From an optimization exercise on the open Yosys and OpenROAD flow, aimed at small area and a short achievable clock period; shortcuts taken in it are not production practice.
RTL that was checked went through simulation tests only; none was proved equivalent to the original.
The series may have gaps, and a smaller design here may also do less where the tests do not look.
Function not checked in run 3: the RTL went through the layout flow alone.
Power figures rest on the tool's default switching activity, not on a simulated workload.

`flow/flow/run.sh`:
```
#!/bin/bash
# Layout flow: the standard ORFS flow (standard synthesis, floorplan,
# placement, CTS, routing) with a larger setup-slack target for the timing
# repair steps, so that the repair keeps improving paths that already meet
# the 16 ns clock. The clock, I/O delays and all constraints are the standard flow's.
set -euo pipefail
MARGIN=9
TNS=10
sed -e "s/\"\${@:-finish}\"/SETUP_SLACK_MARGIN=$MARGIN TNS_END_PERCENT=$TNS \"\${@:-finish}\"/" standard.sh > standard_margin.sh
grep -q "SETUP_SLACK_MARGIN=$MARGIN TNS_END_PERCENT" standard_margin.sh
bash standard_margin.sh > standard.log 2>&1
```
`flow/standard.sh`:
```
#!/bin/bash
# synth_recipe.tcl (not shown) runs the flow's synth.tcl, then flattens the netlist and writes it again
# the make line also repeats each setting of config.mk as NAME=value (left out here)
make -C /OpenROAD-flow-scripts/flow DESIGN_CONFIG=/design/flow/config.mk WORK_HOME=/design/flow/orfs CLKGATE_MAP_FILE= SYNTH_SCRIPT=/design/flow/synth_recipe.tcl "${@:-finish}"
```
`flow/config.mk`:
```
export PLATFORM = sky130hd
export DESIGN_NAME = alu
export DESIGN_NICKNAME = alu
export VERILOG_FILES = /design/flow/design.v
export SDC_FILE = /design/flow/constraint.sdc
export NUM_CORES = 4
export LEC_CHECK = 0
export ABC_AREA = 1
export CAP_MARGIN = 20
export CORE_MARGIN = 2
export CORE_UTILIZATION = 55
export CTS_CLUSTER_DIAMETER = 80
export CTS_CLUSTER_SIZE = 20
export PLACE_DENSITY = 0.7
export SLEW_MARGIN = 20
```
`flow/constraint.sdc`:
```
create_clock -name core_clock -period 16.0 [get_ports {clk}]
set_input_delay 3.2000 -clock core_clock [delete_from_list [all_inputs] [get_ports {clk}]]
set_output_delay 3.2000 -clock core_clock [all_outputs]
set_load 0.01 [all_outputs]
```
`flow/design.v`:
```
module alu(instr,clk,rst,alucon,result,zero,so1,so2);
input [31:0] instr;
input clk;
input rst;
output [3:0] alucon;
output zero;
output reg [31:0] so1;
output reg [31:0] so2;
output [31:0] result;
  reg [2:0] ac;
  assign alucon = {1'b0, ac};
  reg [31:0] s0, s1, s2, s3, s4, s5, s6, s7;
  reg [32*27-1:0] mem;   
  reg        pend;       
  reg [2:0]  pend_rd;    
  reg        pend_ld;    
  reg [4:0]  maddr;      
  reg        mok;        
  reg [26:0] lsel;       
  reg        st;         
  reg [31:0] sdr;        
  reg [31:0] row0;
  reg [31:0] row1;
  reg [31:0] row2;
  reg [31:0] row3;
  reg cin;
  wire ps1 = row0[0] ^ row1[0];
  wire pc2 = row0[0] & row1[0];
  wire ps3 = row0[1] ^ row1[1] ^ row2[1];
  wire pc4 = (row0[1] & row1[1]) | (row0[1] & row2[1]) | (row1[1] & row2[1]);
  wire ps5 = row0[2] ^ row1[2] ^ row2[2];
  wire pc6 = (row0[2] & row1[2]) | (row0[2] & row2[2]) | (row1[2] & row2[2]);
  wire ps7 = row0[3] ^ row1[3] ^ row2[3];
  wire pc8 = (row0[3] & row1[3]) | (row0[3] & row2[3]) | (row1[3] & row2[3]);
  wire ps9 = row0[4] ^ row1[4] ^ row2[4];
  wire pc10 = (row0[4] & row1[4]) | (row0[4] & row2[4]) | (row1[4] & row2[4]);
  wire ps11 = row0[5] ^ row1[5] ^ row2[5];
  wire pc12 = (row0[5] & row1[5]) | (row0[5] & row2[5]) | (row1[5] & row2[5]);
  wire ps13 = row0[6] ^ row1[6] ^ row2[6];
  wire pc14 = (row0[6] & row1[6]) | (row0[6] & row2[6]) | (row1[6] & row2[6]);
  wire ps15 = row0[7] ^ row1[7] ^ row2[7];
  wire pc16 = (row0[7] & row1[7]) | (row0[7] & row2[7]) | (row1[7] & row2[7]);
  wire ps17 = row0[8] ^ row1[8] ^ row2[8];
  wire pc18 = (row0[8] & row1[8]) | (row0[8] & row2[8]) | (row1[8] & row2[8]);
  wire ps19 = row0[9] ^ row1[9] ^ row2[9];
  wire pc20 = (row0[9] & row1[9]) | (row0[9] & row2[9]) | (row1[9] & row2[9]);
  wire ps21 = row0[10] ^ row1[10] ^ row2[10];
  wire pc22 = (row0[10] & row1[10]) | (row0[10] & row2[10]) | (row1[10] & row2[10]);
  wire ps23 = row0[11] ^ row1[11] ^ row2[11];
  wire pc24 = (row0[11] & row1[11]) | (row0[11] & row2[11]) | (row1[11] & row2[11]);
  wire ps25 = row0[12] ^ row1[12] ^ row2[12];
  wire pc26 = (row0[12] & row1[12]) | (row0[12] & row2[12]) | (row1[12] & row2[12]);
  wire ps27 = row0[13] ^ row1[13] ^ row2[13];
  wire pc28 = (row0[13] & row1[13]) | (row0[13] & row2[13]) | (row1[13] & row2[13]);
  wire ps29 = row0[14] ^ row1[14] ^ row2[14];
  wire pc30 = (row0[14] & row1[14]) | (row0[14] & row2[14]) | (row1[14] & row2[14]);
  wire ps31 = row0[15] ^ row1[15] ^ row2[15];
  wire pc32 = (row0[15] & row1[15]) | (row0[15] & row2[15]) | (row1[15] & row2[15]);
  wire ps33 = row0[16] ^ row1[16] ^ row2[16];
  wire pc34 = (row0[16] & row1[16]) | (row0[16] & row2[16]) | (row1[16] & row2[16]);
  wire ps35 = row0[17] ^ row1[17] ^ row2[17];
  wire pc36 = (row0[17] & row1[17]) | (row0[17] & row2[17]) | (row1[17] & row2[17]);
  wire ps37 = row0[18] ^ row1[18] ^ row2[18];
  wire pc38 = (row0[18] & row1[18]) | (row0[18] & row2[18]) | (row1[18] & row2[18]);
  wire ps39 = row0[19] ^ row1[19] ^ row2[19];
  wire pc40 = (row0[19] & row1[19]) | (row0[19] & row2[19]) | (row1[19] & row2[19]);
  wire ps41 = row0[20] ^ row1[20] ^ row2[20];
  wire pc42 = (row0[20] & row1[20]) | (row0[20] & row2[20]) | (row1[20] & row2[20]);
  wire ps43 = row0[21] ^ row1[21] ^ row2[21];
  wire pc44 = (row0[21] & row1[21]) | (row0[21] & row2[21]) | (row1[21] & row2[21]);
  wire ps45 = row0[22] ^ row1[22] ^ row2[22];
  wire pc46 = (row0[22] & row1[22]) | (row0[22] & row2[22]) | (row1[22] & row2[22]);
  wire ps47 = row0[23] ^ row1[23] ^ row2[23];
  wire pc48 = (row0[23] & row1[23]) | (row0[23] & row2[23]) | (row1[23] & row2[23]);
  wire ps49 = row0[24] ^ row1[24] ^ row2[24];
  wire pc50 = (row0[24] & row1[24]) | (row0[24] & row2[24]) | (row1[24] & row2[24]);
  wire ps51 = row0[25] ^ row1[25] ^ row2[25];
  wire pc52 = (row0[25] & row1[25]) | (row0[25] & row2[25]) | (row1[25] & row2[25]);
  wire ps53 = row0[26] ^ row1[26] ^ row2[26];
  wire pc54 = (row0[26] & row1[26]) | (row0[26] & row2[26]) | (row1[26] & row2[26]);
  wire ps55 = row0[27] ^ row1[27] ^ row2[27];
  wire pc56 = (row0[27] & row1[27]) | (row0[27] & row2[27]) | (row1[27] & row2[27]);
  wire ps57 = row0[28] ^ row1[28] ^ row2[28];
  wire pc58 = (row0[28] & row1[28]) | (row0[28] & row2[28]) | (row1[28] & row2[28]);
  wire ps59 = row0[29] ^ row1[29] ^ row2[29];
  wire pc60 = (row0[29] & row1[29]) | (row0[29] & row2[29]) | (row1[29] & row2[29]);
  wire ps61 = row0[30] ^ row1[30] ^ row2[30];
  wire pc62 = (row0[30] & row1[30]) | (row0[30] & row2[30]) | (row1[30] & row2[30]);
  wire ps63 = row0[31] ^ row1[31] ^ row2[31];
  wire pc64 = (row0[31] & row1[31]) | (row0[31] & row2[31]) | (row1[31] & row2[31]);
  wire ps65 = row2[0] ^ row3[0];
  wire pc66 = row2[0] & row3[0];
  wire ps67 = row3[1] ^ ps3 ^ pc2;
  wire pc68 = (row3[1] & ps3) | (row3[1] & pc2) | (ps3 & pc2);
  wire ps69 = row3[2] ^ ps5 ^ pc4;
  wire pc70 = (row3[2] & ps5) | (row3[2] & pc4) | (ps5 & pc4);
  wire ps71 = row3[3] ^ ps7 ^ pc6;
  wire pc72 = (row3[3] & ps7) | (row3[3] & pc6) | (ps7 & pc6);
  wire ps73 = row3[4] ^ ps9 ^ pc8;
  wire pc74 = (row3[4] & ps9) | (row3[4] & pc8) | (ps9 & pc8);
  wire ps75 = row3[5] ^ ps11 ^ pc10;
  wire pc76 = (row3[5] & ps11) | (row3[5] & pc10) | (ps11 & pc10);
  wire ps77 = row3[6] ^ ps13 ^ pc12;
  wire pc78 = (row3[6] & ps13) | (row3[6] & pc12) | (ps13 & pc12);
  wire ps79 = row3[7] ^ ps15 ^ pc14;
  wire pc80 = (row3[7] & ps15) | (row3[7] & pc14) | (ps15 & pc14);
  wire ps81 = row3[8] ^ ps17 ^ pc16;
  wire pc82 = (row3[8] & ps17) | (row3[8] & pc16) | (ps17 & pc16);
  wire ps83 = row3[9] ^ ps19 ^ pc18;
  wire pc84 = (row3[9] & ps19) | (row3[9] & pc18) | (ps19 & pc18);
  wire ps85 = row3[10] ^ ps21 ^ pc20;
  wire pc86 = (row3[10] & ps21) | (row3[10] & pc20) | (ps21 & pc20);
  wire ps87 = row3[11] ^ ps23 ^ pc22;
  wire pc88 = (row3[11] & ps23) | (row3[11] & pc22) | (ps23 & pc22);
  wire ps89 = row3[12] ^ ps25 ^ pc24;
  wire pc90 = (row3[12] & ps25) | (row3[12] & pc24) | (ps25 & pc24);
  wire ps91 = row3[13] ^ ps27 ^ pc26;
  wire pc92 = (row3[13] & ps27) | (row3[13] & pc26) | (ps27 & pc26);
  wire ps93 = row3[14] ^ ps29 ^ pc28;
  wire pc94 = (row3[14] & ps29) | (row3[14] & pc28) | (ps29 & pc28);
  wire ps95 = row3[15] ^ ps31 ^ pc30;
  wire pc96 = (row3[15] & ps31) | (row3[15] & pc30) | (ps31 & pc30);
  wire ps97 = row3[16] ^ ps33 ^ pc32;
  wire pc98 = (row3[16] & ps33) | (row3[16] & pc32) | (ps33 & pc32);
  wire ps99 = row3[17] ^ ps35 ^ pc34;
  wire pc100 = (row3[17] & ps35) | (row3[17] & pc34) | (ps35 & pc34);
  wire ps101 = row3[18] ^ ps37 ^ pc36;
  wire pc102 = (row3[18] & ps37) | (row3[18] & pc36) | (ps37 & pc36);
  wire ps103 = row3[19] ^ ps39 ^ pc38;
  wire pc104 = (row3[19] & ps39) | (row3[19] & pc38) | (ps39 & pc38);
  wire ps105 = row3[20] ^ ps41 ^ pc40;
  wire pc106 = (row3[20] & ps41) | (row3[20] & pc40) | (ps41 & pc40);
  wire ps107 = row3[21] ^ ps43 ^ pc42;
  wire pc108 = (row3[21] & ps43) | (row3[21] & pc42) | (ps43 & pc42);
  wire ps109 = row3[22] ^ ps45 ^ pc44;
  wire pc110 = (row3[22] & ps45) | (row3[22] & pc44) | (ps45 & pc44);
  wire ps111 = row3[23] ^ ps47 ^ pc46;
  wire pc112 = (row3[23] & ps47) | (row3[23] & pc46) | (ps47 & pc46);
  wire ps113 = row3[24] ^ ps49 ^ pc48;
  wire pc114 = (row3[24] & ps49) | (row3[24] & pc48) | (ps49 & pc48);
  wire ps115 = row3[25] ^ ps51 ^ pc50;
  wire pc116 = (row3[25] & ps51) | (row3[25] & pc50) | (ps51 & pc50);
  wire ps117 = row3[26] ^ ps53 ^ pc52;
  wire pc118 = (row3[26] & ps53) | (row3[26] & pc52) | (ps53 & pc52);
  wire ps119 = row3[27] ^ ps55 ^ pc54;
  wire pc120 = (row3[27] & ps55) | (row3[27] & pc54) | (ps55 & pc54);
  wire ps121 = row3[28] ^ ps57 ^ pc56;
  wire pc122 = (row3[28] & ps57) | (row3[28] & pc56) | (ps57 & pc56);
  wire ps123 = row3[29] ^ ps59 ^ pc58;
  wire pc124 = (row3[29] & ps59) | (row3[29] & pc58) | (ps59 & pc58);
  wire ps125 = row3[30] ^ ps61 ^ pc60;
  wire pc126 = (row3[30] & ps61) | (row3[30] & pc60) | (ps61 & pc60);
  wire ps127 = row3[31] ^ ps63 ^ pc62;
  wire pc128 = (row3[31] & ps63) | (row3[31] & pc62) | (ps63 & pc62);
  wire [31:0] fa_ = {ps127, ps125, ps123, ps121, ps119, ps117, ps115, ps113, ps111, ps109, ps107, ps105, ps103, ps101, ps99, ps97, ps95, ps93, ps91, ps89, ps87, ps85, ps83, ps81, ps79, ps77, ps75, ps73, ps71, ps69, ps67, ps1};
  wire [31:0] fb_ = {pc126, pc124, pc122, pc120, pc118, pc116, pc114, pc112, pc110, pc108, pc106, pc104, pc102, pc100, pc98, pc96, pc94, pc92, pc90, pc88, pc86, pc84, pc82, pc80, pc78, pc76, pc74, pc72, pc70, pc68, pc66, ps65};
  wire arith = ac[2] | ac[1];
  wire [31:0] sum = fa_ + fb_ + {31'b0, cin};
  wire zsum = ~|(fa_ ^ fb_ ^ {fa_[30:0] | fb_[30:0], cin});
  wire [31:0] andv = so1 & so2;
  wire [31:0] orv = so1 | so2;
  assign result = arith ? sum : ac[0] ? orv : andv;
  assign zero = arith ? zsum : ac[0] ? ~|orv : ~|andv;
  reg [31:0] mrd;
  integer k;
  always @* begin
    mrd = 32'b0;
    for (k = 0; k < 27; k = k + 1)
      mrd = mrd | (mem[32*k +: 32] & {32{lsel[k]}});
  end
  wire [31:0] pv = mrd | (result & {32{~pend_ld}});
  wire [5:0] op = instr[31:26];
  wire [5:0] fn = instr[5:0];
  wire [4:0] rs = instr[25:21];
  wire [4:0] rt = instr[20:16];
  wire [4:0] rd = instr[15:11];
  wire [15:0] imm = instr[15:0];
  wire isR  = op == 6'h00;
  wire isLW = op == 6'h23;
  wire isSW = op == 6'h2b;
  wire isAI = op == 6'h08;
  wire isBQ = op == 6'h04;
  wire isI  = isLW | isSW | isAI;
  wire rs_ok = rs[4:3] == 2'b10;
  wire rt_ok = rt[4:3] == 2'b10;
  wire rd_ok = rd[4:3] == 2'b10;
  reg [2:0] ac_n;
  always @* begin
    ac_n = ac;
    if (isR) begin
      if (fn == 6'h20) ac_n = 3'd2;
      else if (fn == 6'h22) ac_n = 3'd3;
      else if (fn == 6'h24) ac_n = 3'd0;
      else if (fn == 6'h25) ac_n = 3'd1;
      else if (fn == 6'h18) ac_n = 3'd4;
    end else if (isI) ac_n = 3'd2;
    else if (isBQ) ac_n = 3'd3;
  end
  function [31:0] rdreg(input [2:0] a);
    case (a)
      3'd0: rdreg = s0; 3'd1: rdreg = s1; 3'd2: rdreg = s2; 3'd3: rdreg = s3;
      3'd4: rdreg = s4; 3'd5: rdreg = s5; 3'd6: rdreg = s6; default: rdreg = s7;
    endcase
  endfunction
  wire [7:0] pf, d1, d2;
  wire [31:0] sv [0:7];
  assign sv[0] = s0; assign sv[1] = s1; assign sv[2] = s2; assign sv[3] = s3;
  assign sv[4] = s4; assign sv[5] = s5; assign sv[6] = s6; assign sv[7] = s7;
  genvar g;
  generate
    for (g = 0; g < 8; g = g + 1) begin : g_rsel
      assign pf[g] = pend & (pend_rd == g);
      assign d1[g] = rs[2:0] == g;
      assign d2[g] = rt[2:0] == g;
    end
  endgenerate
  wire h1 = |(d1 & pf);
  wire h2 = |(d2 & pf);
  reg [31:0] r1, r2;
  integer m;
  always @* begin
    r1 = pv & {32{h1}};
    r2 = pv & {32{h2}};
    for (m = 0; m < 8; m = m + 1) begin
      r1 = r1 | (sv[m] & {32{d1[m] & ~pf[m]}});
      r2 = r2 | (sv[m] & {32{d2[m] & ~pf[m]}});
    end
  end
  wire [31:0] x = ((isR | isBQ | isI) & rs_ok) ? r1 : so1;
  wire [31:0] y = ((isR | isBQ) & rt_ok) ? r2 : isI ? {16'b0, imm} : so2;
  wire [31:0] eb = {16'b0, imm};
  wire [5:0] ea_lo = {1'b0, x[4:0]} + {1'b0, imm[4:0]};
  wire [31:0] ea_ph = x ^ eb;
  wire [31:0] ea_pg = x | eb;
  wire ea_hz = (ea_ph[5] == ea_lo[5]) & (ea_ph[31:6] == ea_pg[30:5]);
  wire ea_ok = ea_hz & (ea_lo[4:0] < 5'd27);
  wire [26:0] lsel_n;
  genvar q;
  generate
    for (q = 0; q < 27; q = q + 1) begin : g_lsel
      assign lsel_n[q] = isLW & ea_ok & (ea_lo[4:0] == q);
    end
  endgenerate
  wire bn0 = y[1];
  wire b10 = y[0] ^ 1'b0;
  wire b20 = (y[1] ^ y[0]) & ~(y[0] ^ 1'b0);
  wire [31:0] pp0 = ({32{b10}} & x[31:0] | {32{b20}} & {x[30:0], 1'b0}) ^ {32{bn0}};
  wire bn1 = y[3];
  wire b11 = y[2] ^ y[1];
  wire b21 = (y[3] ^ y[2]) & ~(y[2] ^ y[1]);
  wire [29:0] pp1 = ({30{b11}} & x[29:0] | {30{b21}} & {x[28:0], 1'b0}) ^ {30{bn1}};
  wire bn2 = y[5];
  wire b12 = y[4] ^ y[3];
  wire b22 = (y[5] ^ y[4]) & ~(y[4] ^ y[3]);
  wire [27:0] pp2 = ({28{b12}} & x[27:0] | {28{b22}} & {x[26:0], 1'b0}) ^ {28{bn2}};
  wire bn3 = y[7];
  wire b13 = y[6] ^ y[5];
  wire b23 = (y[7] ^ y[6]) & ~(y[6] ^ y[5]);
  wire [25:0] pp3 = ({26{b13}} & x[25:0] | {26{b23}} & {x[24:0], 1'b0}) ^ {26{bn3}};
  wire bn4 = y[9];
  wire b14 = y[8] ^ y[7];
  wire b24 = (y[9] ^ y[8]) & ~(y[8] ^ y[7]);
  wire [23:0] pp4 = ({24{b14}} & x[23:0] | {24{b24}} & {x[22:0], 1'b0}) ^ {24{bn4}};
  wire bn5 = y[11];
  wire b15 = y[10] ^ y[9];
  wire b25 = (y[11] ^ y[10]) & ~(y[10] ^ y[9]);
  wire [21:0] pp5 = ({22{b15}} & x[21:0] | {22{b25}} & {x[20:0], 1'b0}) ^ {22{bn5}};
  wire bn6 = y[13];
  wire b16 = y[12] ^ y[11];
  wire b26 = (y[13] ^ y[12]) & ~(y[12] ^ y[11]);
  wire [19:0] pp6 = ({20{b16}} & x[19:0] | {20{b26}} & {x[18:0], 1'b0}) ^ {20{bn6}};
  wire bn7 = y[15];
  wire b17 = y[14] ^ y[13];
  wire b27 = (y[15] ^ y[14]) & ~(y[14] ^ y[13]);
  wire [17:0] pp7 = ({18{b17}} & x[17:0] | {18{b27}} & {x[16:0], 1'b0}) ^ {18{bn7}};
  wire bn8 = y[17];
  wire b18 = y[16] ^ y[15];
  wire b28 = (y[17] ^ y[16]) & ~(y[16] ^ y[15]);
  wire [15:0] pp8 = ({16{b18}} & x[15:0] | {16{b28}} & {x[14:0], 1'b0}) ^ {16{bn8}};
  wire bn9 = y[19];
  wire b19 = y[18] ^ y[17];
  wire b29 = (y[19] ^ y[18]) & ~(y[18] ^ y[17]);
  wire [13:0] pp9 = ({14{b19}} & x[13:0] | {14{b29}} & {x[12:0], 1'b0}) ^ {14{bn9}};
  wire bn10 = y[21];
  wire b110 = y[20] ^ y[19];
  wire b210 = (y[21] ^ y[20]) & ~(y[20] ^ y[19]);
  wire [11:0] pp10 = ({12{b110}} & x[11:0] | {12{b210}} & {x[10:0], 1'b0}) ^ {12{bn10}};
  wire bn11 = y[23];
  wire b111 = y[22] ^ y[21];
  wire b211 = (y[23] ^ y[22]) & ~(y[22] ^ y[21]);
  wire [9:0] pp11 = ({10{b111}} & x[9:0] | {10{b211}} & {x[8:0], 1'b0}) ^ {10{bn11}};
  wire bn12 = y[25];
  wire b112 = y[24] ^ y[23];
  wire b212 = (y[25] ^ y[24]) & ~(y[24] ^ y[23]);
  wire [7:0] pp12 = ({8{b112}} & x[7:0] | {8{b212}} & {x[6:0], 1'b0}) ^ {8{bn12}};
  wire bn13 = y[27];
  wire b113 = y[26] ^ y[25];
  wire b213 = (y[27] ^ y[26]) & ~(y[26] ^ y[25]);
  wire [5:0] pp13 = ({6{b113}} & x[5:0] | {6{b213}} & {x[4:0], 1'b0}) ^ {6{bn13}};
  wire bn14 = y[29];
  wire b114 = y[28] ^ y[27];
  wire b214 = (y[29] ^ y[28]) & ~(y[28] ^ y[27]);
  wire [3:0] pp14 = ({4{b114}} & x[3:0] | {4{b214}} & {x[2:0], 1'b0}) ^ {4{bn14}};
  wire bn15 = y[31];
  wire b115 = y[30] ^ y[29];
  wire b215 = (y[31] ^ y[30]) & ~(y[30] ^ y[29]);
  wire pp15_0 = b115 & x[0];
  wire pp15_1 = b115 ? (x[1] ^ (bn15 & x[0])) : (b215 & x[0]);
  wire ms129 = pp0[24] ^ pp1[22];
  wire mc130 = pp0[24] & pp1[22];
  wire ms131 = pp0[25] ^ pp1[23];
  wire mc132 = pp0[25] & pp1[23];
  wire ms133 = pp0[26] ^ pp1[24] ^ pp2[22];
  wire mc134 = (pp0[26] & pp1[24]) | (pp0[26] & pp2[22]) | (pp1[24] & pp2[22]);
  wire ms135 = pp3[20] ^ pp4[18];
  wire mc136 = pp3[20] & pp4[18];
  wire ms137 = pp0[27] ^ pp1[25] ^ pp2[23];
  wire mc138 = (pp0[27] & pp1[25]) | (pp0[27] & pp2[23]) | (pp1[25] & pp2[23]);
  wire ms139 = pp3[21] ^ pp4[19];
  wire mc140 = pp3[21] & pp4[19];
  wire ms141 = pp0[28] ^ pp1[26] ^ pp2[24];
  wire mc142 = (pp0[28] & pp1[26]) | (pp0[28] & pp2[24]) | (pp1[26] & pp2[24]);
  wire ms143 = pp3[22] ^ pp4[20] ^ pp5[18];
  wire mc144 = (pp3[22] & pp4[20]) | (pp3[22] & pp5[18]) | (pp4[20] & pp5[18]);
  wire ms145 = pp6[16] ^ pp7[14];
  wire mc146 = pp6[16] & pp7[14];
  wire ms147 = pp0[29] ^ pp1[27] ^ pp2[25];
  wire mc148 = (pp0[29] & pp1[27]) | (pp0[29] & pp2[25]) | (pp1[27] & pp2[25]);
  wire ms149 = pp3[23] ^ pp4[21] ^ pp5[19];
  wire mc150 = (pp3[23] & pp4[21]) | (pp3[23] & pp5[19]) | (pp4[21] & pp5[19]);
  wire ms151 = pp6[17] ^ pp7[15];
  wire mc152 = pp6[17] & pp7[15];
  wire ms153 = pp0[30] ^ pp1[28] ^ pp2[26];
  wire mc154 = (pp0[30] & pp1[28]) | (pp0[30] & pp2[26]) | (pp1[28] & pp2[26]);
  wire ms155 = pp3[24] ^ pp4[22] ^ pp5[20];
  wire mc156 = (pp3[24] & pp4[22]) | (pp3[24] & pp5[20]) | (pp4[22] & pp5[20]);
  wire ms157 = pp6[18] ^ pp7[16] ^ pp8[14];
  wire mc158 = (pp6[18] & pp7[16]) | (pp6[18] & pp8[14]) | (pp7[16] & pp8[14]);
  wire ms159 = pp0[16] ^ pp1[14];
  wire mc160 = pp0[16] & pp1[14];
  wire ms161 = pp0[17] ^ pp1[15];
  wire mc162 = pp0[17] & pp1[15];
  wire ms163 = pp0[18] ^ pp1[16] ^ pp2[14];
  wire mc164 = (pp0[18] & pp1[16]) | (pp0[18] & pp2[14]) | (pp1[16] & pp2[14]);
  wire ms165 = pp3[12] ^ pp4[10];
  wire mc166 = pp3[12] & pp4[10];
  wire ms167 = pp0[19] ^ pp1[17] ^ pp2[15];
  wire mc168 = (pp0[19] & pp1[17]) | (pp0[19] & pp2[15]) | (pp1[17] & pp2[15]);
  wire ms169 = pp3[13] ^ pp4[11];
  wire mc170 = pp3[13] & pp4[11];
  wire ms171 = pp0[20] ^ pp1[18] ^ pp2[16];
  wire mc172 = (pp0[20] & pp1[18]) | (pp0[20] & pp2[16]) | (pp1[18] & pp2[16]);
  wire ms173 = pp3[14] ^ pp4[12] ^ pp5[10];
  wire mc174 = (pp3[14] & pp4[12]) | (pp3[14] & pp5[10]) | (pp4[12] & pp5[10]);
  wire ms175 = pp6[8] ^ pp7[6];
  wire mc176 = pp6[8] & pp7[6];
  wire ms177 = pp0[21] ^ pp1[19] ^ pp2[17];
  wire mc178 = (pp0[21] & pp1[19]) | (pp0[21] & pp2[17]) | (pp1[19] & pp2[17]);
  wire ms179 = pp3[15] ^ pp4[13] ^ pp5[11];
  wire mc180 = (pp3[15] & pp4[13]) | (pp3[15] & pp5[11]) | (pp4[13] & pp5[11]);
  wire ms181 = pp6[9] ^ pp7[7];
  wire mc182 = pp6[9] & pp7[7];
  wire ms183 = pp0[22] ^ pp1[20] ^ pp2[18];
  wire mc184 = (pp0[22] & pp1[20]) | (pp0[22] & pp2[18]) | (pp1[20] & pp2[18]);
  wire ms185 = pp3[16] ^ pp4[14] ^ pp5[12];
  wire mc186 = (pp3[16] & pp4[14]) | (pp3[16] & pp5[12]) | (pp4[14] & pp5[12]);
  wire ms187 = pp6[10] ^ pp7[8] ^ pp8[6];
  wire mc188 = (pp6[10] & pp7[8]) | (pp6[10] & pp8[6]) | (pp7[8] & pp8[6]);
  wire ms189 = pp9[4] ^ pp10[2];
  wire mc190 = pp9[4] & pp10[2];
  wire ms191 = pp0[23] ^ pp1[21] ^ pp2[19];
  wire mc192 = (pp0[23] & pp1[21]) | (pp0[23] & pp2[19]) | (pp1[21] & pp2[19]);
  wire ms193 = pp3[17] ^ pp4[15] ^ pp5[13];
  wire mc194 = (pp3[17] & pp4[15]) | (pp3[17] & pp5[13]) | (pp4[15] & pp5[13]);
  wire ms195 = pp6[11] ^ pp7[9] ^ pp8[7];
  wire mc196 = (pp6[11] & pp7[9]) | (pp6[11] & pp8[7]) | (pp7[9] & pp8[7]);
  wire ms197 = pp9[5] ^ pp10[3];
  wire mc198 = pp9[5] & pp10[3];
  wire ms199 = pp2[20] ^ pp3[18] ^ pp4[16];
  wire mc200 = (pp2[20] & pp3[18]) | (pp2[20] & pp4[16]) | (pp3[18] & pp4[16]);
  wire ms201 = pp5[14] ^ pp6[12] ^ pp7[10];
  wire mc202 = (pp5[14] & pp6[12]) | (pp5[14] & pp7[10]) | (pp6[12] & pp7[10]);
  wire ms203 = pp8[8] ^ pp9[6] ^ pp10[4];
  wire mc204 = (pp8[8] & pp9[6]) | (pp8[8] & pp10[4]) | (pp9[6] & pp10[4]);
  wire ms205 = pp11[2] ^ pp12[0] ^ bn12;
  wire mc206 = (pp11[2] & pp12[0]) | (pp11[2] & bn12) | (pp12[0] & bn12);
  wire ms207 = pp2[21] ^ pp3[19] ^ pp4[17];
  wire mc208 = (pp2[21] & pp3[19]) | (pp2[21] & pp4[17]) | (pp3[19] & pp4[17]);
  wire ms209 = pp5[15] ^ pp6[13] ^ pp7[11];
  wire mc210 = (pp5[15] & pp6[13]) | (pp5[15] & pp7[11]) | (pp6[13] & pp7[11]);
  wire ms211 = pp8[9] ^ pp9[7] ^ pp10[5];
  wire mc212 = (pp8[9] & pp9[7]) | (pp8[9] & pp10[5]) | (pp9[7] & pp10[5]);
  wire ms213 = pp11[3] ^ pp12[1] ^ ms131;
  wire mc214 = (pp11[3] & pp12[1]) | (pp11[3] & ms131) | (pp12[1] & ms131);
  wire ms215 = pp5[16] ^ pp6[14] ^ pp7[12];
  wire mc216 = (pp5[16] & pp6[14]) | (pp5[16] & pp7[12]) | (pp6[14] & pp7[12]);
  wire ms217 = pp8[10] ^ pp9[8] ^ pp10[6];
  wire mc218 = (pp8[10] & pp9[8]) | (pp8[10] & pp10[6]) | (pp9[8] & pp10[6]);
  wire ms219 = pp11[4] ^ pp12[2] ^ pp13[0];
  wire mc220 = (pp11[4] & pp12[2]) | (pp11[4] & pp13[0]) | (pp12[2] & pp13[0]);
  wire ms221 = bn13 ^ ms133 ^ ms135;
  wire mc222 = (bn13 & ms133) | (bn13 & ms135) | (ms133 & ms135);
  wire ms223 = pp5[17] ^ pp6[15] ^ pp7[13];
  wire mc224 = (pp5[17] & pp6[15]) | (pp5[17] & pp7[13]) | (pp6[15] & pp7[13]);
  wire ms225 = pp8[11] ^ pp9[9] ^ pp10[7];
  wire mc226 = (pp8[11] & pp9[9]) | (pp8[11] & pp10[7]) | (pp9[9] & pp10[7]);
  wire ms227 = pp11[5] ^ pp12[3] ^ pp13[1];
  wire mc228 = (pp11[5] & pp12[3]) | (pp11[5] & pp13[1]) | (pp12[3] & pp13[1]);
  wire ms229 = ms137 ^ ms139 ^ mc134;
  wire mc230 = (ms137 & ms139) | (ms137 & mc134) | (ms139 & mc134);
  wire ms231 = pp8[12] ^ pp9[10] ^ pp10[8];
  wire mc232 = (pp8[12] & pp9[10]) | (pp8[12] & pp10[8]) | (pp9[10] & pp10[8]);
  wire ms233 = pp11[6] ^ pp12[4] ^ pp13[2];
  wire mc234 = (pp11[6] & pp12[4]) | (pp11[6] & pp13[2]) | (pp12[4] & pp13[2]);
  wire ms235 = pp14[0] ^ bn14 ^ ms141;
  wire mc236 = (pp14[0] & bn14) | (pp14[0] & ms141) | (bn14 & ms141);
  wire ms237 = ms143 ^ ms145 ^ mc138;
  wire mc238 = (ms143 & ms145) | (ms143 & mc138) | (ms145 & mc138);
  wire ms239 = pp8[13] ^ pp9[11] ^ pp10[9];
  wire mc240 = (pp8[13] & pp9[11]) | (pp8[13] & pp10[9]) | (pp9[11] & pp10[9]);
  wire ms241 = pp11[7] ^ pp12[5] ^ pp13[3];
  wire mc242 = (pp11[7] & pp12[5]) | (pp11[7] & pp13[3]) | (pp12[5] & pp13[3]);
  wire ms243 = pp14[1] ^ ms147 ^ ms149;
  wire mc244 = (pp14[1] & ms147) | (pp14[1] & ms149) | (ms147 & ms149);
  wire ms245 = ms151 ^ mc142 ^ mc144;
  wire mc246 = (ms151 & mc142) | (ms151 & mc144) | (mc142 & mc144);
  wire ms247 = pp9[12] ^ pp10[10] ^ pp11[8];
  wire mc248 = (pp9[12] & pp10[10]) | (pp9[12] & pp11[8]) | (pp10[10] & pp11[8]);
  wire ms249 = pp12[6] ^ pp13[4] ^ pp14[2];
  wire mc250 = (pp12[6] & pp13[4]) | (pp12[6] & pp14[2]) | (pp13[4] & pp14[2]);
  wire ms251 = pp15_0 ^ ms153 ^ ms155;
  wire mc252 = (pp15_0 & ms153) | (pp15_0 & ms155) | (ms153 & ms155);
  wire ms253 = ms157 ^ mc148 ^ mc150;
  wire mc254 = (ms157 & mc148) | (ms157 & mc150) | (mc148 & mc150);
  wire ms255 = pp0[10] ^ pp1[8];
  wire mc256 = pp0[10] & pp1[8];
  wire ms257 = pp0[11] ^ pp1[9];
  wire mc258 = pp0[11] & pp1[9];
  wire ms259 = pp0[12] ^ pp1[10] ^ pp2[8];
  wire mc260 = (pp0[12] & pp1[10]) | (pp0[12] & pp2[8]) | (pp1[10] & pp2[8]);
  wire ms261 = pp3[6] ^ pp4[4];
  wire mc262 = pp3[6] & pp4[4];
  wire ms263 = pp0[13] ^ pp1[11] ^ pp2[9];
  wire mc264 = (pp0[13] & pp1[11]) | (pp0[13] & pp2[9]) | (pp1[11] & pp2[9]);
  wire ms265 = pp3[7] ^ pp4[5];
  wire mc266 = pp3[7] & pp4[5];
  wire ms267 = pp0[14] ^ pp1[12] ^ pp2[10];
  wire mc268 = (pp0[14] & pp1[12]) | (pp0[14] & pp2[10]) | (pp1[12] & pp2[10]);
  wire ms269 = pp3[8] ^ pp4[6] ^ pp5[4];
  wire mc270 = (pp3[8] & pp4[6]) | (pp3[8] & pp5[4]) | (pp4[6] & pp5[4]);
  wire ms271 = pp6[2] ^ pp7[0];
  wire mc272 = pp6[2] & pp7[0];
  wire ms273 = pp0[15] ^ pp1[13] ^ pp2[11];
  wire mc274 = (pp0[15] & pp1[13]) | (pp0[15] & pp2[11]) | (pp1[13] & pp2[11]);
  wire ms275 = pp3[9] ^ pp4[7] ^ pp5[5];
  wire mc276 = (pp3[9] & pp4[7]) | (pp3[9] & pp5[5]) | (pp4[7] & pp5[5]);
  wire ms277 = pp6[3] ^ pp7[1];
  wire mc278 = pp6[3] & pp7[1];
  wire ms279 = pp2[12] ^ pp3[10] ^ pp4[8];
  wire mc280 = (pp2[12] & pp3[10]) | (pp2[12] & pp4[8]) | (pp3[10] & pp4[8]);
  wire ms281 = pp5[6] ^ pp6[4] ^ pp7[2];
  wire mc282 = (pp5[6] & pp6[4]) | (pp5[6] & pp7[2]) | (pp6[4] & pp7[2]);
  wire ms283 = pp8[0] ^ bn8 ^ ms159;
  wire mc284 = (pp8[0] & bn8) | (pp8[0] & ms159) | (bn8 & ms159);
  wire ms285 = pp2[13] ^ pp3[11] ^ pp4[9];
  wire mc286 = (pp2[13] & pp3[11]) | (pp2[13] & pp4[9]) | (pp3[11] & pp4[9]);
  wire ms287 = pp5[7] ^ pp6[5] ^ pp7[3];
  wire mc288 = (pp5[7] & pp6[5]) | (pp5[7] & pp7[3]) | (pp6[5] & pp7[3]);
  wire ms289 = pp8[1] ^ ms161 ^ mc160;
  wire mc290 = (pp8[1] & ms161) | (pp8[1] & mc160) | (ms161 & mc160);
  wire ms291 = pp5[8] ^ pp6[6] ^ pp7[4];
  wire mc292 = (pp5[8] & pp6[6]) | (pp5[8] & pp7[4]) | (pp6[6] & pp7[4]);
  wire ms293 = pp8[2] ^ pp9[0] ^ bn9;
  wire mc294 = (pp8[2] & pp9[0]) | (pp8[2] & bn9) | (pp9[0] & bn9);
  wire ms295 = ms163 ^ ms165 ^ mc162;
  wire mc296 = (ms163 & ms165) | (ms163 & mc162) | (ms165 & mc162);
  wire ms297 = pp5[9] ^ pp6[7] ^ pp7[5];
  wire mc298 = (pp5[9] & pp6[7]) | (pp5[9] & pp7[5]) | (pp6[7] & pp7[5]);
  wire ms299 = pp8[3] ^ pp9[1] ^ ms167;
  wire mc300 = (pp8[3] & pp9[1]) | (pp8[3] & ms167) | (pp9[1] & ms167);
  wire ms301 = ms169 ^ mc164 ^ mc166;
  wire mc302 = (ms169 & mc164) | (ms169 & mc166) | (mc164 & mc166);
  wire ms303 = pp8[4] ^ pp9[2] ^ pp10[0];
  wire mc304 = (pp8[4] & pp9[2]) | (pp8[4] & pp10[0]) | (pp9[2] & pp10[0]);
  wire ms305 = bn10 ^ ms171 ^ ms173;
  wire mc306 = (bn10 & ms171) | (bn10 & ms173) | (ms171 & ms173);
  wire ms307 = ms175 ^ mc168 ^ mc170;
  wire mc308 = (ms175 & mc168) | (ms175 & mc170) | (mc168 & mc170);
  wire ms309 = pp8[5] ^ pp9[3] ^ pp10[1];
  wire mc310 = (pp8[5] & pp9[3]) | (pp8[5] & pp10[1]) | (pp9[3] & pp10[1]);
  wire ms311 = ms177 ^ ms179 ^ ms181;
  wire mc312 = (ms177 & ms179) | (ms177 & ms181) | (ms179 & ms181);
  wire ms313 = mc172 ^ mc174 ^ mc176;
  wire mc314 = (mc172 & mc174) | (mc172 & mc176) | (mc174 & mc176);
  wire ms315 = pp11[0] ^ bn11 ^ ms183;
  wire mc316 = (pp11[0] & bn11) | (pp11[0] & ms183) | (bn11 & ms183);
  wire ms317 = ms185 ^ ms187 ^ ms189;
  wire mc318 = (ms185 & ms187) | (ms185 & ms189) | (ms187 & ms189);
  wire ms319 = mc178 ^ mc180 ^ mc182;
  wire mc320 = (mc178 & mc180) | (mc178 & mc182) | (mc180 & mc182);
  wire ms321 = pp11[1] ^ ms191 ^ ms193;
  wire mc322 = (pp11[1] & ms191) | (pp11[1] & ms193) | (ms191 & ms193);
  wire ms323 = ms195 ^ ms197 ^ mc184;
  wire mc324 = (ms195 & ms197) | (ms195 & mc184) | (ms197 & mc184);
  wire ms325 = mc186 ^ mc188 ^ mc190;
  wire mc326 = (mc186 & mc188) | (mc186 & mc190) | (mc188 & mc190);
  wire ms327 = ms129 ^ ms199 ^ ms201;
  wire mc328 = (ms129 & ms199) | (ms129 & ms201) | (ms199 & ms201);
  wire ms329 = ms203 ^ ms205 ^ mc192;
  wire mc330 = (ms203 & ms205) | (ms203 & mc192) | (ms205 & mc192);
  wire ms331 = mc194 ^ mc196 ^ mc198;
  wire mc332 = (mc194 & mc196) | (mc194 & mc198) | (mc196 & mc198);
  wire ms333 = mc130 ^ ms207 ^ ms209;
  wire mc334 = (mc130 & ms207) | (mc130 & ms209) | (ms207 & ms209);
  wire ms335 = ms211 ^ ms213 ^ mc200;
  wire mc336 = (ms211 & ms213) | (ms211 & mc200) | (ms213 & mc200);
  wire ms337 = mc202 ^ mc204 ^ mc206;
  wire mc338 = (mc202 & mc204) | (mc202 & mc206) | (mc204 & mc206);
  wire ms339 = mc132 ^ ms215 ^ ms217;
  wire mc340 = (mc132 & ms215) | (mc132 & ms217) | (ms215 & ms217);
  wire ms341 = ms219 ^ ms221 ^ mc208;
  wire mc342 = (ms219 & ms221) | (ms219 & mc208) | (ms221 & mc208);
  wire ms343 = mc210 ^ mc212 ^ mc214;
  wire mc344 = (mc210 & mc212) | (mc210 & mc214) | (mc212 & mc214);
  wire ms345 = mc136 ^ ms223 ^ ms225;
  wire mc346 = (mc136 & ms223) | (mc136 & ms225) | (ms223 & ms225);
  wire ms347 = ms227 ^ ms229 ^ mc216;
  wire mc348 = (ms227 & ms229) | (ms227 & mc216) | (ms229 & mc216);
  wire ms349 = mc218 ^ mc220 ^ mc222;
  wire mc350 = (mc218 & mc220) | (mc218 & mc222) | (mc220 & mc222);
  wire ms351 = mc140 ^ ms231 ^ ms233;
  wire mc352 = (mc140 & ms231) | (mc140 & ms233) | (ms231 & ms233);
  wire ms353 = ms235 ^ ms237 ^ mc224;
  wire mc354 = (ms235 & ms237) | (ms235 & mc224) | (ms237 & mc224);
  wire ms355 = mc226 ^ mc228 ^ mc230;
  wire mc356 = (mc226 & mc228) | (mc226 & mc230) | (mc228 & mc230);
  wire ms357 = mc146 ^ ms239 ^ ms241;
  wire mc358 = (mc146 & ms239) | (mc146 & ms241) | (ms239 & ms241);
  wire ms359 = ms243 ^ ms245 ^ mc232;
  wire mc360 = (ms243 & ms245) | (ms243 & mc232) | (ms245 & mc232);
  wire ms361 = mc234 ^ mc236 ^ mc238;
  wire mc362 = (mc234 & mc236) | (mc234 & mc238) | (mc236 & mc238);
  wire ms363 = mc152 ^ ms247 ^ ms249;
  wire mc364 = (mc152 & ms247) | (mc152 & ms249) | (ms247 & ms249);
  wire ms365 = ms251 ^ ms253 ^ mc240;
  wire mc366 = (ms251 & ms253) | (ms251 & mc240) | (ms253 & mc240);
  wire ms367 = mc242 ^ mc244 ^ mc246;
  wire mc368 = (mc242 & mc244) | (mc242 & mc246) | (mc244 & mc246);
  wire ms369 = pp0[6] ^ pp1[4];
  wire mc370 = pp0[6] & pp1[4];
  wire ms371 = pp0[7] ^ pp1[5];
  wire mc372 = pp0[7] & pp1[5];
  wire ms373 = pp0[8] ^ pp1[6] ^ pp2[4];
  wire mc374 = (pp0[8] & pp1[6]) | (pp0[8] & pp2[4]) | (pp1[6] & pp2[4]);
  wire ms375 = pp3[2] ^ pp4[0];
  wire mc376 = pp3[2] & pp4[0];
  wire ms377 = pp0[9] ^ pp1[7] ^ pp2[5];
  wire mc378 = (pp0[9] & pp1[7]) | (pp0[9] & pp2[5]) | (pp1[7] & pp2[5]);
  wire ms379 = pp3[3] ^ pp4[1];
  wire mc380 = pp3[3] & pp4[1];
  wire ms381 = pp2[6] ^ pp3[4] ^ pp4[2];
  wire mc382 = (pp2[6] & pp3[4]) | (pp2[6] & pp4[2]) | (pp3[4] & pp4[2]);
  wire ms383 = pp5[0] ^ bn5 ^ ms255;
  wire mc384 = (pp5[0] & bn5) | (pp5[0] & ms255) | (bn5 & ms255);
  wire ms385 = pp2[7] ^ pp3[5] ^ pp4[3];
  wire mc386 = (pp2[7] & pp3[5]) | (pp2[7] & pp4[3]) | (pp3[5] & pp4[3]);
  wire ms387 = pp5[1] ^ ms257 ^ mc256;
  wire mc388 = (pp5[1] & ms257) | (pp5[1] & mc256) | (ms257 & mc256);
  wire ms389 = pp5[2] ^ pp6[0] ^ bn6;
  wire mc390 = (pp5[2] & pp6[0]) | (pp5[2] & bn6) | (pp6[0] & bn6);
  wire ms391 = ms259 ^ ms261 ^ mc258;
  wire mc392 = (ms259 & ms261) | (ms259 & mc258) | (ms261 & mc258);
  wire ms393 = pp5[3] ^ pp6[1] ^ ms263;
  wire mc394 = (pp5[3] & pp6[1]) | (pp5[3] & ms263) | (pp6[1] & ms263);
  wire ms395 = ms265 ^ mc260 ^ mc262;
  wire mc396 = (ms265 & mc260) | (ms265 & mc262) | (mc260 & mc262);
  wire ms397 = bn7 ^ ms267 ^ ms269;
  wire mc398 = (bn7 & ms267) | (bn7 & ms269) | (ms267 & ms269);
  wire ms399 = ms271 ^ mc264 ^ mc266;
  wire mc400 = (ms271 & mc264) | (ms271 & mc266) | (mc264 & mc266);
  wire ms401 = ms273 ^ ms275 ^ ms277;
  wire mc402 = (ms273 & ms275) | (ms273 & ms277) | (ms275 & ms277);
  wire ms403 = mc268 ^ mc270 ^ mc272;
  wire mc404 = (mc268 & mc270) | (mc268 & mc272) | (mc270 & mc272);
  wire ms405 = ms279 ^ ms281 ^ ms283;
  wire mc406 = (ms279 & ms281) | (ms279 & ms283) | (ms281 & ms283);
  wire ms407 = mc274 ^ mc276 ^ mc278;
  wire mc408 = (mc274 & mc276) | (mc274 & mc278) | (mc276 & mc278);
  wire ms409 = ms285 ^ ms287 ^ ms289;
  wire mc410 = (ms285 & ms287) | (ms285 & ms289) | (ms287 & ms289);
  wire ms411 = mc280 ^ mc282 ^ mc284;
  wire mc412 = (mc280 & mc282) | (mc280 & mc284) | (mc282 & mc284);
  wire ms413 = ms291 ^ ms293 ^ ms295;
  wire mc414 = (ms291 & ms293) | (ms291 & ms295) | (ms293 & ms295);
  wire ms415 = mc286 ^ mc288 ^ mc290;
  wire mc416 = (mc286 & mc288) | (mc286 & mc290) | (mc288 & mc290);
  wire ms417 = ms297 ^ ms299 ^ ms301;
  wire mc418 = (ms297 & ms299) | (ms297 & ms301) | (ms299 & ms301);
  wire ms419 = mc292 ^ mc294 ^ mc296;
  wire mc420 = (mc292 & mc294) | (mc292 & mc296) | (mc294 & mc296);
  wire ms421 = ms303 ^ ms305 ^ ms307;
  wire mc422 = (ms303 & ms305) | (ms303 & ms307) | (ms305 & ms307);
  wire ms423 = mc298 ^ mc300 ^ mc302;
  wire mc424 = (mc298 & mc300) | (mc298 & mc302) | (mc300 & mc302);
  wire ms425 = ms309 ^ ms311 ^ ms313;
  wire mc426 = (ms309 & ms311) | (ms309 & ms313) | (ms311 & ms313);
  wire ms427 = mc304 ^ mc306 ^ mc308;
  wire mc428 = (mc304 & mc306) | (mc304 & mc308) | (mc306 & mc308);
  wire ms429 = ms315 ^ ms317 ^ ms319;
  wire mc430 = (ms315 & ms317) | (ms315 & ms319) | (ms317 & ms319);
  wire ms431 = mc310 ^ mc312 ^ mc314;
  wire mc432 = (mc310 & mc312) | (mc310 & mc314) | (mc312 & mc314);
  wire ms433 = ms321 ^ ms323 ^ ms325;
  wire mc434 = (ms321 & ms323) | (ms321 & ms325) | (ms323 & ms325);
  wire ms435 = mc316 ^ mc318 ^ mc320;
  wire mc436 = (mc316 & mc318) | (mc316 & mc320) | (mc318 & mc320);
  wire ms437 = ms327 ^ ms329 ^ ms331;
  wire mc438 = (ms327 & ms329) | (ms327 & ms331) | (ms329 & ms331);
  wire ms439 = mc322 ^ mc324 ^ mc326;
  wire mc440 = (mc322 & mc324) | (mc322 & mc326) | (mc324 & mc326);
  wire ms441 = ms333 ^ ms335 ^ ms337;
  wire mc442 = (ms333 & ms335) | (ms333 & ms337) | (ms335 & ms337);
  wire ms443 = mc328 ^ mc330 ^ mc332;
  wire mc444 = (mc328 & mc330) | (mc328 & mc332) | (mc330 & mc332);
  wire ms445 = ms339 ^ ms341 ^ ms343;
  wire mc446 = (ms339 & ms341) | (ms339 & ms343) | (ms341 & ms343);
  wire ms447 = mc334 ^ mc336 ^ mc338;
  wire mc448 = (mc334 & mc336) | (mc334 & mc338) | (mc336 & mc338);
  wire ms449 = ms345 ^ ms347 ^ ms349;
  wire mc450 = (ms345 & ms347) | (ms345 & ms349) | (ms347 & ms349);
  wire ms451 = mc340 ^ mc342 ^ mc344;
  wire mc452 = (mc340 & mc342) | (mc340 & mc344) | (mc342 & mc344);
  wire ms453 = ms351 ^ ms353 ^ ms355;
  wire mc454 = (ms351 & ms353) | (ms351 & ms355) | (ms353 & ms355);
  wire ms455 = mc346 ^ mc348 ^ mc350;
  wire mc456 = (mc346 & mc348) | (mc346 & mc350) | (mc348 & mc350);
  wire ms457 = ms357 ^ ms359 ^ ms361;
  wire mc458 = (ms357 & ms359) | (ms357 & ms361) | (ms359 & ms361);
  wire ms459 = mc352 ^ mc354 ^ mc356;
  wire mc460 = (mc352 & mc354) | (mc352 & mc356) | (mc354 & mc356);
  wire ms461 = ms363 ^ ms365 ^ ms367;
  wire mc462 = (ms363 & ms365) | (ms363 & ms367) | (ms365 & ms367);
  wire ms463 = mc358 ^ mc360 ^ mc362;
  wire mc464 = (mc358 & mc360) | (mc358 & mc362) | (mc360 & mc362);
  wire x465 = pp0[31] ^ pp1[29];
  wire x466 = pp2[27] ^ pp3[25];
  wire x467 = pp4[23] ^ pp5[21];
  wire x468 = pp6[19] ^ pp7[17];
  wire x469 = pp8[15] ^ pp9[13];
  wire x470 = pp10[11] ^ pp11[9];
  wire x471 = pp12[7] ^ pp13[5];
  wire x472 = pp14[3] ^ pp15_1;
  wire x473 = x465 ^ x466;
  wire x474 = x467 ^ x468;
  wire x475 = x469 ^ x470;
  wire x476 = x471 ^ x472;
  wire x477 = x473 ^ x474;
  wire x478 = x475 ^ x476;
  wire x479 = x477 ^ x478;
  wire x480 = mc154 ^ mc248;
  wire x481 = mc254 ^ mc368;
  wire x482 = x480 ^ x481;
  wire x483 = mc156 ^ mc250;
  wire x484 = mc364 ^ mc462;
  wire x485 = x483 ^ x484;
  wire x486 = mc158 ^ mc252;
  wire x487 = mc366 ^ mc464;
  wire x488 = x486 ^ x487;
  wire [31:0] mrow0 = {x479, ms461, ms457, ms453, ms449, ms445, ms441, ms437, ms433, ms429, ms425, ms421, ms417, ms413, ms409, ms405, ms401, ms397, ms393, ms389, ms385, ms381, ms377, bn4, pp2[3], pp2[2], pp0[5], pp0[4], pp0[3], pp0[2], pp0[1], pp0[0]};
  wire [31:0] mrow1 = {x482, ms463, ms459, ms455, ms451, ms447, ms443, ms439, ms435, ms431, ms427, ms423, ms419, ms415, ms411, ms407, ms403, ms399, ms395, ms391, ms387, ms383, ms379, ms373, pp3[1], pp3[0], pp1[3], pp1[2], pp1[1], pp1[0], 1'b0, bn0};
  wire [31:0] mrow2 = {x485, mc458, mc454, mc450, mc446, mc442, mc438, mc434, mc430, mc426, mc422, mc418, mc414, mc410, mc406, mc402, mc398, mc394, mc390, mc386, mc382, mc378, mc374, ms375, ms371, bn3, pp2[1], pp2[0], 1'b0, bn1, 1'b0, 1'b0};
  wire [31:0] mrow3 = {x488, mc460, mc456, mc452, mc448, mc444, mc440, mc436, mc432, mc428, mc424, mc420, mc416, mc412, mc408, mc404, mc400, mc396, mc392, mc388, mc384, mc380, mc376, mc372, mc370, ms369, 1'b0, bn2, 1'b0, 1'b0, 1'b0, 1'b0};
  wire mul_n = ac_n == 3'd4;
  wire sub_n = ac_n == 3'd3;
  always @(posedge clk) begin
    if (rst) begin
      ac <= 3'd0; so1 <= 32'b0; so2 <= 32'b0;
      pend <= 1'b0; st <= 1'b0;
    end else begin
      ac <= ac_n; so1 <= x; so2 <= y;
      pend <= (isR & rd_ok) | ((isAI | isLW) & rt_ok);
      st <= isSW & rt_ok & ea_ok;
    end
    pend_rd <= isR ? rd[2:0] : rt[2:0];
    pend_ld <= isLW;
    maddr <= ea_lo[4:0];
    mok <= ea_ok;
    lsel <= lsel_n;
    sdr <= r2;
    row0 <= mul_n ? mrow0 : x;
    row1 <= mul_n ? mrow1 : (sub_n ? ~y : y);
    row2 <= mul_n ? mrow2 : 32'b0;
    row3 <= mul_n ? mrow3 : 32'b0;
    cin <= sub_n & ~mul_n;
  end
  wire [31:0] pv0 = pv & {32{~rst}};
  wire [7:0] swe;
  genvar w;
  generate
    for (w = 0; w < 8; w = w + 1) begin : g_swe
      assign swe[w] = rst | (pend && pend_rd == w);
    end
  endgenerate
  always @(posedge clk) begin
    if (swe[0]) s0 <= pv0;
    if (swe[1]) s1 <= pv0;
    if (swe[2]) s2 <= pv0;
    if (swe[3]) s3 <= pv0;
    if (swe[4]) s4 <= pv0;
    if (swe[5]) s5 <= pv0;
    if (swe[6]) s6 <= pv0;
    if (swe[7]) s7 <= pv0;
  end
  wire [31:0] sd = sdr;
  wire [31:0] sd0 = sd & {32{~rst}};
  wire [31:0] sd1 = sd | {32{rst}};
  generate
    for (w = 0; w < 27; w = w + 1) begin : g_mem
      wire we = rst | (st && maddr == w);
      wire [31:0] c = (w < 18) ? w + 1 : 32'b0;
      always @(posedge clk)
        if (we) mem[32*w +: 32] <= (c & sd1) | (~c & sd0);
    end
  endgenerate
endmodule
```
==> flow_metrics.env, run 1 <==
export IMPL_grt_first_pass_wirelength_um=397000
export IMPL_cts_tree="yes"
export IMPL_dr_pass1_iters=9
export IMPL_synth_top_family_by_area="simple AND/OR/NAND/NOR gates"
export IMPL_crit_start="instr[17]"
export IMPL_drive_gt1_share_pct=16.7
export IMPL_nWellTaps=1637
export IMPL_syn_inst=6704
export IMPL_cts_hold_buf=0
export IMPL_initial_core_util_pct=55.4
export IMPL_dr_total_vias=56600
export IMPL_worstSetupEndpointType="flip-flop"
export IMPL_worstMarginPinSlew_ns=1.24
export IMPL_setup_tns_ns=0
export IMPL_drc_errors=0
export IMPL_synth_area_um2=68500
export IMPL_vias_per_cell=6.44
export IMPL_sequentialPower_mw=4.20
export IMPL_dieArea_um2=127000
export IMPL_drt_iter0_drc=9190
export IMPL_stdcell_count=8795
export IMPL_switchingPower_mw=1.97
export IMPL_max_freq_ghz=0.134
export IMPL_synth_area_top_cells="edfxtp_1 49%, nand2_1 9.6%, dfxtp_1 7.5%"
export IMPL_min_path_type="reg -> reg"
export IMPL_largest_reg_flops=864
export IMPL_met3_usage_pct=17.6
export IMPL_setup_viol=0
export IMPL_top_usage_layer="met2"
export IMPL_synth_top_area_share_pct=49.1
export IMPL_power_leader="registers"
export IMPL_crit_chain="buf_12 > inv_12 > nor2_4 > nand2_4 > buf_6 > nor2_4 > buf_12 > buf_16 > nand2_1 > o2111ai_1 > nor2_2 > nand2_2 > nand2_1 > nand2_4 > buf_4 > nor2_1 > buf_4 > nor3_1 > a221oi_1 > fa_1 > fa_1 > fa_1 > nand2_1 > o21ai_0"
export IMPL_yosysMostFrequentCell="nand2_1"
export IMPL_rsz0062_at_grt="yes"
export IMPL_p_comb_uw=927
export IMPL_rrSetupSlack_ns=8.98
export IMPL_multi_input_area_share_pct=35.4
export IMPL_grt_overflow=0
export IMPL_post_cts_buffers=260
export IMPL_final_nets=7419
export IMPL_cts_buffers=83
export IMPL_mostFrequentLayoutCell="nand2_1"
export IMPL_total_power_mw=7.38
export IMPL_mostFrequentLayoutCells="1647 x nand2_1, 1120 x edfxtp_1, 639 x inv_1"
export IMPL_bufAreaShareNonClock_pct=7.01
export IMPL_met2_length_um=121000
export IMPL_synth_common_cells="1761 x nand2_1, 1120 x edfxtp_1, 676 x inv_1"
export IMPL_die_h_um=357
export IMPL_crit_buf_inv=7
export IMPL_dp_slack_ns=5.56
export IMPL_reg2reg_from="row0[6]$_DFF_P_"
export IMPL_clkTransAtPathRegs_ns=0.09
export IMPL_worst_hold_path_endpoint="sdr[1]$_DFF_P_"
export IMPL_placed_area_um2=72100
export IMPL_n_fill_cell=9761
export IMPL_cts_resized=747
export IMPL_portBuffers=133
export IMPL_top_layer_used="met5"
export IMPL_synthArstFlopShare_pct=0
export IMPL_regArea_um2=38800
export IMPL_yosysTopAreaCell="edfxtp_1"
export IMPL_dp_cells=8322
export IMPL_syn_nets=7038
export IMPL_synth_area_per_cell_um2=10.2
export IMPL_cp_slowest_stage_delay_ns=0.76
export IMPL_synth_simple_area_share_pct=17.4
export IMPL_max_slew_margin_rel_pct=17.0
export IMPL_cts_num_sinks=1378
export IMPL_seq_area_frac_synth_pct=56.6
export IMPL_critPathKind="in -> reg"
export IMPL_synth_xor_area_share_pct=3.35
export IMPL_power_density_nw_per_um2=91.3
export IMPL_clock_area_share_pct=3.15
export IMPL_seq_power_share_pct=56.8
export IMPL_grt_met1_usage_pct=54.5
export IMPL_synth_edff_count=1120
export IMPL_whs_ns=0.691
export IMPL_n_antenna_cell=4
export IMPL_period_share_pct=46.6
export IMPL_ant_nets=0
export IMPL_synth_mux_area_share_pct=0.0292
export IMPL_synth_seq_cells=1378
export IMPL_wirelength_um=286000
export IMPL_cp_depth=24
export IMPL_holdCritStartpoint="s1[1]$_DFFE_PP_"
export IMPL_power_frac_comb_pct=12.6
export IMPL_hpwl_um=179000
export IMPL_drv_slew=0
export IMPL_yosysUniqueCellTypes=70
export IMPL_p_leak_nw=32.5
export IMPL_outcome="no timing/DRC/antenna violations"
export IMPL_fin_crit_ns=7.45
export IMPL_max_clock_path_buffers=3
export IMPL_p_int_mw=5.41
export IMPL_crit_fanout=15
export IMPL_setup_slack_ns=8.55
export IMPL_gr_usage_met2_pct=65.8
export IMPL_finalHoldViolations=0
export IMPL_top_register="mem"
export IMPL_n_clock_buffer=139
export IMPL_multi_input_gates=4309
export IMPL_routedWlPerCell_um=32.5
export IMPL_crit_path_end="row0[20]$_DFF_P_"
export IMPL_sw_frac_of_total_pct=26.7
export IMPL_grtUsageTotal_pct=44.7
export IMPL_yosysWarningCount=1
export IMPL_die_w_um=357
export IMPL_syn_to_final_growth_pct=18.0
export IMPL_synth_compound_gate_area_share_pct=8.85
export IMPL_inverters_excl_clock=736
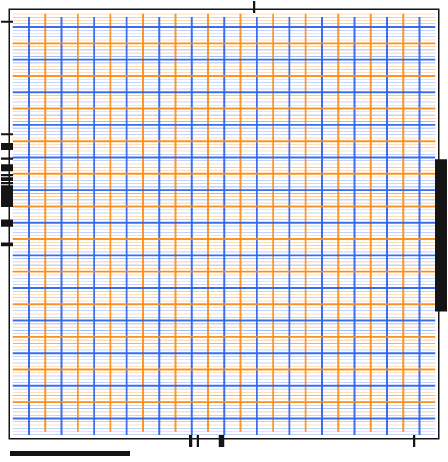
**Above:** run 1 (power grid).
The bar under the picture is 100 um long. Pins as bars on the die edge.
VSS -> blue
VDD -> orange
met1 rails = 130
signal pins = 135
Core Region: 124000 um^2
maximum vdd ir drop: 0.119 mV

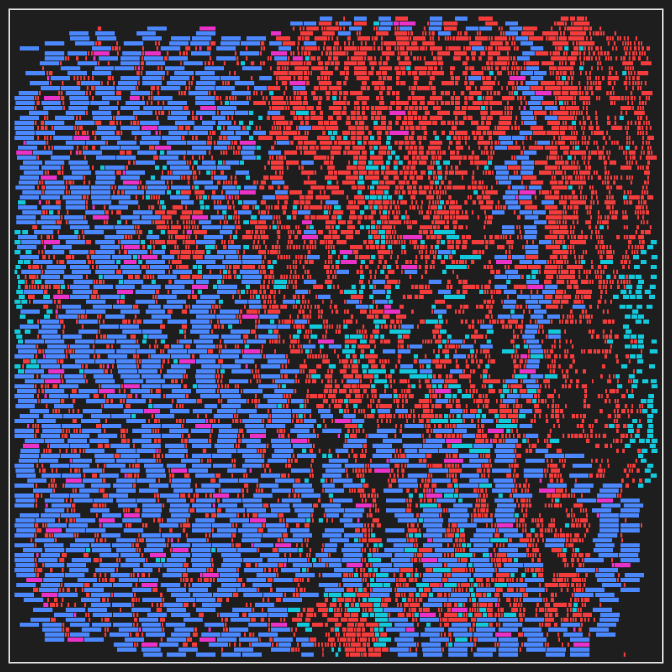
**Above:** run 1 (cell classes on the final placement).
remaining logic cells -> red  # cells 5045
clock drivers and dummy loads -> magenta  # cells 154
registers -> blue  # cells 1378
remaining buffers and delay cells -> cyan  # cells 577
sequential cell area share: 48.0%
final core occ: 65.4%
final instance area: 80900 um^2
Rows: 129

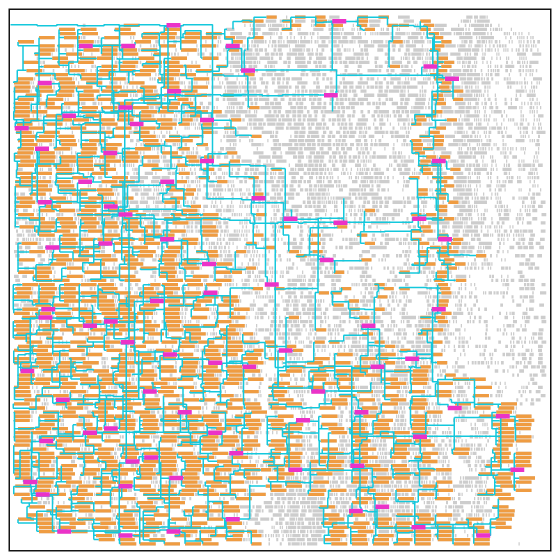
**Above:** run 1 (clock wires, drivers and flops).
flip-flops -> orange  # count 1378
clock-net drivers -> magenta  # count 83
clock wires -> cyan  # length 14500 um
routed clock nets = 84
flops lie = spread over the die
Clock Latency Late Sink: 0.77 ns
Clk pwr share: 30.6%
Layout Skew: 0.0782 ns
clk pwr: 2.26 mW

--- run 2 (diff from run 1) ---
==> flow/flow/run.sh (replaced) <==
#!/bin/bash
# Layout flow: the standard ORFS flow (standard synthesis, floorplan,
# placement, CTS, routing) with a larger setup-slack target for the timing
# repair steps, so that the repair keeps improving paths that already meet
# the 16 ns clock. The clock, I/O delays and all constraints are the standard flow's.
# Synthesis is the standard script with ADDER_MAP_FILE empty, so that
# full and half adders are mapped as ordinary gates rather than as the
# (slower) fa/ha cells; registers are unaffected.
set -euo pipefail
MARGIN=9
TNS=10
sed -e "s/\"\${@:-finish}\"/SETUP_SLACK_MARGIN=$MARGIN TNS_END_PERCENT=$TNS ADDER_MAP_FILE= \"\${@:-finish}\"/" standard.sh > standard_margin.sh
grep -q "SETUP_SLACK_MARGIN=$MARGIN TNS_END_PERCENT=$TNS ADDER_MAP_FILE=" standard_margin.sh
bash standard_margin.sh > standard.log 2>&1
==> run 2 against run 1 <==
Worst hold slack got worse by 0.023 ns. Critical path type is now reg -> out. Non-clock buffer count decreased by 22. Fmax is 5.5% higher. Wire length up 7.0%.
==> flow_metrics.env, run 2 <==
export IMPL_clock_area_share_pct=3.23
export IMPL_power_leader="registers"
export IMPL_min_path_type="reg -> reg"
export IMPL_fin_skew_ns=0.0628
export IMPL_cp_slowest_stage_delay_ns=0.54
export IMPL_portBuffers=133
export IMPL_n_fill_cell=10800
export IMPL_max_clock_path_buffers=3
export IMPL_max_freq_ghz=0.142
export IMPL_dr_total_vias=65600
export IMPL_seq_power_share_pct=55.0
export IMPL_drt_iter0_drc=10200
export IMPL_p_comb_mw=1.07
export IMPL_regArea_um2=38800
export IMPL_reg2reg_from="row0[3]$_DFF_P_"
export IMPL_grt_first_pass_wirelength_um=419000
export IMPL_p_clk_mw=2.36
export IMPL_worstSetupEndpointType="output pin"
export IMPL_drc_errors=0
export IMPL_p_clk_share_pct=30.9
export IMPL_met3_usage_pct=13.2
export IMPL_p_leak_nw=35.1
export IMPL_top_layer_used="met5"
export IMPL_gr_usage_met2_pct=64.4
export IMPL_nWellTaps=1755
export IMPL_multi_input_gates=5707
export IMPL_synth_top_area_share_pct=46.4
export IMPL_sw_frac_of_total_pct=28.1
export IMPL_ant_nets=0
export IMPL_peakVddDrop_mv=0.121
export IMPL_syn_inst=8127
export IMPL_met2_length_um=129000
export IMPL_syn_nets=8161
export IMPL_grtUsageTotal_pct=43.4
export IMPL_initial_core_util_pct=55.3
export IMPL_synth_area_top_cells="edfxtp_1 46%, nand2_1 14%, dfxtp_1 7.1%"
export IMPL_crit_fanout=6
export IMPL_stdcell_count=10300
export IMPL_rsz0062_at_grt="yes"
export IMPL_worst_hold_path_endpoint="mem[548]$_DFFE_PP_"
export IMPL_dieArea_um2=135000
export IMPL_dp_slack_ns=6.55
export IMPL_vias_per_cell=6.36
export IMPL_mostFrequentLayoutCells="2612 x nand2_1, 1120 x edfxtp_1, 619 x inv_1"
export IMPL_rrSetupSlack_ns=10.24
export IMPL_cts_resized=352
export IMPL_yosysTopAreaCell="edfxtp_1"
export IMPL_crit_chain="inv_1 > nand2_1 > nand2_1 > nand2_1 > nand3_1 > nand2_1 > nand2_1 > nand2_4 > nor2_1 > inv_1 > nand2_2 > nor2_1 > inv_2 > nor3_4 > nand3_1 > nand2_1 > nand2_1 > nand3_2 > and2_4 > clkdlybuf4s50_1"
export IMPL_finalHoldViolations=0
export IMPL_max_slew_margin_rel_pct=13.4
export IMPL_n_clock_buffer=134
export IMPL_sequentialPower_mw=4.20
export IMPL_outcome="no timing/DRC/antenna violations"
export IMPL_crit_start="row0[25]$_DFF_P_"
export IMPL_die_h_um=367
export IMPL_cts_buffers=86
export IMPL_mostFrequentLayoutCell="nand2_1"
export IMPL_yosysUniqueCellTypes=88
export IMPL_cts_hold_buf=0
export IMPL_coreArea_um2=131000
export IMPL_yosysMostFrequentCell="nand2_1"
export IMPL_synth_area_per_cell_um2=8.92
export IMPL_synth_edff_count=1120
export IMPL_yosysWarningCount=1
export IMPL_syn_to_final_growth_pct=16.2
export IMPL_n_antenna_cell=10
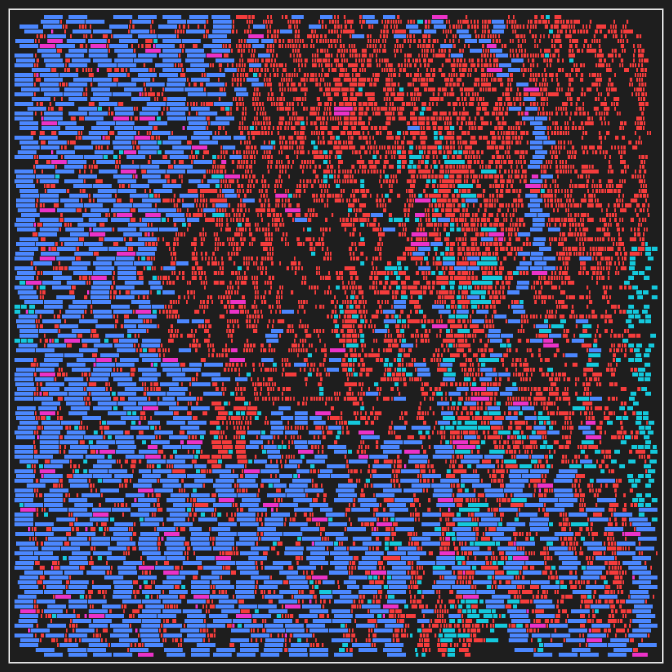
**Above:** run 2 (cell classes on the final placement).
registers -> blue  # cells 1378
clock drivers and dummy loads -> magenta  # cells 160
remaining buffers and delay cells -> cyan  # cells 555
remaining logic cells -> red  # cells 6455
final core occ: 64.2%
sequential cell area share: 46.1%
final instance area: 84200 um^2
Rows: 133

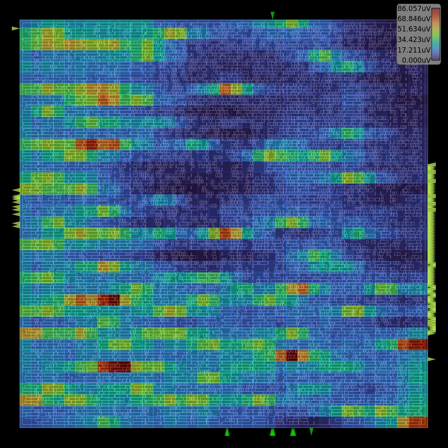
**Above:** run 2 (supply voltage drop heat map).
Psw: 2.14 mW
power per standard cell area: 90.5 nW/um^2
Final Total Pwr: 7.63 mW

==> run 3: too many edits to list; what changed since run 2 <==
flow/design.v: 725 -> 707 lines; modules unchanged: 0
  alu: edited, 725 -> 707 lines
==> run 3 against run 2 <==
Count of clock-buffer cells in the layout is 8 lower. Sequential power is 3% lower. Worst hold slack better by 0.0091 ns. Via count is 2.6% higher. Die area is 2.3% lower. Clock power is 4% lower. Sequential cell count is 56 lower. Largest cell class unchanged. Core utilization is 2.2 points higher. Fmax is 2.6% lower. Register-to-register slack worse by 0.66 ns.
==> flow_metrics.env, run 3 <==
export IMPL_outcome="no timing/DRC/antenna violations"
export IMPL_synth_area_top_cells="edfxtp_1 48%, nand2_1 15%, dfxtp_1 5.7%"
export IMPL_synth_seq_cells=1322
export IMPL_dp_cells=9813
export IMPL_dieArea_um2=132000
export IMPL_cp_slowest_stage_delay_ns=0.25
export IMPL_p_clk_mw=2.27
export IMPL_sw_frac_of_total_pct=29.4
export IMPL_multi_input_area_um2=32400
export IMPL_max_slew_margin_rel_pct=11.1
export IMPL_post_cts_buffers=175
export IMPL_n_clock_buffer=126
export IMPL_cts_buffers=85
export IMPL_cts_root_buf="clkbuf_16"
export IMPL_sequentialPower_mw=4.06
export IMPL_inverters_excl_clock=727
export IMPL_portBuffers=133
export IMPL_drt_iter0_drc=11500
export IMPL_setup_viol=0
export IMPL_worstMarginPinSlew_ns=1.33
export IMPL_n_antenna_cell=19
export IMPL_cts_resized=634
export IMPL_reg2reg_from="ac[2]$_SDFF_PP0_"
export IMPL_cp_required_ns=16.63
export IMPL_synth_area_um2=70800
export IMPL_r2r_cells=33
export IMPL_final_util_pct=66.4
export IMPL_power_frac_comb_pct=17.9
export IMPL_critPathKind="in -> reg"
export IMPL_whs_ns=0.677
export IMPL_syn_inst=8161
export IMPL_yosysTopAreaCell="edfxtp_1"
export IMPL_cts_num_sinks=1322
export IMPL_top_usage_layer="met2"
export IMPL_setup_tns_ns=0
export IMPL_synth_xor_area_share_pct=4.28
export IMPL_vias_per_cell=6.52
export IMPL_n_fill_cell=10200
export IMPL_regArea_um2=37700
export IMPL_p_int_mw=5.45
export IMPL_largest_reg_flops=864
export IMPL_power_leader="registers"
export IMPL_ant_nets=0
export IMPL_gr_usage_met2_pct=68.0
export IMPL_synth_edff_count=1120
export IMPL_worstSetupEndpointType="flip-flop"
export IMPL_crit_start="instr[30]"
export IMPL_synth_area_per_cell_um2=8.67
export IMPL_holdCritStartpoint="s2[0]$_DFFE_PP_"
export IMPL_synth_simple_area_share_pct=26.6
export IMPL_met3_usage_pct=15.8
export IMPL_wirelength_um=314000
export IMPL_final_nets=8618
export IMPL_rrSetupSlack_ns=9.58
export IMPL_whs_path_depth=2
export IMPL_r2r_end="row0[24]$_DFF_P_"
export IMPL_hpwl_um=195000
export IMPL_synth_top_family_by_area="simple AND/OR/NAND/NOR gates"
export IMPL_yosysUniqueCellTypes=76
export IMPL_drv_slew=0
export IMPL_ys_flop_type="edfxtp_1"
export IMPL_clock_area_share_pct=3.11
export IMPL_grt_overflow=0
export IMPL_seq_cells=1322
export IMPL_nWellTaps=1662
export IMPL_crit_buf_inv=31
export IMPL_yosysWarningCount=1
export IMPL_crit_path_end="lsel[13]$_DFF_P_"
export IMPL_cts_htree_levels=3
export IMPL_syn_to_final_growth_pct=19.8
export IMPL_switchingPower_mw=2.26
export IMPL_clkTransAtPathRegs_ns=0.09
export IMPL_met2_length_um=131000
export IMPL_wl_met1_um=106000
export IMPL_seq_power_share_pct=52.7
export IMPL_grt_first_pass_wirelength_um=425000
export IMPL_cp_depth=36
export IMPL_grt_met1_usage_pct=56.2
export IMPL_cp_start_kind="input port"
export IMPL_top_register="mem"
export IMPL_routedWlPerCell_um=30.4
export IMPL_cts_tree="yes"
export IMPL_seq_area_frac_synth_pct=53.2
export IMPL_dr_total_vias=67300
export IMPL_antenna_found_initial=25
export IMPL_period_share_pct=45.3
export IMPL_ios=135
export IMPL_die_w_um=363
export IMPL_syn_nets=8195
export IMPL_drive_gt1_share_pct=17.9
export IMPL_dominant_cells="registers"
export IMPL_stdcell_count=10300
export IMPL_dr_pass1_iters=14
export IMPL_worst_hold_path_endpoint="sdr[0]$_DFF_P_"
export IMPL_placed_area_um2=74300
export IMPL_mostFrequentLayoutCells="2631 x nand2_1, 1120 x edfxtp_1, 609 x inv_1"
export IMPL_grt_pass1_vias=60200
export IMPL_drc_errors=0
export IMPL_grtUsageTotal_pct=45.3
export IMPL_synth_mux_area_share_pct=0
export IMPL_multi_input_area_share_pct=38.2
export IMPL_peakVddDrop_mv=0.141
export IMPL_synth_top_area_share_pct=47.5
export IMPL_max_freq_ghz=0.138
export IMPL_maxCapViolations=0
export IMPL_crit_fanout=4
export IMPL_worst_path_max_delay_cell="nand4_1"
export IMPL_multi_input_gates=5813
export IMPL_cpMostUsedCell="buf_4"
export IMPL_wl_met3_um=49900
export IMPL_worst_ep_arrival_time_ns=7.88
export IMPL_die_h_um=363
export IMPL_top_layer_used="met5"
export IMPL_synth_common_cells="2882 x nand2_1, 1120 x edfxtp_1, 662 x nand3_1"
export IMPL_yosysMostFrequentCell="nand2_1"
export IMPL_p_comb_mw=1.38
export IMPL_synth_compound_gate_area_share_pct=9.84
export IMPL_critical_path_top_delay_family="buffers and inverters"
export IMPL_setup_slack_ns=8.75
export IMPL_total_power_mw=7.71
export IMPL_max_clock_path_buffers=3
export IMPL_cts_hold_buf=0
export IMPL_fin_crit_ns=7.25
export IMPL_synthArstFlopShare_pct=0
export IMPL_finalHoldViolations=0
export IMPL_power_density_nw_per_um2=90.9
export IMPL_p_leak_nw=35.9
export IMPL_rsz0062_at_grt="yes"
export IMPL_synth_adder_area_share_pct=0
export IMPL_dp_slack_ns=6.07
export IMPL_bufAreaShareNonClock_pct=8.04
export IMPL_design_area_um2=84800
export IMPL_initial_core_util_pct=55.4
export IMPL_mostFrequentLayoutCell="nand2_1"
export IMPL_min_path_type="reg -> reg"
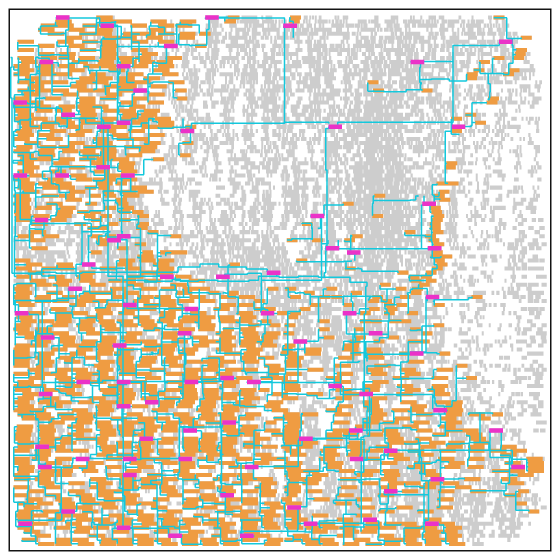
**Above:** run 3 (clock wires, drivers and flops).
flip-flops -> orange  # count 1322
clock wires -> cyan  # length 14100 um
clock-net drivers -> magenta  # count 85
routed clock nets = 86
Clock Latency Late Sink: 0.76 ns
Clk pwr share: 29.4%
Layout Skew: 0.0743 ns

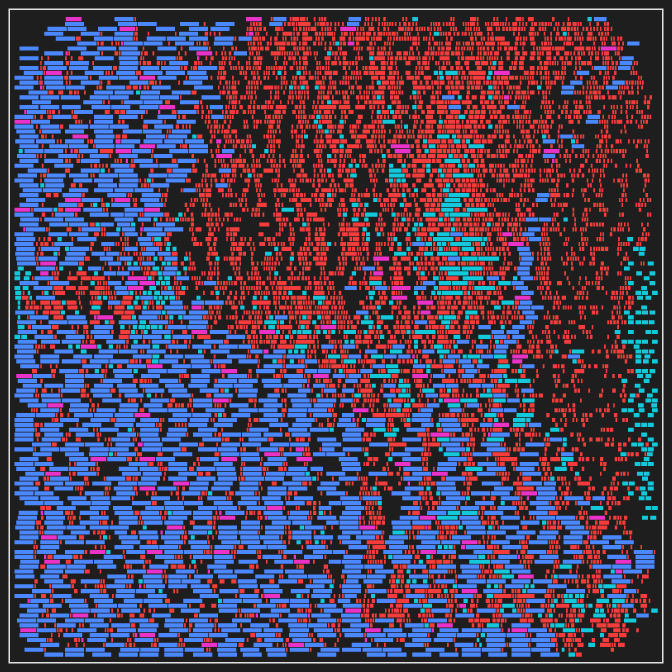
**Above:** run 3 (cell classes on the final placement).
remaining logic cells -> red  # cells 6540
clock drivers and dummy loads -> magenta  # cells 148
remaining buffers and delay cells -> cyan  # cells 635
registers -> blue  # cells 1322
sequential cell area share: 44.5%
Rows: 131
Core Region: 128000 um^2

--- run 4: outline of the changes from run 3 ---
flow/design.v: 707 -> 931 lines; modules unchanged: 0
  alu: edited, 707 -> 931 lines
--- a/flow/config.mk
+++ b/flow/config.mk
@@ -9,7 +9,7 @@
 export CAP_MARGIN = 20
 export CORE_MARGIN = 2
-export CORE_UTILIZATION = 55
+export CORE_UTILIZATION = 65
 export CTS_CLUSTER_DIAMETER = 80
 export CTS_CLUSTER_SIZE = 20
-export PLACE_DENSITY = 0.7
+export PLACE_DENSITY = 0.8
 export SLEW_MARGIN = 20
==> run 4 against run 3 <==
Still clean. Sequential cell count grew 56. Core utilization is 9.1 points higher. Worst hold slack worse by 0.10 ns. Clock skew fell by 0.033 ns. Via count is 4.1% lower. Synthesized cell count decreased by 6.8%. First-iteration DRC count increased by 4.9%. Non-clock buffer count down 115. Critical path type unchanged.
==> flow_metrics.env, run 4 <==
export IMPL_stdcell_count=9382
export IMPL_cp_depth=26
export IMPL_critPathKind="in -> reg"
export IMPL_portBuffers=133
export IMPL_worstSetupEndpointType="flip-flop"
export IMPL_cts_hold_buf=0
export IMPL_yosysTopAreaCell="edfxtp_1"
export IMPL_p_leak_nw=32.4
export IMPL_n_clock_buffer=130
export IMPL_bufAreaShareNonClock_pct=6.17
export IMPL_setup_viol=0
export IMPL_synth_mux_area_share_pct=0.0142
export IMPL_rrSetupSlack_ns=9.69
export IMPL_seq_area_frac_synth_pct=55.2
export IMPL_max_freq_ghz=0.137
export IMPL_p_int_mw=5.41
export IMPL_n_fill_cell=7194
export IMPL_cts_resized=289
export IMPL_yosysUniqueCellTypes=82
export IMPL_period_share_pct=45.6
export IMPL_final_util_pct=75.5
export IMPL_cpMostUsedCell="nand2_1"
export IMPL_max_clock_path_buffers=3
export IMPL_crit_fanout=28
export IMPL_wl_met1_um=90600
export IMPL_power_density_nw_per_um2=92.0
export IMPL_critical_path_top_delay_family="simple AND/OR/NAND/NOR gates"
export IMPL_ant_nets=0
export IMPL_cp_start_kind="input port"
export IMPL_worstMarginPinSlew_ns=1.20
export IMPL_setup_slack_ns=8.71
export IMPL_finalHoldViolations=0
export IMPL_hpwl_um=176000
export IMPL_power_frac_comb_pct=13.5
export IMPL_outcome="no timing/DRC/antenna violations"
export IMPL_synth_xor_area_share_pct=4.32
export IMPL_dominant_cells="registers"
export IMPL_mostFrequentLayoutCells="2135 x nand2_1, 1120 x edfxtp_1, 581 x inv_1"
export IMPL_cts_buffers=83
export IMPL_insertion_delay_ns=0.73
export IMPL_grt_met1_usage_pct=58.9
export IMPL_placed_area_um2=73800
export IMPL_power_leader="registers"
export IMPL_synth_top_area_share_pct=47.8
export IMPL_synth_seq_cells=1378
export IMPL_syn_to_final_growth_pct=15.1
export IMPL_fin_skew_ns=0.0408
export IMPL_cts_num_sinks=1378
export IMPL_grt_first_pass_wirelength_um=393000
export IMPL_synth_area_top_cells="edfxtp_1 48%, nand2_1 12%, dfxtp_1 7.3%"
export IMPL_cts_htree_levels=3
export IMPL_vias_per_cell=6.88
export IMPL_die_w_um=333
export IMPL_post_cts_buffers=59
export IMPL_met3_usage_pct=19.6
export IMPL_r2r_cells=24
export IMPL_drc_errors=0
export IMPL_grtUsageTotal_pct=49.1
export IMPL_yosysMostFrequentCell="nand2_1"
export IMPL_seq_cells=1378
export IMPL_min_path_type="reg -> reg"
export IMPL_dp_cells=9000
export IMPL_dieArea_um2=111000
export IMPL_synth_adder_area_share_pct=0.119
export IMPL_gr_usage_met2_pct=71.6
export IMPL_multi_input_area_um2=29900
export IMPL_drt_iter0_drc=12100
export IMPL_rows=120
export IMPL_clkTransAtPathRegs_ns=0.08
export IMPL_drv_slew=0
export IMPL_synth_area_per_cell_um2=9.25
export IMPL_setup_tns_ns=0
export IMPL_crit_start="instr[16]"
export IMPL_largest_reg_flops=864
export IMPL_p_comb_mw=1.00
export IMPL_reg2reg_from="lsel[13]$_DFF_P_"
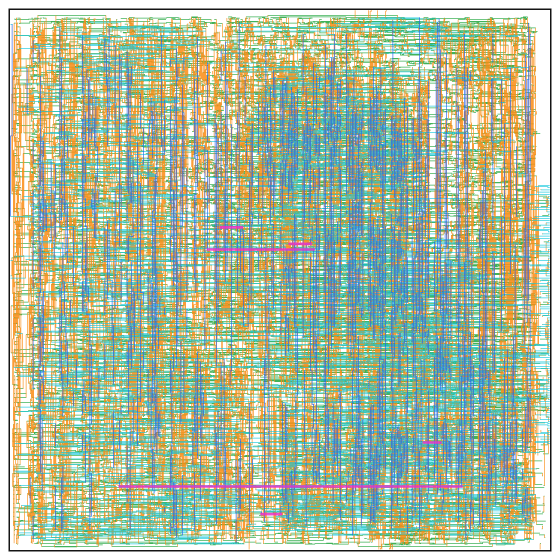
**Above:** run 4 (wiring by layer).
M1 -> green  # wire length 90.6 mm
M2 -> orange  # wire length 117 mm
M3 -> cyan  # wire length 49.5 mm
M4 -> blue  # wire length 28.6 mm
M5 -> magenta  # wire length 324 um
wire per inst: 30.5 um
routed vias: 64.6k

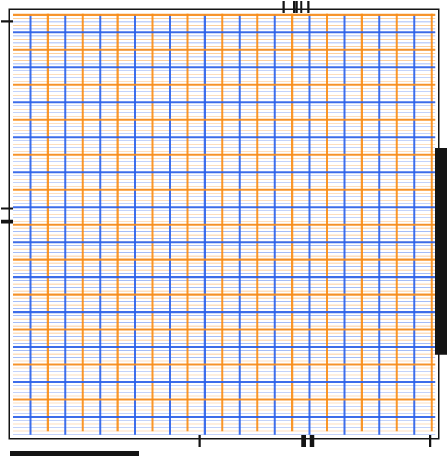
**Above:** run 4 (power grid).
The bar under the picture is 100 um long. Pins as bars on the die edge.
VDD -> orange
VSS -> blue
met5 straps = 24
rows = 120
signal pins = 135
Core Region: 107000 um^2
die height: 333 um

--- run 5 (diff from run 4) ---
--- a/flow/config.mk
+++ b/flow/config.mk
@@ -10,6 +10,6 @@
 export CORE_MARGIN = 2
-export CORE_UTILIZATION = 65
+export CORE_UTILIZATION = 55
 export CTS_CLUSTER_DIAMETER = 80
 export CTS_CLUSTER_SIZE = 20
-export PLACE_DENSITY = 0.8
+export PLACE_DENSITY = 0.7
 export SLEW_MARGIN = 20
==> run 5 against run 4 <==
Core utilization fell by 11 points. Highest routed layer unchanged. Die area up 18%. Sequential share of layout area down 0.41 points. Largest cell class unchanged. Global-route usage down 6.9 points. Power up 1.4%. Cell count rose by 2.8%. Synthesized cell count did not move. Critical path depth is 8 lower. Critical endpoint is now result[30]. Setup slack better by 0.15 ns.
==> flow_metrics.env, run 5 <==
export IMPL_outcome="no timing/DRC/antenna violations"
export IMPL_grt_pass1_vias=57100
export IMPL_multi_input_gates=5224
export IMPL_placed_area_um2=74100
export IMPL_reg2reg_from="ac[2]$_SDFF_PP0_"
export IMPL_final_nets=7939
export IMPL_inverters_excl_clock=698
export IMPL_peakVddDrop_mv=0.138
export IMPL_grtUsageTotal_pct=42.2
export IMPL_dr_total_vias=62500
export IMPL_cts_tree="yes"
export IMPL_cts_hold_buf=0
export IMPL_finalHoldViolations=0
export IMPL_design_area_um2=81700
export IMPL_bufAreaShareNonClock_pct=6.15
export IMPL_met2_length_um=122000
export IMPL_synth_adder_area_share_pct=0.119
export IMPL_critical_path_top_delay_family="simple AND/OR/NAND/NOR gates"
export IMPL_cp_depth=18
export IMPL_setup_viol=0
export IMPL_drc_errors=0
export IMPL_seq_cells=1378
export IMPL_mostFrequentLayoutCell="nand2_1"
export IMPL_cts_buffers=87
export IMPL_dp_slack_ns=5.82
export IMPL_whs_path_depth=2
export IMPL_drv_slew=0
export IMPL_sequentialPower_mw=4.19
export IMPL_wl_met1_um=99900
export IMPL_cp_start_kind="flip-flop"
export IMPL_multi_input_area_share_pct=36.8
export IMPL_cts_root_buf="clkbuf_16"
export IMPL_stdcell_count=9643
export IMPL_n_clock_buffer=132
export IMPL_setup_slack_ns=8.86
export IMPL_seq_area_frac_synth_pct=55.2
export IMPL_period_share_pct=44.6
export IMPL_syn_to_final_growth_pct=16.2
export IMPL_synth_top_family_by_area="simple AND/OR/NAND/NOR gates"
export IMPL_crit_chain="inv_1 > nand2_2 > nand2_1 > nand2_1 > nand2_1 > nor2_1 > a21oi_1 > o21ai_4 > nand2_2 > a21boi_4 > nand2_1 > nand3_1 > nand3_1 > nand2_1 > nand2_1 > nand3_2 > and2_1 > clkdlybuf4s50_1"
export IMPL_syn_nets=7637
export IMPL_insertion_delay_ns=0.76
export IMPL_worstSetupEndpointType="output pin"
export IMPL_fin_skew_ns=0.0543
export IMPL_top_layer_used="met5"
export IMPL_dp_cells=9261
export IMPL_synth_compound_gate_area_share_pct=11.6
export IMPL_min_path_type="reg -> reg"
export IMPL_top_register="mem"
export IMPL_coreArea_um2=127000
export IMPL_ys_flop_type="edfxtp_1"
export IMPL_gr_usage_met2_pct=63.6
export IMPL_grt_first_pass_wirelength_um=396000
export IMPL_setup_tns_ns=0
export IMPL_worst_path_max_delay_cell="clkdlybuf4s50_1"
export IMPL_synth_area_per_cell_um2=9.25
export IMPL_synth_common_cells="2233 x nand2_1, 1120 x edfxtp_1, 608 x inv_1"
export IMPL_worst_hold_path_endpoint="sdr[9]$_DFF_P_"
export IMPL_mostFrequentLayoutCells="2125 x nand2_1, 1120 x edfxtp_1, 584 x inv_1"
export IMPL_seq_cell_share_pct=47.5
export IMPL_cp_required_ns=12.80
export IMPL_maxCapViolations=0
export IMPL_grt_overflow=0
export IMPL_cts_htree_levels=3
export IMPL_worst_ep_arrival_time_ns=3.94
export IMPL_ant_nets=0
export IMPL_rows=131
export IMPL_synth_xor_area_share_pct=4.32
export IMPL_power_leader="registers"
export IMPL_n_fill_cell=10300
export IMPL_synth_simple_area_share_pct=23.0
export IMPL_crit_path_end="result[30]"
export IMPL_rrSetupSlack_ns=9.95
export IMPL_fin_crit_ns=7.14
export IMPL_yosysUniqueCellTypes=82
export IMPL_multi_input_area_um2=30000
export IMPL_max_clock_path_buffers=3
export IMPL_rsz0062_at_grt="yes"
export IMPL_dominant_cells="registers"
export IMPL_power_frac_comb_pct=13.1
export IMPL_drt_iter0_drc=9890
export IMPL_antenna_found_initial=12
export IMPL_cpMostUsedCell="nand2_1"
export IMPL_p_leak_nw=32.6
export IMPL_whs_ns=0.614
export IMPL_final_util_pct=64.2
export IMPL_vias_per_cell=6.48
export IMPL_nWellTaps=1662
export IMPL_ios=135
export IMPL_dr_pass1_iters=11
export IMPL_grt_met1_usage_pct=53.0
export IMPL_top_usage_layer="met2"
export IMPL_seq_power_share_pct=55.6
export IMPL_synthArstFlopShare_pct=0
export IMPL_critPathKind="reg -> out"
export IMPL_synth_seq_cells=1378
export IMPL_met3_usage_pct=13.0
export IMPL_yosysTopAreaCell="edfxtp_1"
export IMPL_cts_num_sinks=1378
export IMPL_crit_buf_inv=2
export IMPL_cp_slowest_stage_delay_ns=0.56
export IMPL_synth_mux_area_share_pct=0.0142
export IMPL_cts_resized=386
export IMPL_wl_met3_um=40800
export IMPL_p_clk_mw=2.37
export IMPL_max_freq_ghz=0.140
export IMPL_synth_area_top_cells="edfxtp_1 48%, nand2_1 12%, dfxtp_1 7.3%"
export IMPL_holdCritStartpoint="s3[9]$_DFFE_PP_"
export IMPL_max_slew_margin_rel_pct=10.1
export IMPL_wirelength_um=285000
export IMPL_synth_top_area_share_pct=47.8
export IMPL_clock_area_share_pct=3.42
export IMPL_clkTransAtPathRegs_ns=0.09
export IMPL_worstMarginPinSlew_ns=1.34
export IMPL_synth_area_um2=70300
export IMPL_p_comb_uw=986
export IMPL_synth_edff_count=1120
export IMPL_yosysWarningCount=1
export IMPL_largest_reg_flops=864
export IMPL_drive_gt1_share_pct=16.5
export IMPL_portBuffers=133
export IMPL_initial_core_util_pct=55.3
export IMPL_yosysMostFrequentCell="nand2_1"
export IMPL_p_clk_share_pct=31.4
export IMPL_post_cts_buffers=80
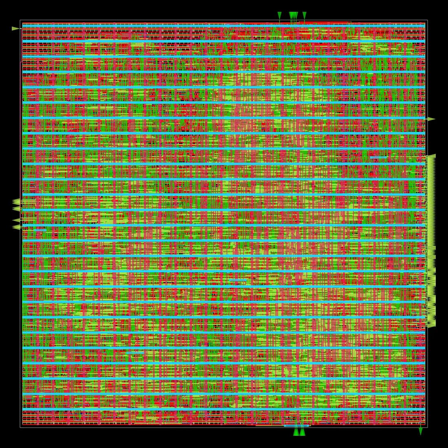
**Above:** run 5 (final layout).
die area: 131000 um^2
Chip Width: 362 um

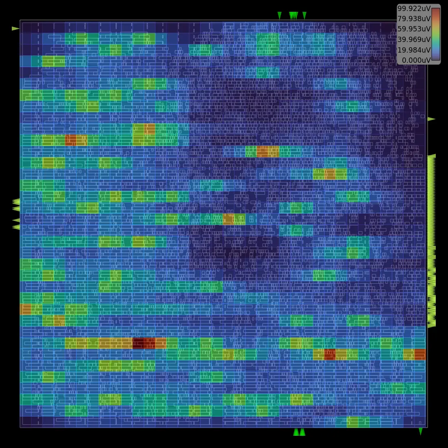
**Above:** run 5 (supply voltage drop heat map).
Psw: 2.06 mW
Pint: 5.49 mW
Final Total Pwr: 7.55 mW
power per standard cell area: 92.4 nW/um^2

--- run 6 (diff from run 5) ---
==> flow/flow/run.sh (replaced) <==
#!/bin/bash
# Layout flow: the standard ORFS flow (standard synthesis, floorplan,
# placement, CTS, routing) with these changes:
# - a larger setup-slack target for the timing repair steps, so that the
#   repair keeps improving paths that already meet the 16 ns clock (the
#   clock, I/O delays and all constraints are the standard flow's);
# - synthesis is the standard script with ADDER_MAP_FILE empty, so that
#   full and half adders are mapped as ordinary gates rather than as the
#   (slower) fa/ha cells; registers are unaffected;
# - every input and output port is still buffered, with buf_4 cells instead
#   of the default choice (a clkdlybuf4s50 delay cell on the outputs).
set -euo pipefail
MARGIN=9
TNS=10
sed -e "s/\"\${@:-finish}\"/SETUP_SLACK_MARGIN=$MARGIN TNS_END_PERCENT=$TNS ADDER_MAP_FILE= 'BUFFER_PORTS_ARGS=-buffer_cell sky130_fd_sc_hd__buf_4' \"\${@:-finish}\"/" standard.sh > standard_margin.sh
grep -q "SETUP_SLACK_MARGIN=$MARGIN TNS_END_PERCENT=$TNS ADDER_MAP_FILE= 'BUFFER_PORTS_ARGS=-buffer_cell sky130_fd_sc_hd__buf_4'" standard_margin.sh
bash standard_margin.sh > standard.log 2>&1
==> run 6 against run 5 <==
Still clean on timing, DRC and antenna. Via count is 0.86% lower. Non-clock buffer count shrank 18. Critical path depth increased by 13. Cell count decreased by 0.25%. Sequential power barely moved. Synthesized cell count stayed put. Cell area down 0.77%. Fmax rose by 2.3%. Register-to-register slack gained 0.02 ns. Worst hold slack got worse by 0.031 ns. Core utilization is 0.50 points lower. Combinational power about the same. Critical path type is now in -> reg. Critical endpoint is now row0[24]$_DFF_P_. Largest cell class unchanged.
==> flow_metrics.env, run 6 <==
export IMPL_met2_length_um=120000
export IMPL_finalHoldViolations=0
export IMPL_wl_met3_um=43100
export IMPL_p_clk_share_pct=30.9
export IMPL_crit_path_end="row0[24]$_DFF_P_"
export IMPL_cts_root_buf="clkbuf_16"
export IMPL_insertion_delay_ns=0.77
export IMPL_met3_usage_pct=12.6
export IMPL_cts_buffers=85
export IMPL_wl_met1_um=98100
export IMPL_worst_path_max_delay_cell="or2_2"
export IMPL_gr_usage_met2_pct=62.2
export IMPL_ios=135
export IMPL_grt_first_pass_wirelength_um=389000
export IMPL_nWellTaps=1662
export IMPL_r2r_cells=31
export IMPL_synth_seq_cells=1378
export IMPL_crit_fanout=11
export IMPL_seq_power_share_pct=55.7
export IMPL_drv_slew=0
export IMPL_ys_flop_type="edfxtp_1"
export IMPL_hpwl_um=179000
export IMPL_max_clock_path_buffers=3
export IMPL_post_cts_buffers=36
export IMPL_setup_slack_ns=9.02
export IMPL_dr_pass1_iters=10
export IMPL_cts_tree="yes"
export IMPL_fin_crit_ns=6.98
export IMPL_setup_viol=0
export IMPL_inverters_excl_clock=701
export IMPL_cpMostUsedCell="nand2_1"
export IMPL_die_w_um=362
export IMPL_p_comb_mw=1.01
export IMPL_crit_buf_inv=9
export IMPL_whs_ns=0.583
export IMPL_rsz0062_at_grt="yes"
export IMPL_p_leak_nw=32.6
export IMPL_critical_path_top_delay_family="simple AND/OR/NAND/NOR gates"
export IMPL_maxCapViolations=0
export IMPL_yosysMostFrequentCell="nand2_1"
export IMPL_seq_cells=1378
export IMPL_min_path_type="reg -> reg"
export IMPL_synth_area_per_cell_um2=9.25
export IMPL_wirelength_um=285000
export IMPL_synth_top_area_share_pct=47.8
export IMPL_setup_tns_ns=0
export IMPL_portBuffers=133
export IMPL_grt_pass1_vias=56100
export IMPL_dr_total_vias=61900
export IMPL_multi_input_area_share_pct=37.1
export IMPL_syn_nets=7637
export IMPL_p_int_mw=5.47
export IMPL_synth_adder_area_share_pct=0.119
export IMPL_worstMarginPinSlew_ns=1.26
export IMPL_vias_per_cell=6.44
export IMPL_synthArstFlopShare_pct=0
export IMPL_grt_overflow=0
export IMPL_synth_edff_count=1120
export IMPL_top_usage_layer="met2"
export IMPL_mostFrequentLayoutCell="nand2_1"
export IMPL_sequentialPower_mw=4.19
export IMPL_cts_num_sinks=1378
export IMPL_dp_cells=9256
export IMPL_dominant_cells="registers"
export IMPL_routedWlPerCell_um=29.6
export IMPL_dieArea_um2=131000
export IMPL_syn_to_final_growth_pct=15.3
export IMPL_cts_htree_levels=3
export IMPL_top_layer_used="met5"
export IMPL_n_clock_buffer=128
export IMPL_whs_path_depth=2
export IMPL_max_slew_margin_rel_pct=16.0
export IMPL_synth_area_top_cells="edfxtp_1 48%, nand2_1 12%, dfxtp_1 7.3%"
export IMPL_period_share_pct=43.6
export IMPL_worstSetupEndpointType="flip-flop"
export IMPL_clkTransAtPathRegs_ns=0.08
export IMPL_drc_errors=0
export IMPL_rows=131
export IMPL_grt_met1_usage_pct=52.4
export IMPL_final_nets=7923
export IMPL_cts_resized=179
export IMPL_holdCritStartpoint="sdr[4]$_DFF_P_"
export IMPL_grtUsageTotal_pct=41.5
export IMPL_seq_area_frac_synth_pct=55.2
export IMPL_power_frac_comb_pct=13.4
export IMPL_ant_nets=0
export IMPL_regArea_um2=38800
export IMPL_synth_mux_area_share_pct=0.0142
export IMPL_yosysUniqueCellTypes=82
export IMPL_n_fill_cell=10300
export IMPL_top_register="mem"
export IMPL_critPathKind="in -> reg"
export IMPL_largest_reg_flops=864
export IMPL_cp_required_ns=16.59
export IMPL_mostFrequentLayoutCells="2130 x nand2_1, 1120 x edfxtp_1, 582 x inv_1"
export IMPL_outcome="no timing/DRC/antenna violations"
export IMPL_max_freq_ghz=0.143
export IMPL_cts_hold_buf=0
export IMPL_r2r_end="row0[24]$_DFF_P_"
export IMPL_antenna_found_initial=14
export IMPL_worst_hold_path_endpoint="mem[516]$_DFFE_PP_"
export IMPL_drive_gt1_share_pct=17.6
export IMPL_synth_area_um2=70300
export IMPL_bufAreaShareNonClock_pct=5.46
export IMPL_n_antenna_cell=4
export IMPL_synth_simple_area_share_pct=23.0
export IMPL_syn_inst=7603
export IMPL_sw_frac_of_total_pct=27.3
export IMPL_switchingPower_mw=2.05
export IMPL_cp_depth=31
export IMPL_drt_iter0_drc=9842
export IMPL_synth_compound_gate_area_share_pct=11.6
export IMPL_fin_skew_ns=0.0917
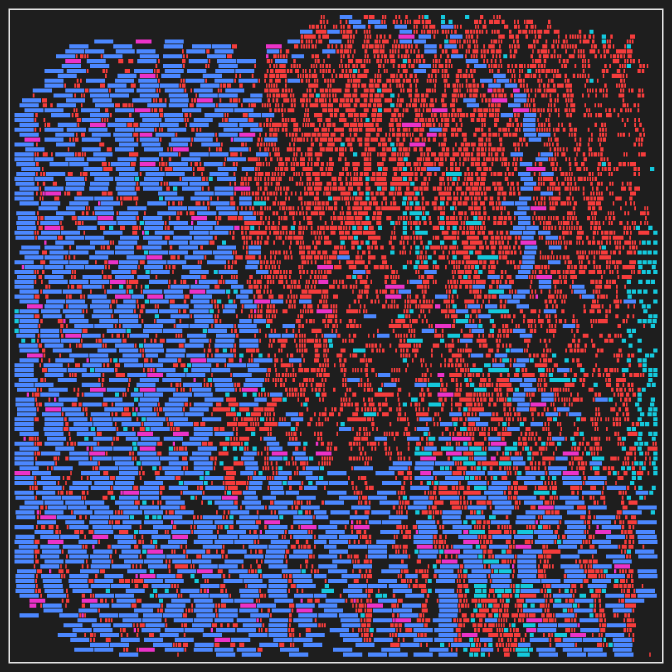
**Above:** run 6 (cell classes on the final placement).
clock drivers and dummy loads -> magenta  # cells 151
registers -> blue  # cells 1378
remaining logic cells -> red  # cells 5926
remaining buffers and delay cells -> cyan  # cells 498
final core occ: 63.7%
final instance area: 81000 um^2
sequential cell area share: 47.9%
Core Region: 127000 um^2

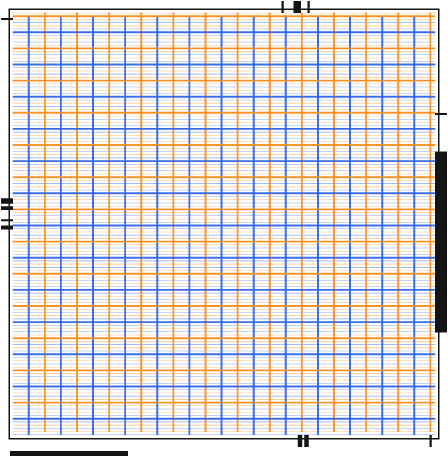
**Above:** run 6 (power grid).
The bar under the picture is 100 um long. Pins as bars on the die edge.
VSS -> blue
VDD -> orange
met1 rails = 132
met5 straps = 26
signal pins = 135
rows = 131
met4 straps = 26
die height: 362 um
maximum vdd ir drop: 0.125 mV

## Run 7: large edit since run 6, in outline
flow/design.v: 931 -> 981 lines; modules unchanged: 0
  alu: edited, 931 -> 981 lines
==> run 7 against run 6 <==
First-iteration DRC count down 2.3%. Die area up 2.3%. Critical path depth down 15. Register-to-register slack worse by 0.34 ns. Largest power group unchanged.
==> flow_metrics.env, run 7 <==
export IMPL_synthArstFlopShare_pct=0
export IMPL_yosysUniqueCellTypes=82
export IMPL_outcome="no timing/DRC/antenna violations"
export IMPL_grt_pass1_vias=57600
export IMPL_cp_depth=16
export IMPL_synth_area_top_cells="edfxtp_1 47%, nand2_1 14%, dfxtp_1 8.5%"
export IMPL_dp_slack_ns=7.08
export IMPL_rrSetupSlack_ns=9.63
export IMPL_dr_total_vias=63500
export IMPL_fin_crit_ns=7.43
export IMPL_cts_tree="yes"
export IMPL_cts_htree_levels=3
export IMPL_inverters_excl_clock=806
export IMPL_grt_first_pass_wirelength_um=405000
export IMPL_setup_slack_ns=8.57
export IMPL_initial_core_util_pct=55.5
export IMPL_mostFrequentLayoutCell="nand2_1"
export IMPL_wl_met1_um=105000
export IMPL_setup_viol=0
export IMPL_max_slew_margin_rel_pct=18.6
export IMPL_synth_area_per_cell_um2=8.93
export IMPL_holdCritStartpoint="s0[5]$_DFFE_PP_"
export IMPL_whs_path_depth=2
export IMPL_finalHoldViolations=0
export IMPL_gr_usage_met2_pct=61.9
export IMPL_n_clock_buffer=139
export IMPL_grt_met1_usage_pct=54.3
export IMPL_place_congestion=1.06
export IMPL_top_usage_layer="met2"
export IMPL_synth_area_um2=72000
export IMPL_crit_buf_inv=2
export IMPL_seq_power_share_pct=56.5
export IMPL_mostFrequentLayoutCells="2578 x nand2_1, 1120 x edfxtp_1, 716 x inv_1"
export IMPL_ant_nets=0
export IMPL_p_clk_share_pct=31.4
export IMPL_critPathKind="reg -> out"
export IMPL_drc_errors=0
export IMPL_rsz0062_at_grt="yes"
export IMPL_vias_per_cell=6.33
export IMPL_dominant_cells="registers"
export IMPL_ys_flop_type="edfxtp_1"
export IMPL_worstMarginPinSlew_ns=1.19
export IMPL_yosysTopAreaCell="edfxtp_1"
export IMPL_seq_cells=1426
export IMPL_regArea_um2=39800
export IMPL_synth_seq_cells=1426
export IMPL_coreArea_um2=130000
export IMPL_period_share_pct=46.4
export IMPL_multi_input_area_um2=28900
export IMPL_syn_inst=8055
export IMPL_die_w_um=366
export IMPL_p_leak_nw=32.9
export IMPL_max_clock_path_buffers=3
export IMPL_p_clk_mw=2.40
export IMPL_multi_input_gates=5522
export IMPL_cts_buffers=88
export IMPL_whs_ns=0.593
export IMPL_p_comb_uw=920
export IMPL_power_frac_comb_pct=12.1
export IMPL_cp_slowest_stage_delay_ns=0.36
export IMPL_insertion_delay_ns=0.78
export IMPL_clock_area_share_pct=3.50
export IMPL_min_path_type="reg -> reg"
export IMPL_cts_resized=60
export IMPL_clkTransAtPathRegs_ns=0.08
export IMPL_hpwl_um=192000
export IMPL_dr_pass1_iters=9
export IMPL_design_area_um2=79700
export IMPL_syn_nets=8089
export IMPL_drv_slew=0
export IMPL_synth_adder_area_share_pct=0
export IMPL_largest_reg_flops=864
export IMPL_final_nets=8228
export IMPL_p_int_mw=5.57
export IMPL_synth_compound_gate_area_share_pct=10.8
export IMPL_portBuffers=133
export IMPL_synth_top_area_share_pct=46.7
export IMPL_grt_overflow=0
export IMPL_power_leader="registers"
export IMPL_met3_usage_pct=12.8
export IMPL_synth_top_family_by_area="simple AND/OR/NAND/NOR gates"
export IMPL_worst_path_max_delay_cell="xor2_4"
export IMPL_crit_start="row1[30]$_DFF_P_"
export IMPL_antenna_found_initial=13
export IMPL_dp_cells=9809
export IMPL_fin_skew_ns=0.0766
export IMPL_cp_required_ns=12.80
export IMPL_cts_num_sinks=1426
export IMPL_multi_input_area_share_pct=36.2
export IMPL_cts_hold_buf=0
export IMPL_bufAreaShareNonClock_pct=3.59
export IMPL_wl_met3_um=41300
export IMPL_maxCapViolations=0
export IMPL_yosysWarningCount=1
export IMPL_nWellTaps=1742
export IMPL_max_freq_ghz=0.135
export IMPL_synth_common_cells="2611 x nand2_1, 1120 x edfxtp_1, 726 x inv_1"
export IMPL_r2r_cells=43
export IMPL_n_fill_cell=11000
export IMPL_synth_mux_area_share_pct=0
export IMPL_drive_gt1_share_pct=12.6
export IMPL_n_antenna_cell=12
export IMPL_routedWlPerCell_um=28.9
export IMPL_drt_iter0_drc=9612
export IMPL_grtUsageTotal_pct=42.0
export IMPL_final_util_pct=61.4
export IMPL_synth_simple_area_share_pct=25.3
export IMPL_crit_fanout=3
export IMPL_top_layer_used="met5"
export IMPL_worstSetupEndpointType="output pin"
export IMPL_peakVddDrop_mv=0.117
export IMPL_crit_chain="or2_2 > nand2_2 > xor2_2 > or2_2 > nand3_1 > nand4_1 > buf_4 > nand2_2 > xor2_4 > o22ai_2 > a221oi_2 > nand2_1 > a2111oi_2 > nand4_1 > o21ai_2 > buf_4"
export IMPL_syn_to_final_growth_pct=10.7
export IMPL_cp_start_kind="flip-flop"
export IMPL_crit_path_end="zero"
export IMPL_rows=132
export IMPL_sw_frac_of_total_pct=27.0
export IMPL_r2r_end="row1[25]$_DFF_P_"
export IMPL_reg2reg_from="row1[20]$_DFF_P_"
export IMPL_yosysMostFrequentCell="nand2_1"
export IMPL_ios=135
export IMPL_setup_tns_ns=0
export IMPL_stdcell_count=10000
export IMPL_synth_xor_area_share_pct=2.48
export IMPL_worst_ep_arrival_time_ns=4.23
export IMPL_seq_cell_share_pct=50.0
export IMPL_cts_root_buf="clkbuf_16"
export IMPL_sequentialPower_mw=4.31
export IMPL_synth_edff_count=1120
export IMPL_top_register="mem"
export IMPL_met2_length_um=122000
export IMPL_critical_path_top_delay_family="simple AND/OR/NAND/NOR gates"
export IMPL_seq_area_frac_synth_pct=55.3
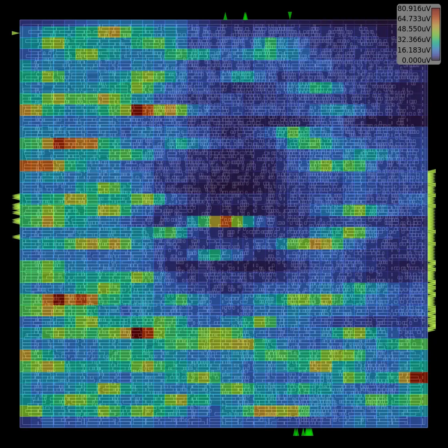
**Above:** run 7 (supply voltage drop heat map).
Final Total Pwr: 7.63 mW
Psw: 2.06 mW
power per standard cell area: 95.8 nW/um^2

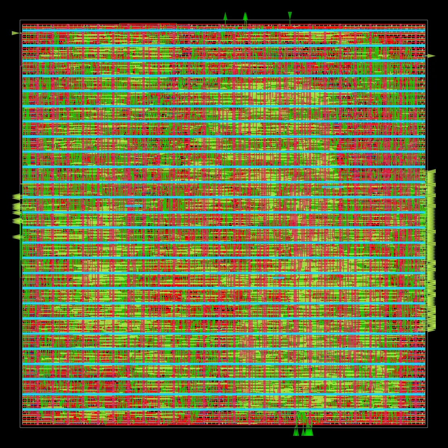
**Above:** run 7 (final layout).
die area: 134000 um^2
die height: 366 um
final wirelength: 289000 um


==> layout pictures side by side <==
Clock wires, drivers and flops.
Plate I
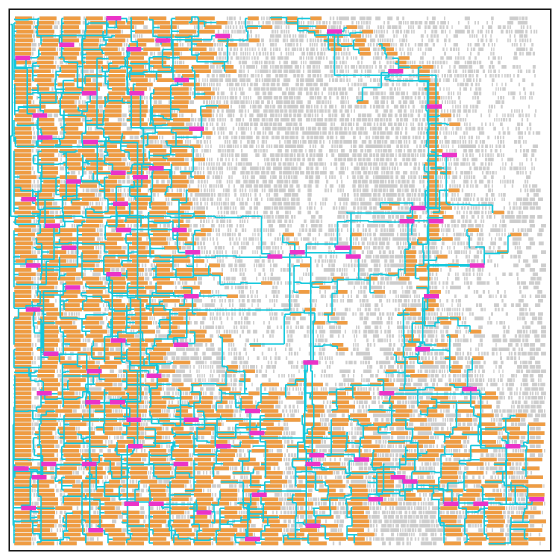
Plate II
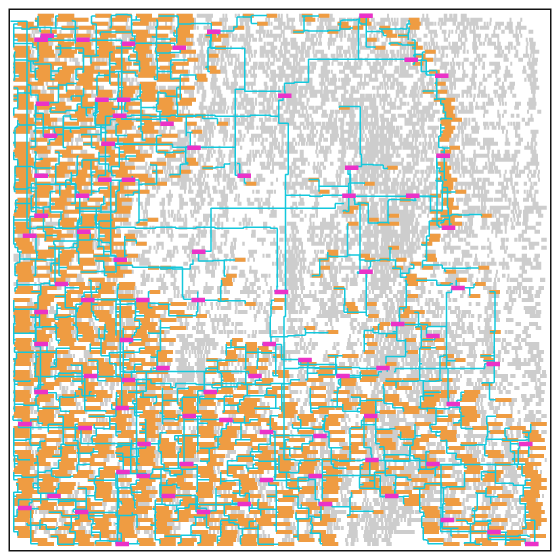
| from | picture |
|---|---|
| run 2 | Plate II |
| run 4 | Plate I |

Key to Plate II:
clock wires -> cyan  # length 14900 um
flip-flops -> orange  # count 1378
clock-net drivers -> magenta  # count 86
routed clock nets = 87
flops lie = spread over the die

## re-timing with driven ports
In the flow no input, the clock included, has a driving cell. The finished layouts below were timed again as built, in two steps.
Step 1: set_driving_cell puts a clkbuf_16 on clk and a buf_2 on each other input, an assumption about the parent block.
Step 2 moves the port delays by t, midway between the first and last clock arrival at a register: inputs arrive t later, outputs are due t later. That takes back most of the time a late clock gives input paths.
a / b / c = ideal / step 1 / step 2; a / b = the first two.
run	shift t [ns]	setup slack, ns	hold WS [ns]	pins driven straight from the clock port
run 1	0.806	8.545 / 8.565 / 7.759	0.691 / 0.691 / 0.691	1
run 2	0.836	8.933 / 8.846 / 8.266	0.668 / 0.668 / 0.668	1
run 3	0.805	8.746 / 8.715 / 7.981	0.677 / 0.677 / 0.677	1
run 4	0.786	8.712 / 8.764 / 7.978	0.576 / 0.576 / 0.576	1
run 5	0.809	8.863 / 8.785 / 8.151	0.614 / 0.614 / 0.614	1
run 6	0.802	9.020 / 9.003 / 8.267	0.583 / 0.583 / 0.583	1
run 7	0.817	8.574 / 8.495 / 7.945	0.593 / 0.593 / 0.593	1
After both steps setup and hold are still met in every run listed. For run 1, which loses most, drivers alone change the setup slack by +0.020 ns; drivers and shift together by -0.786 ns.
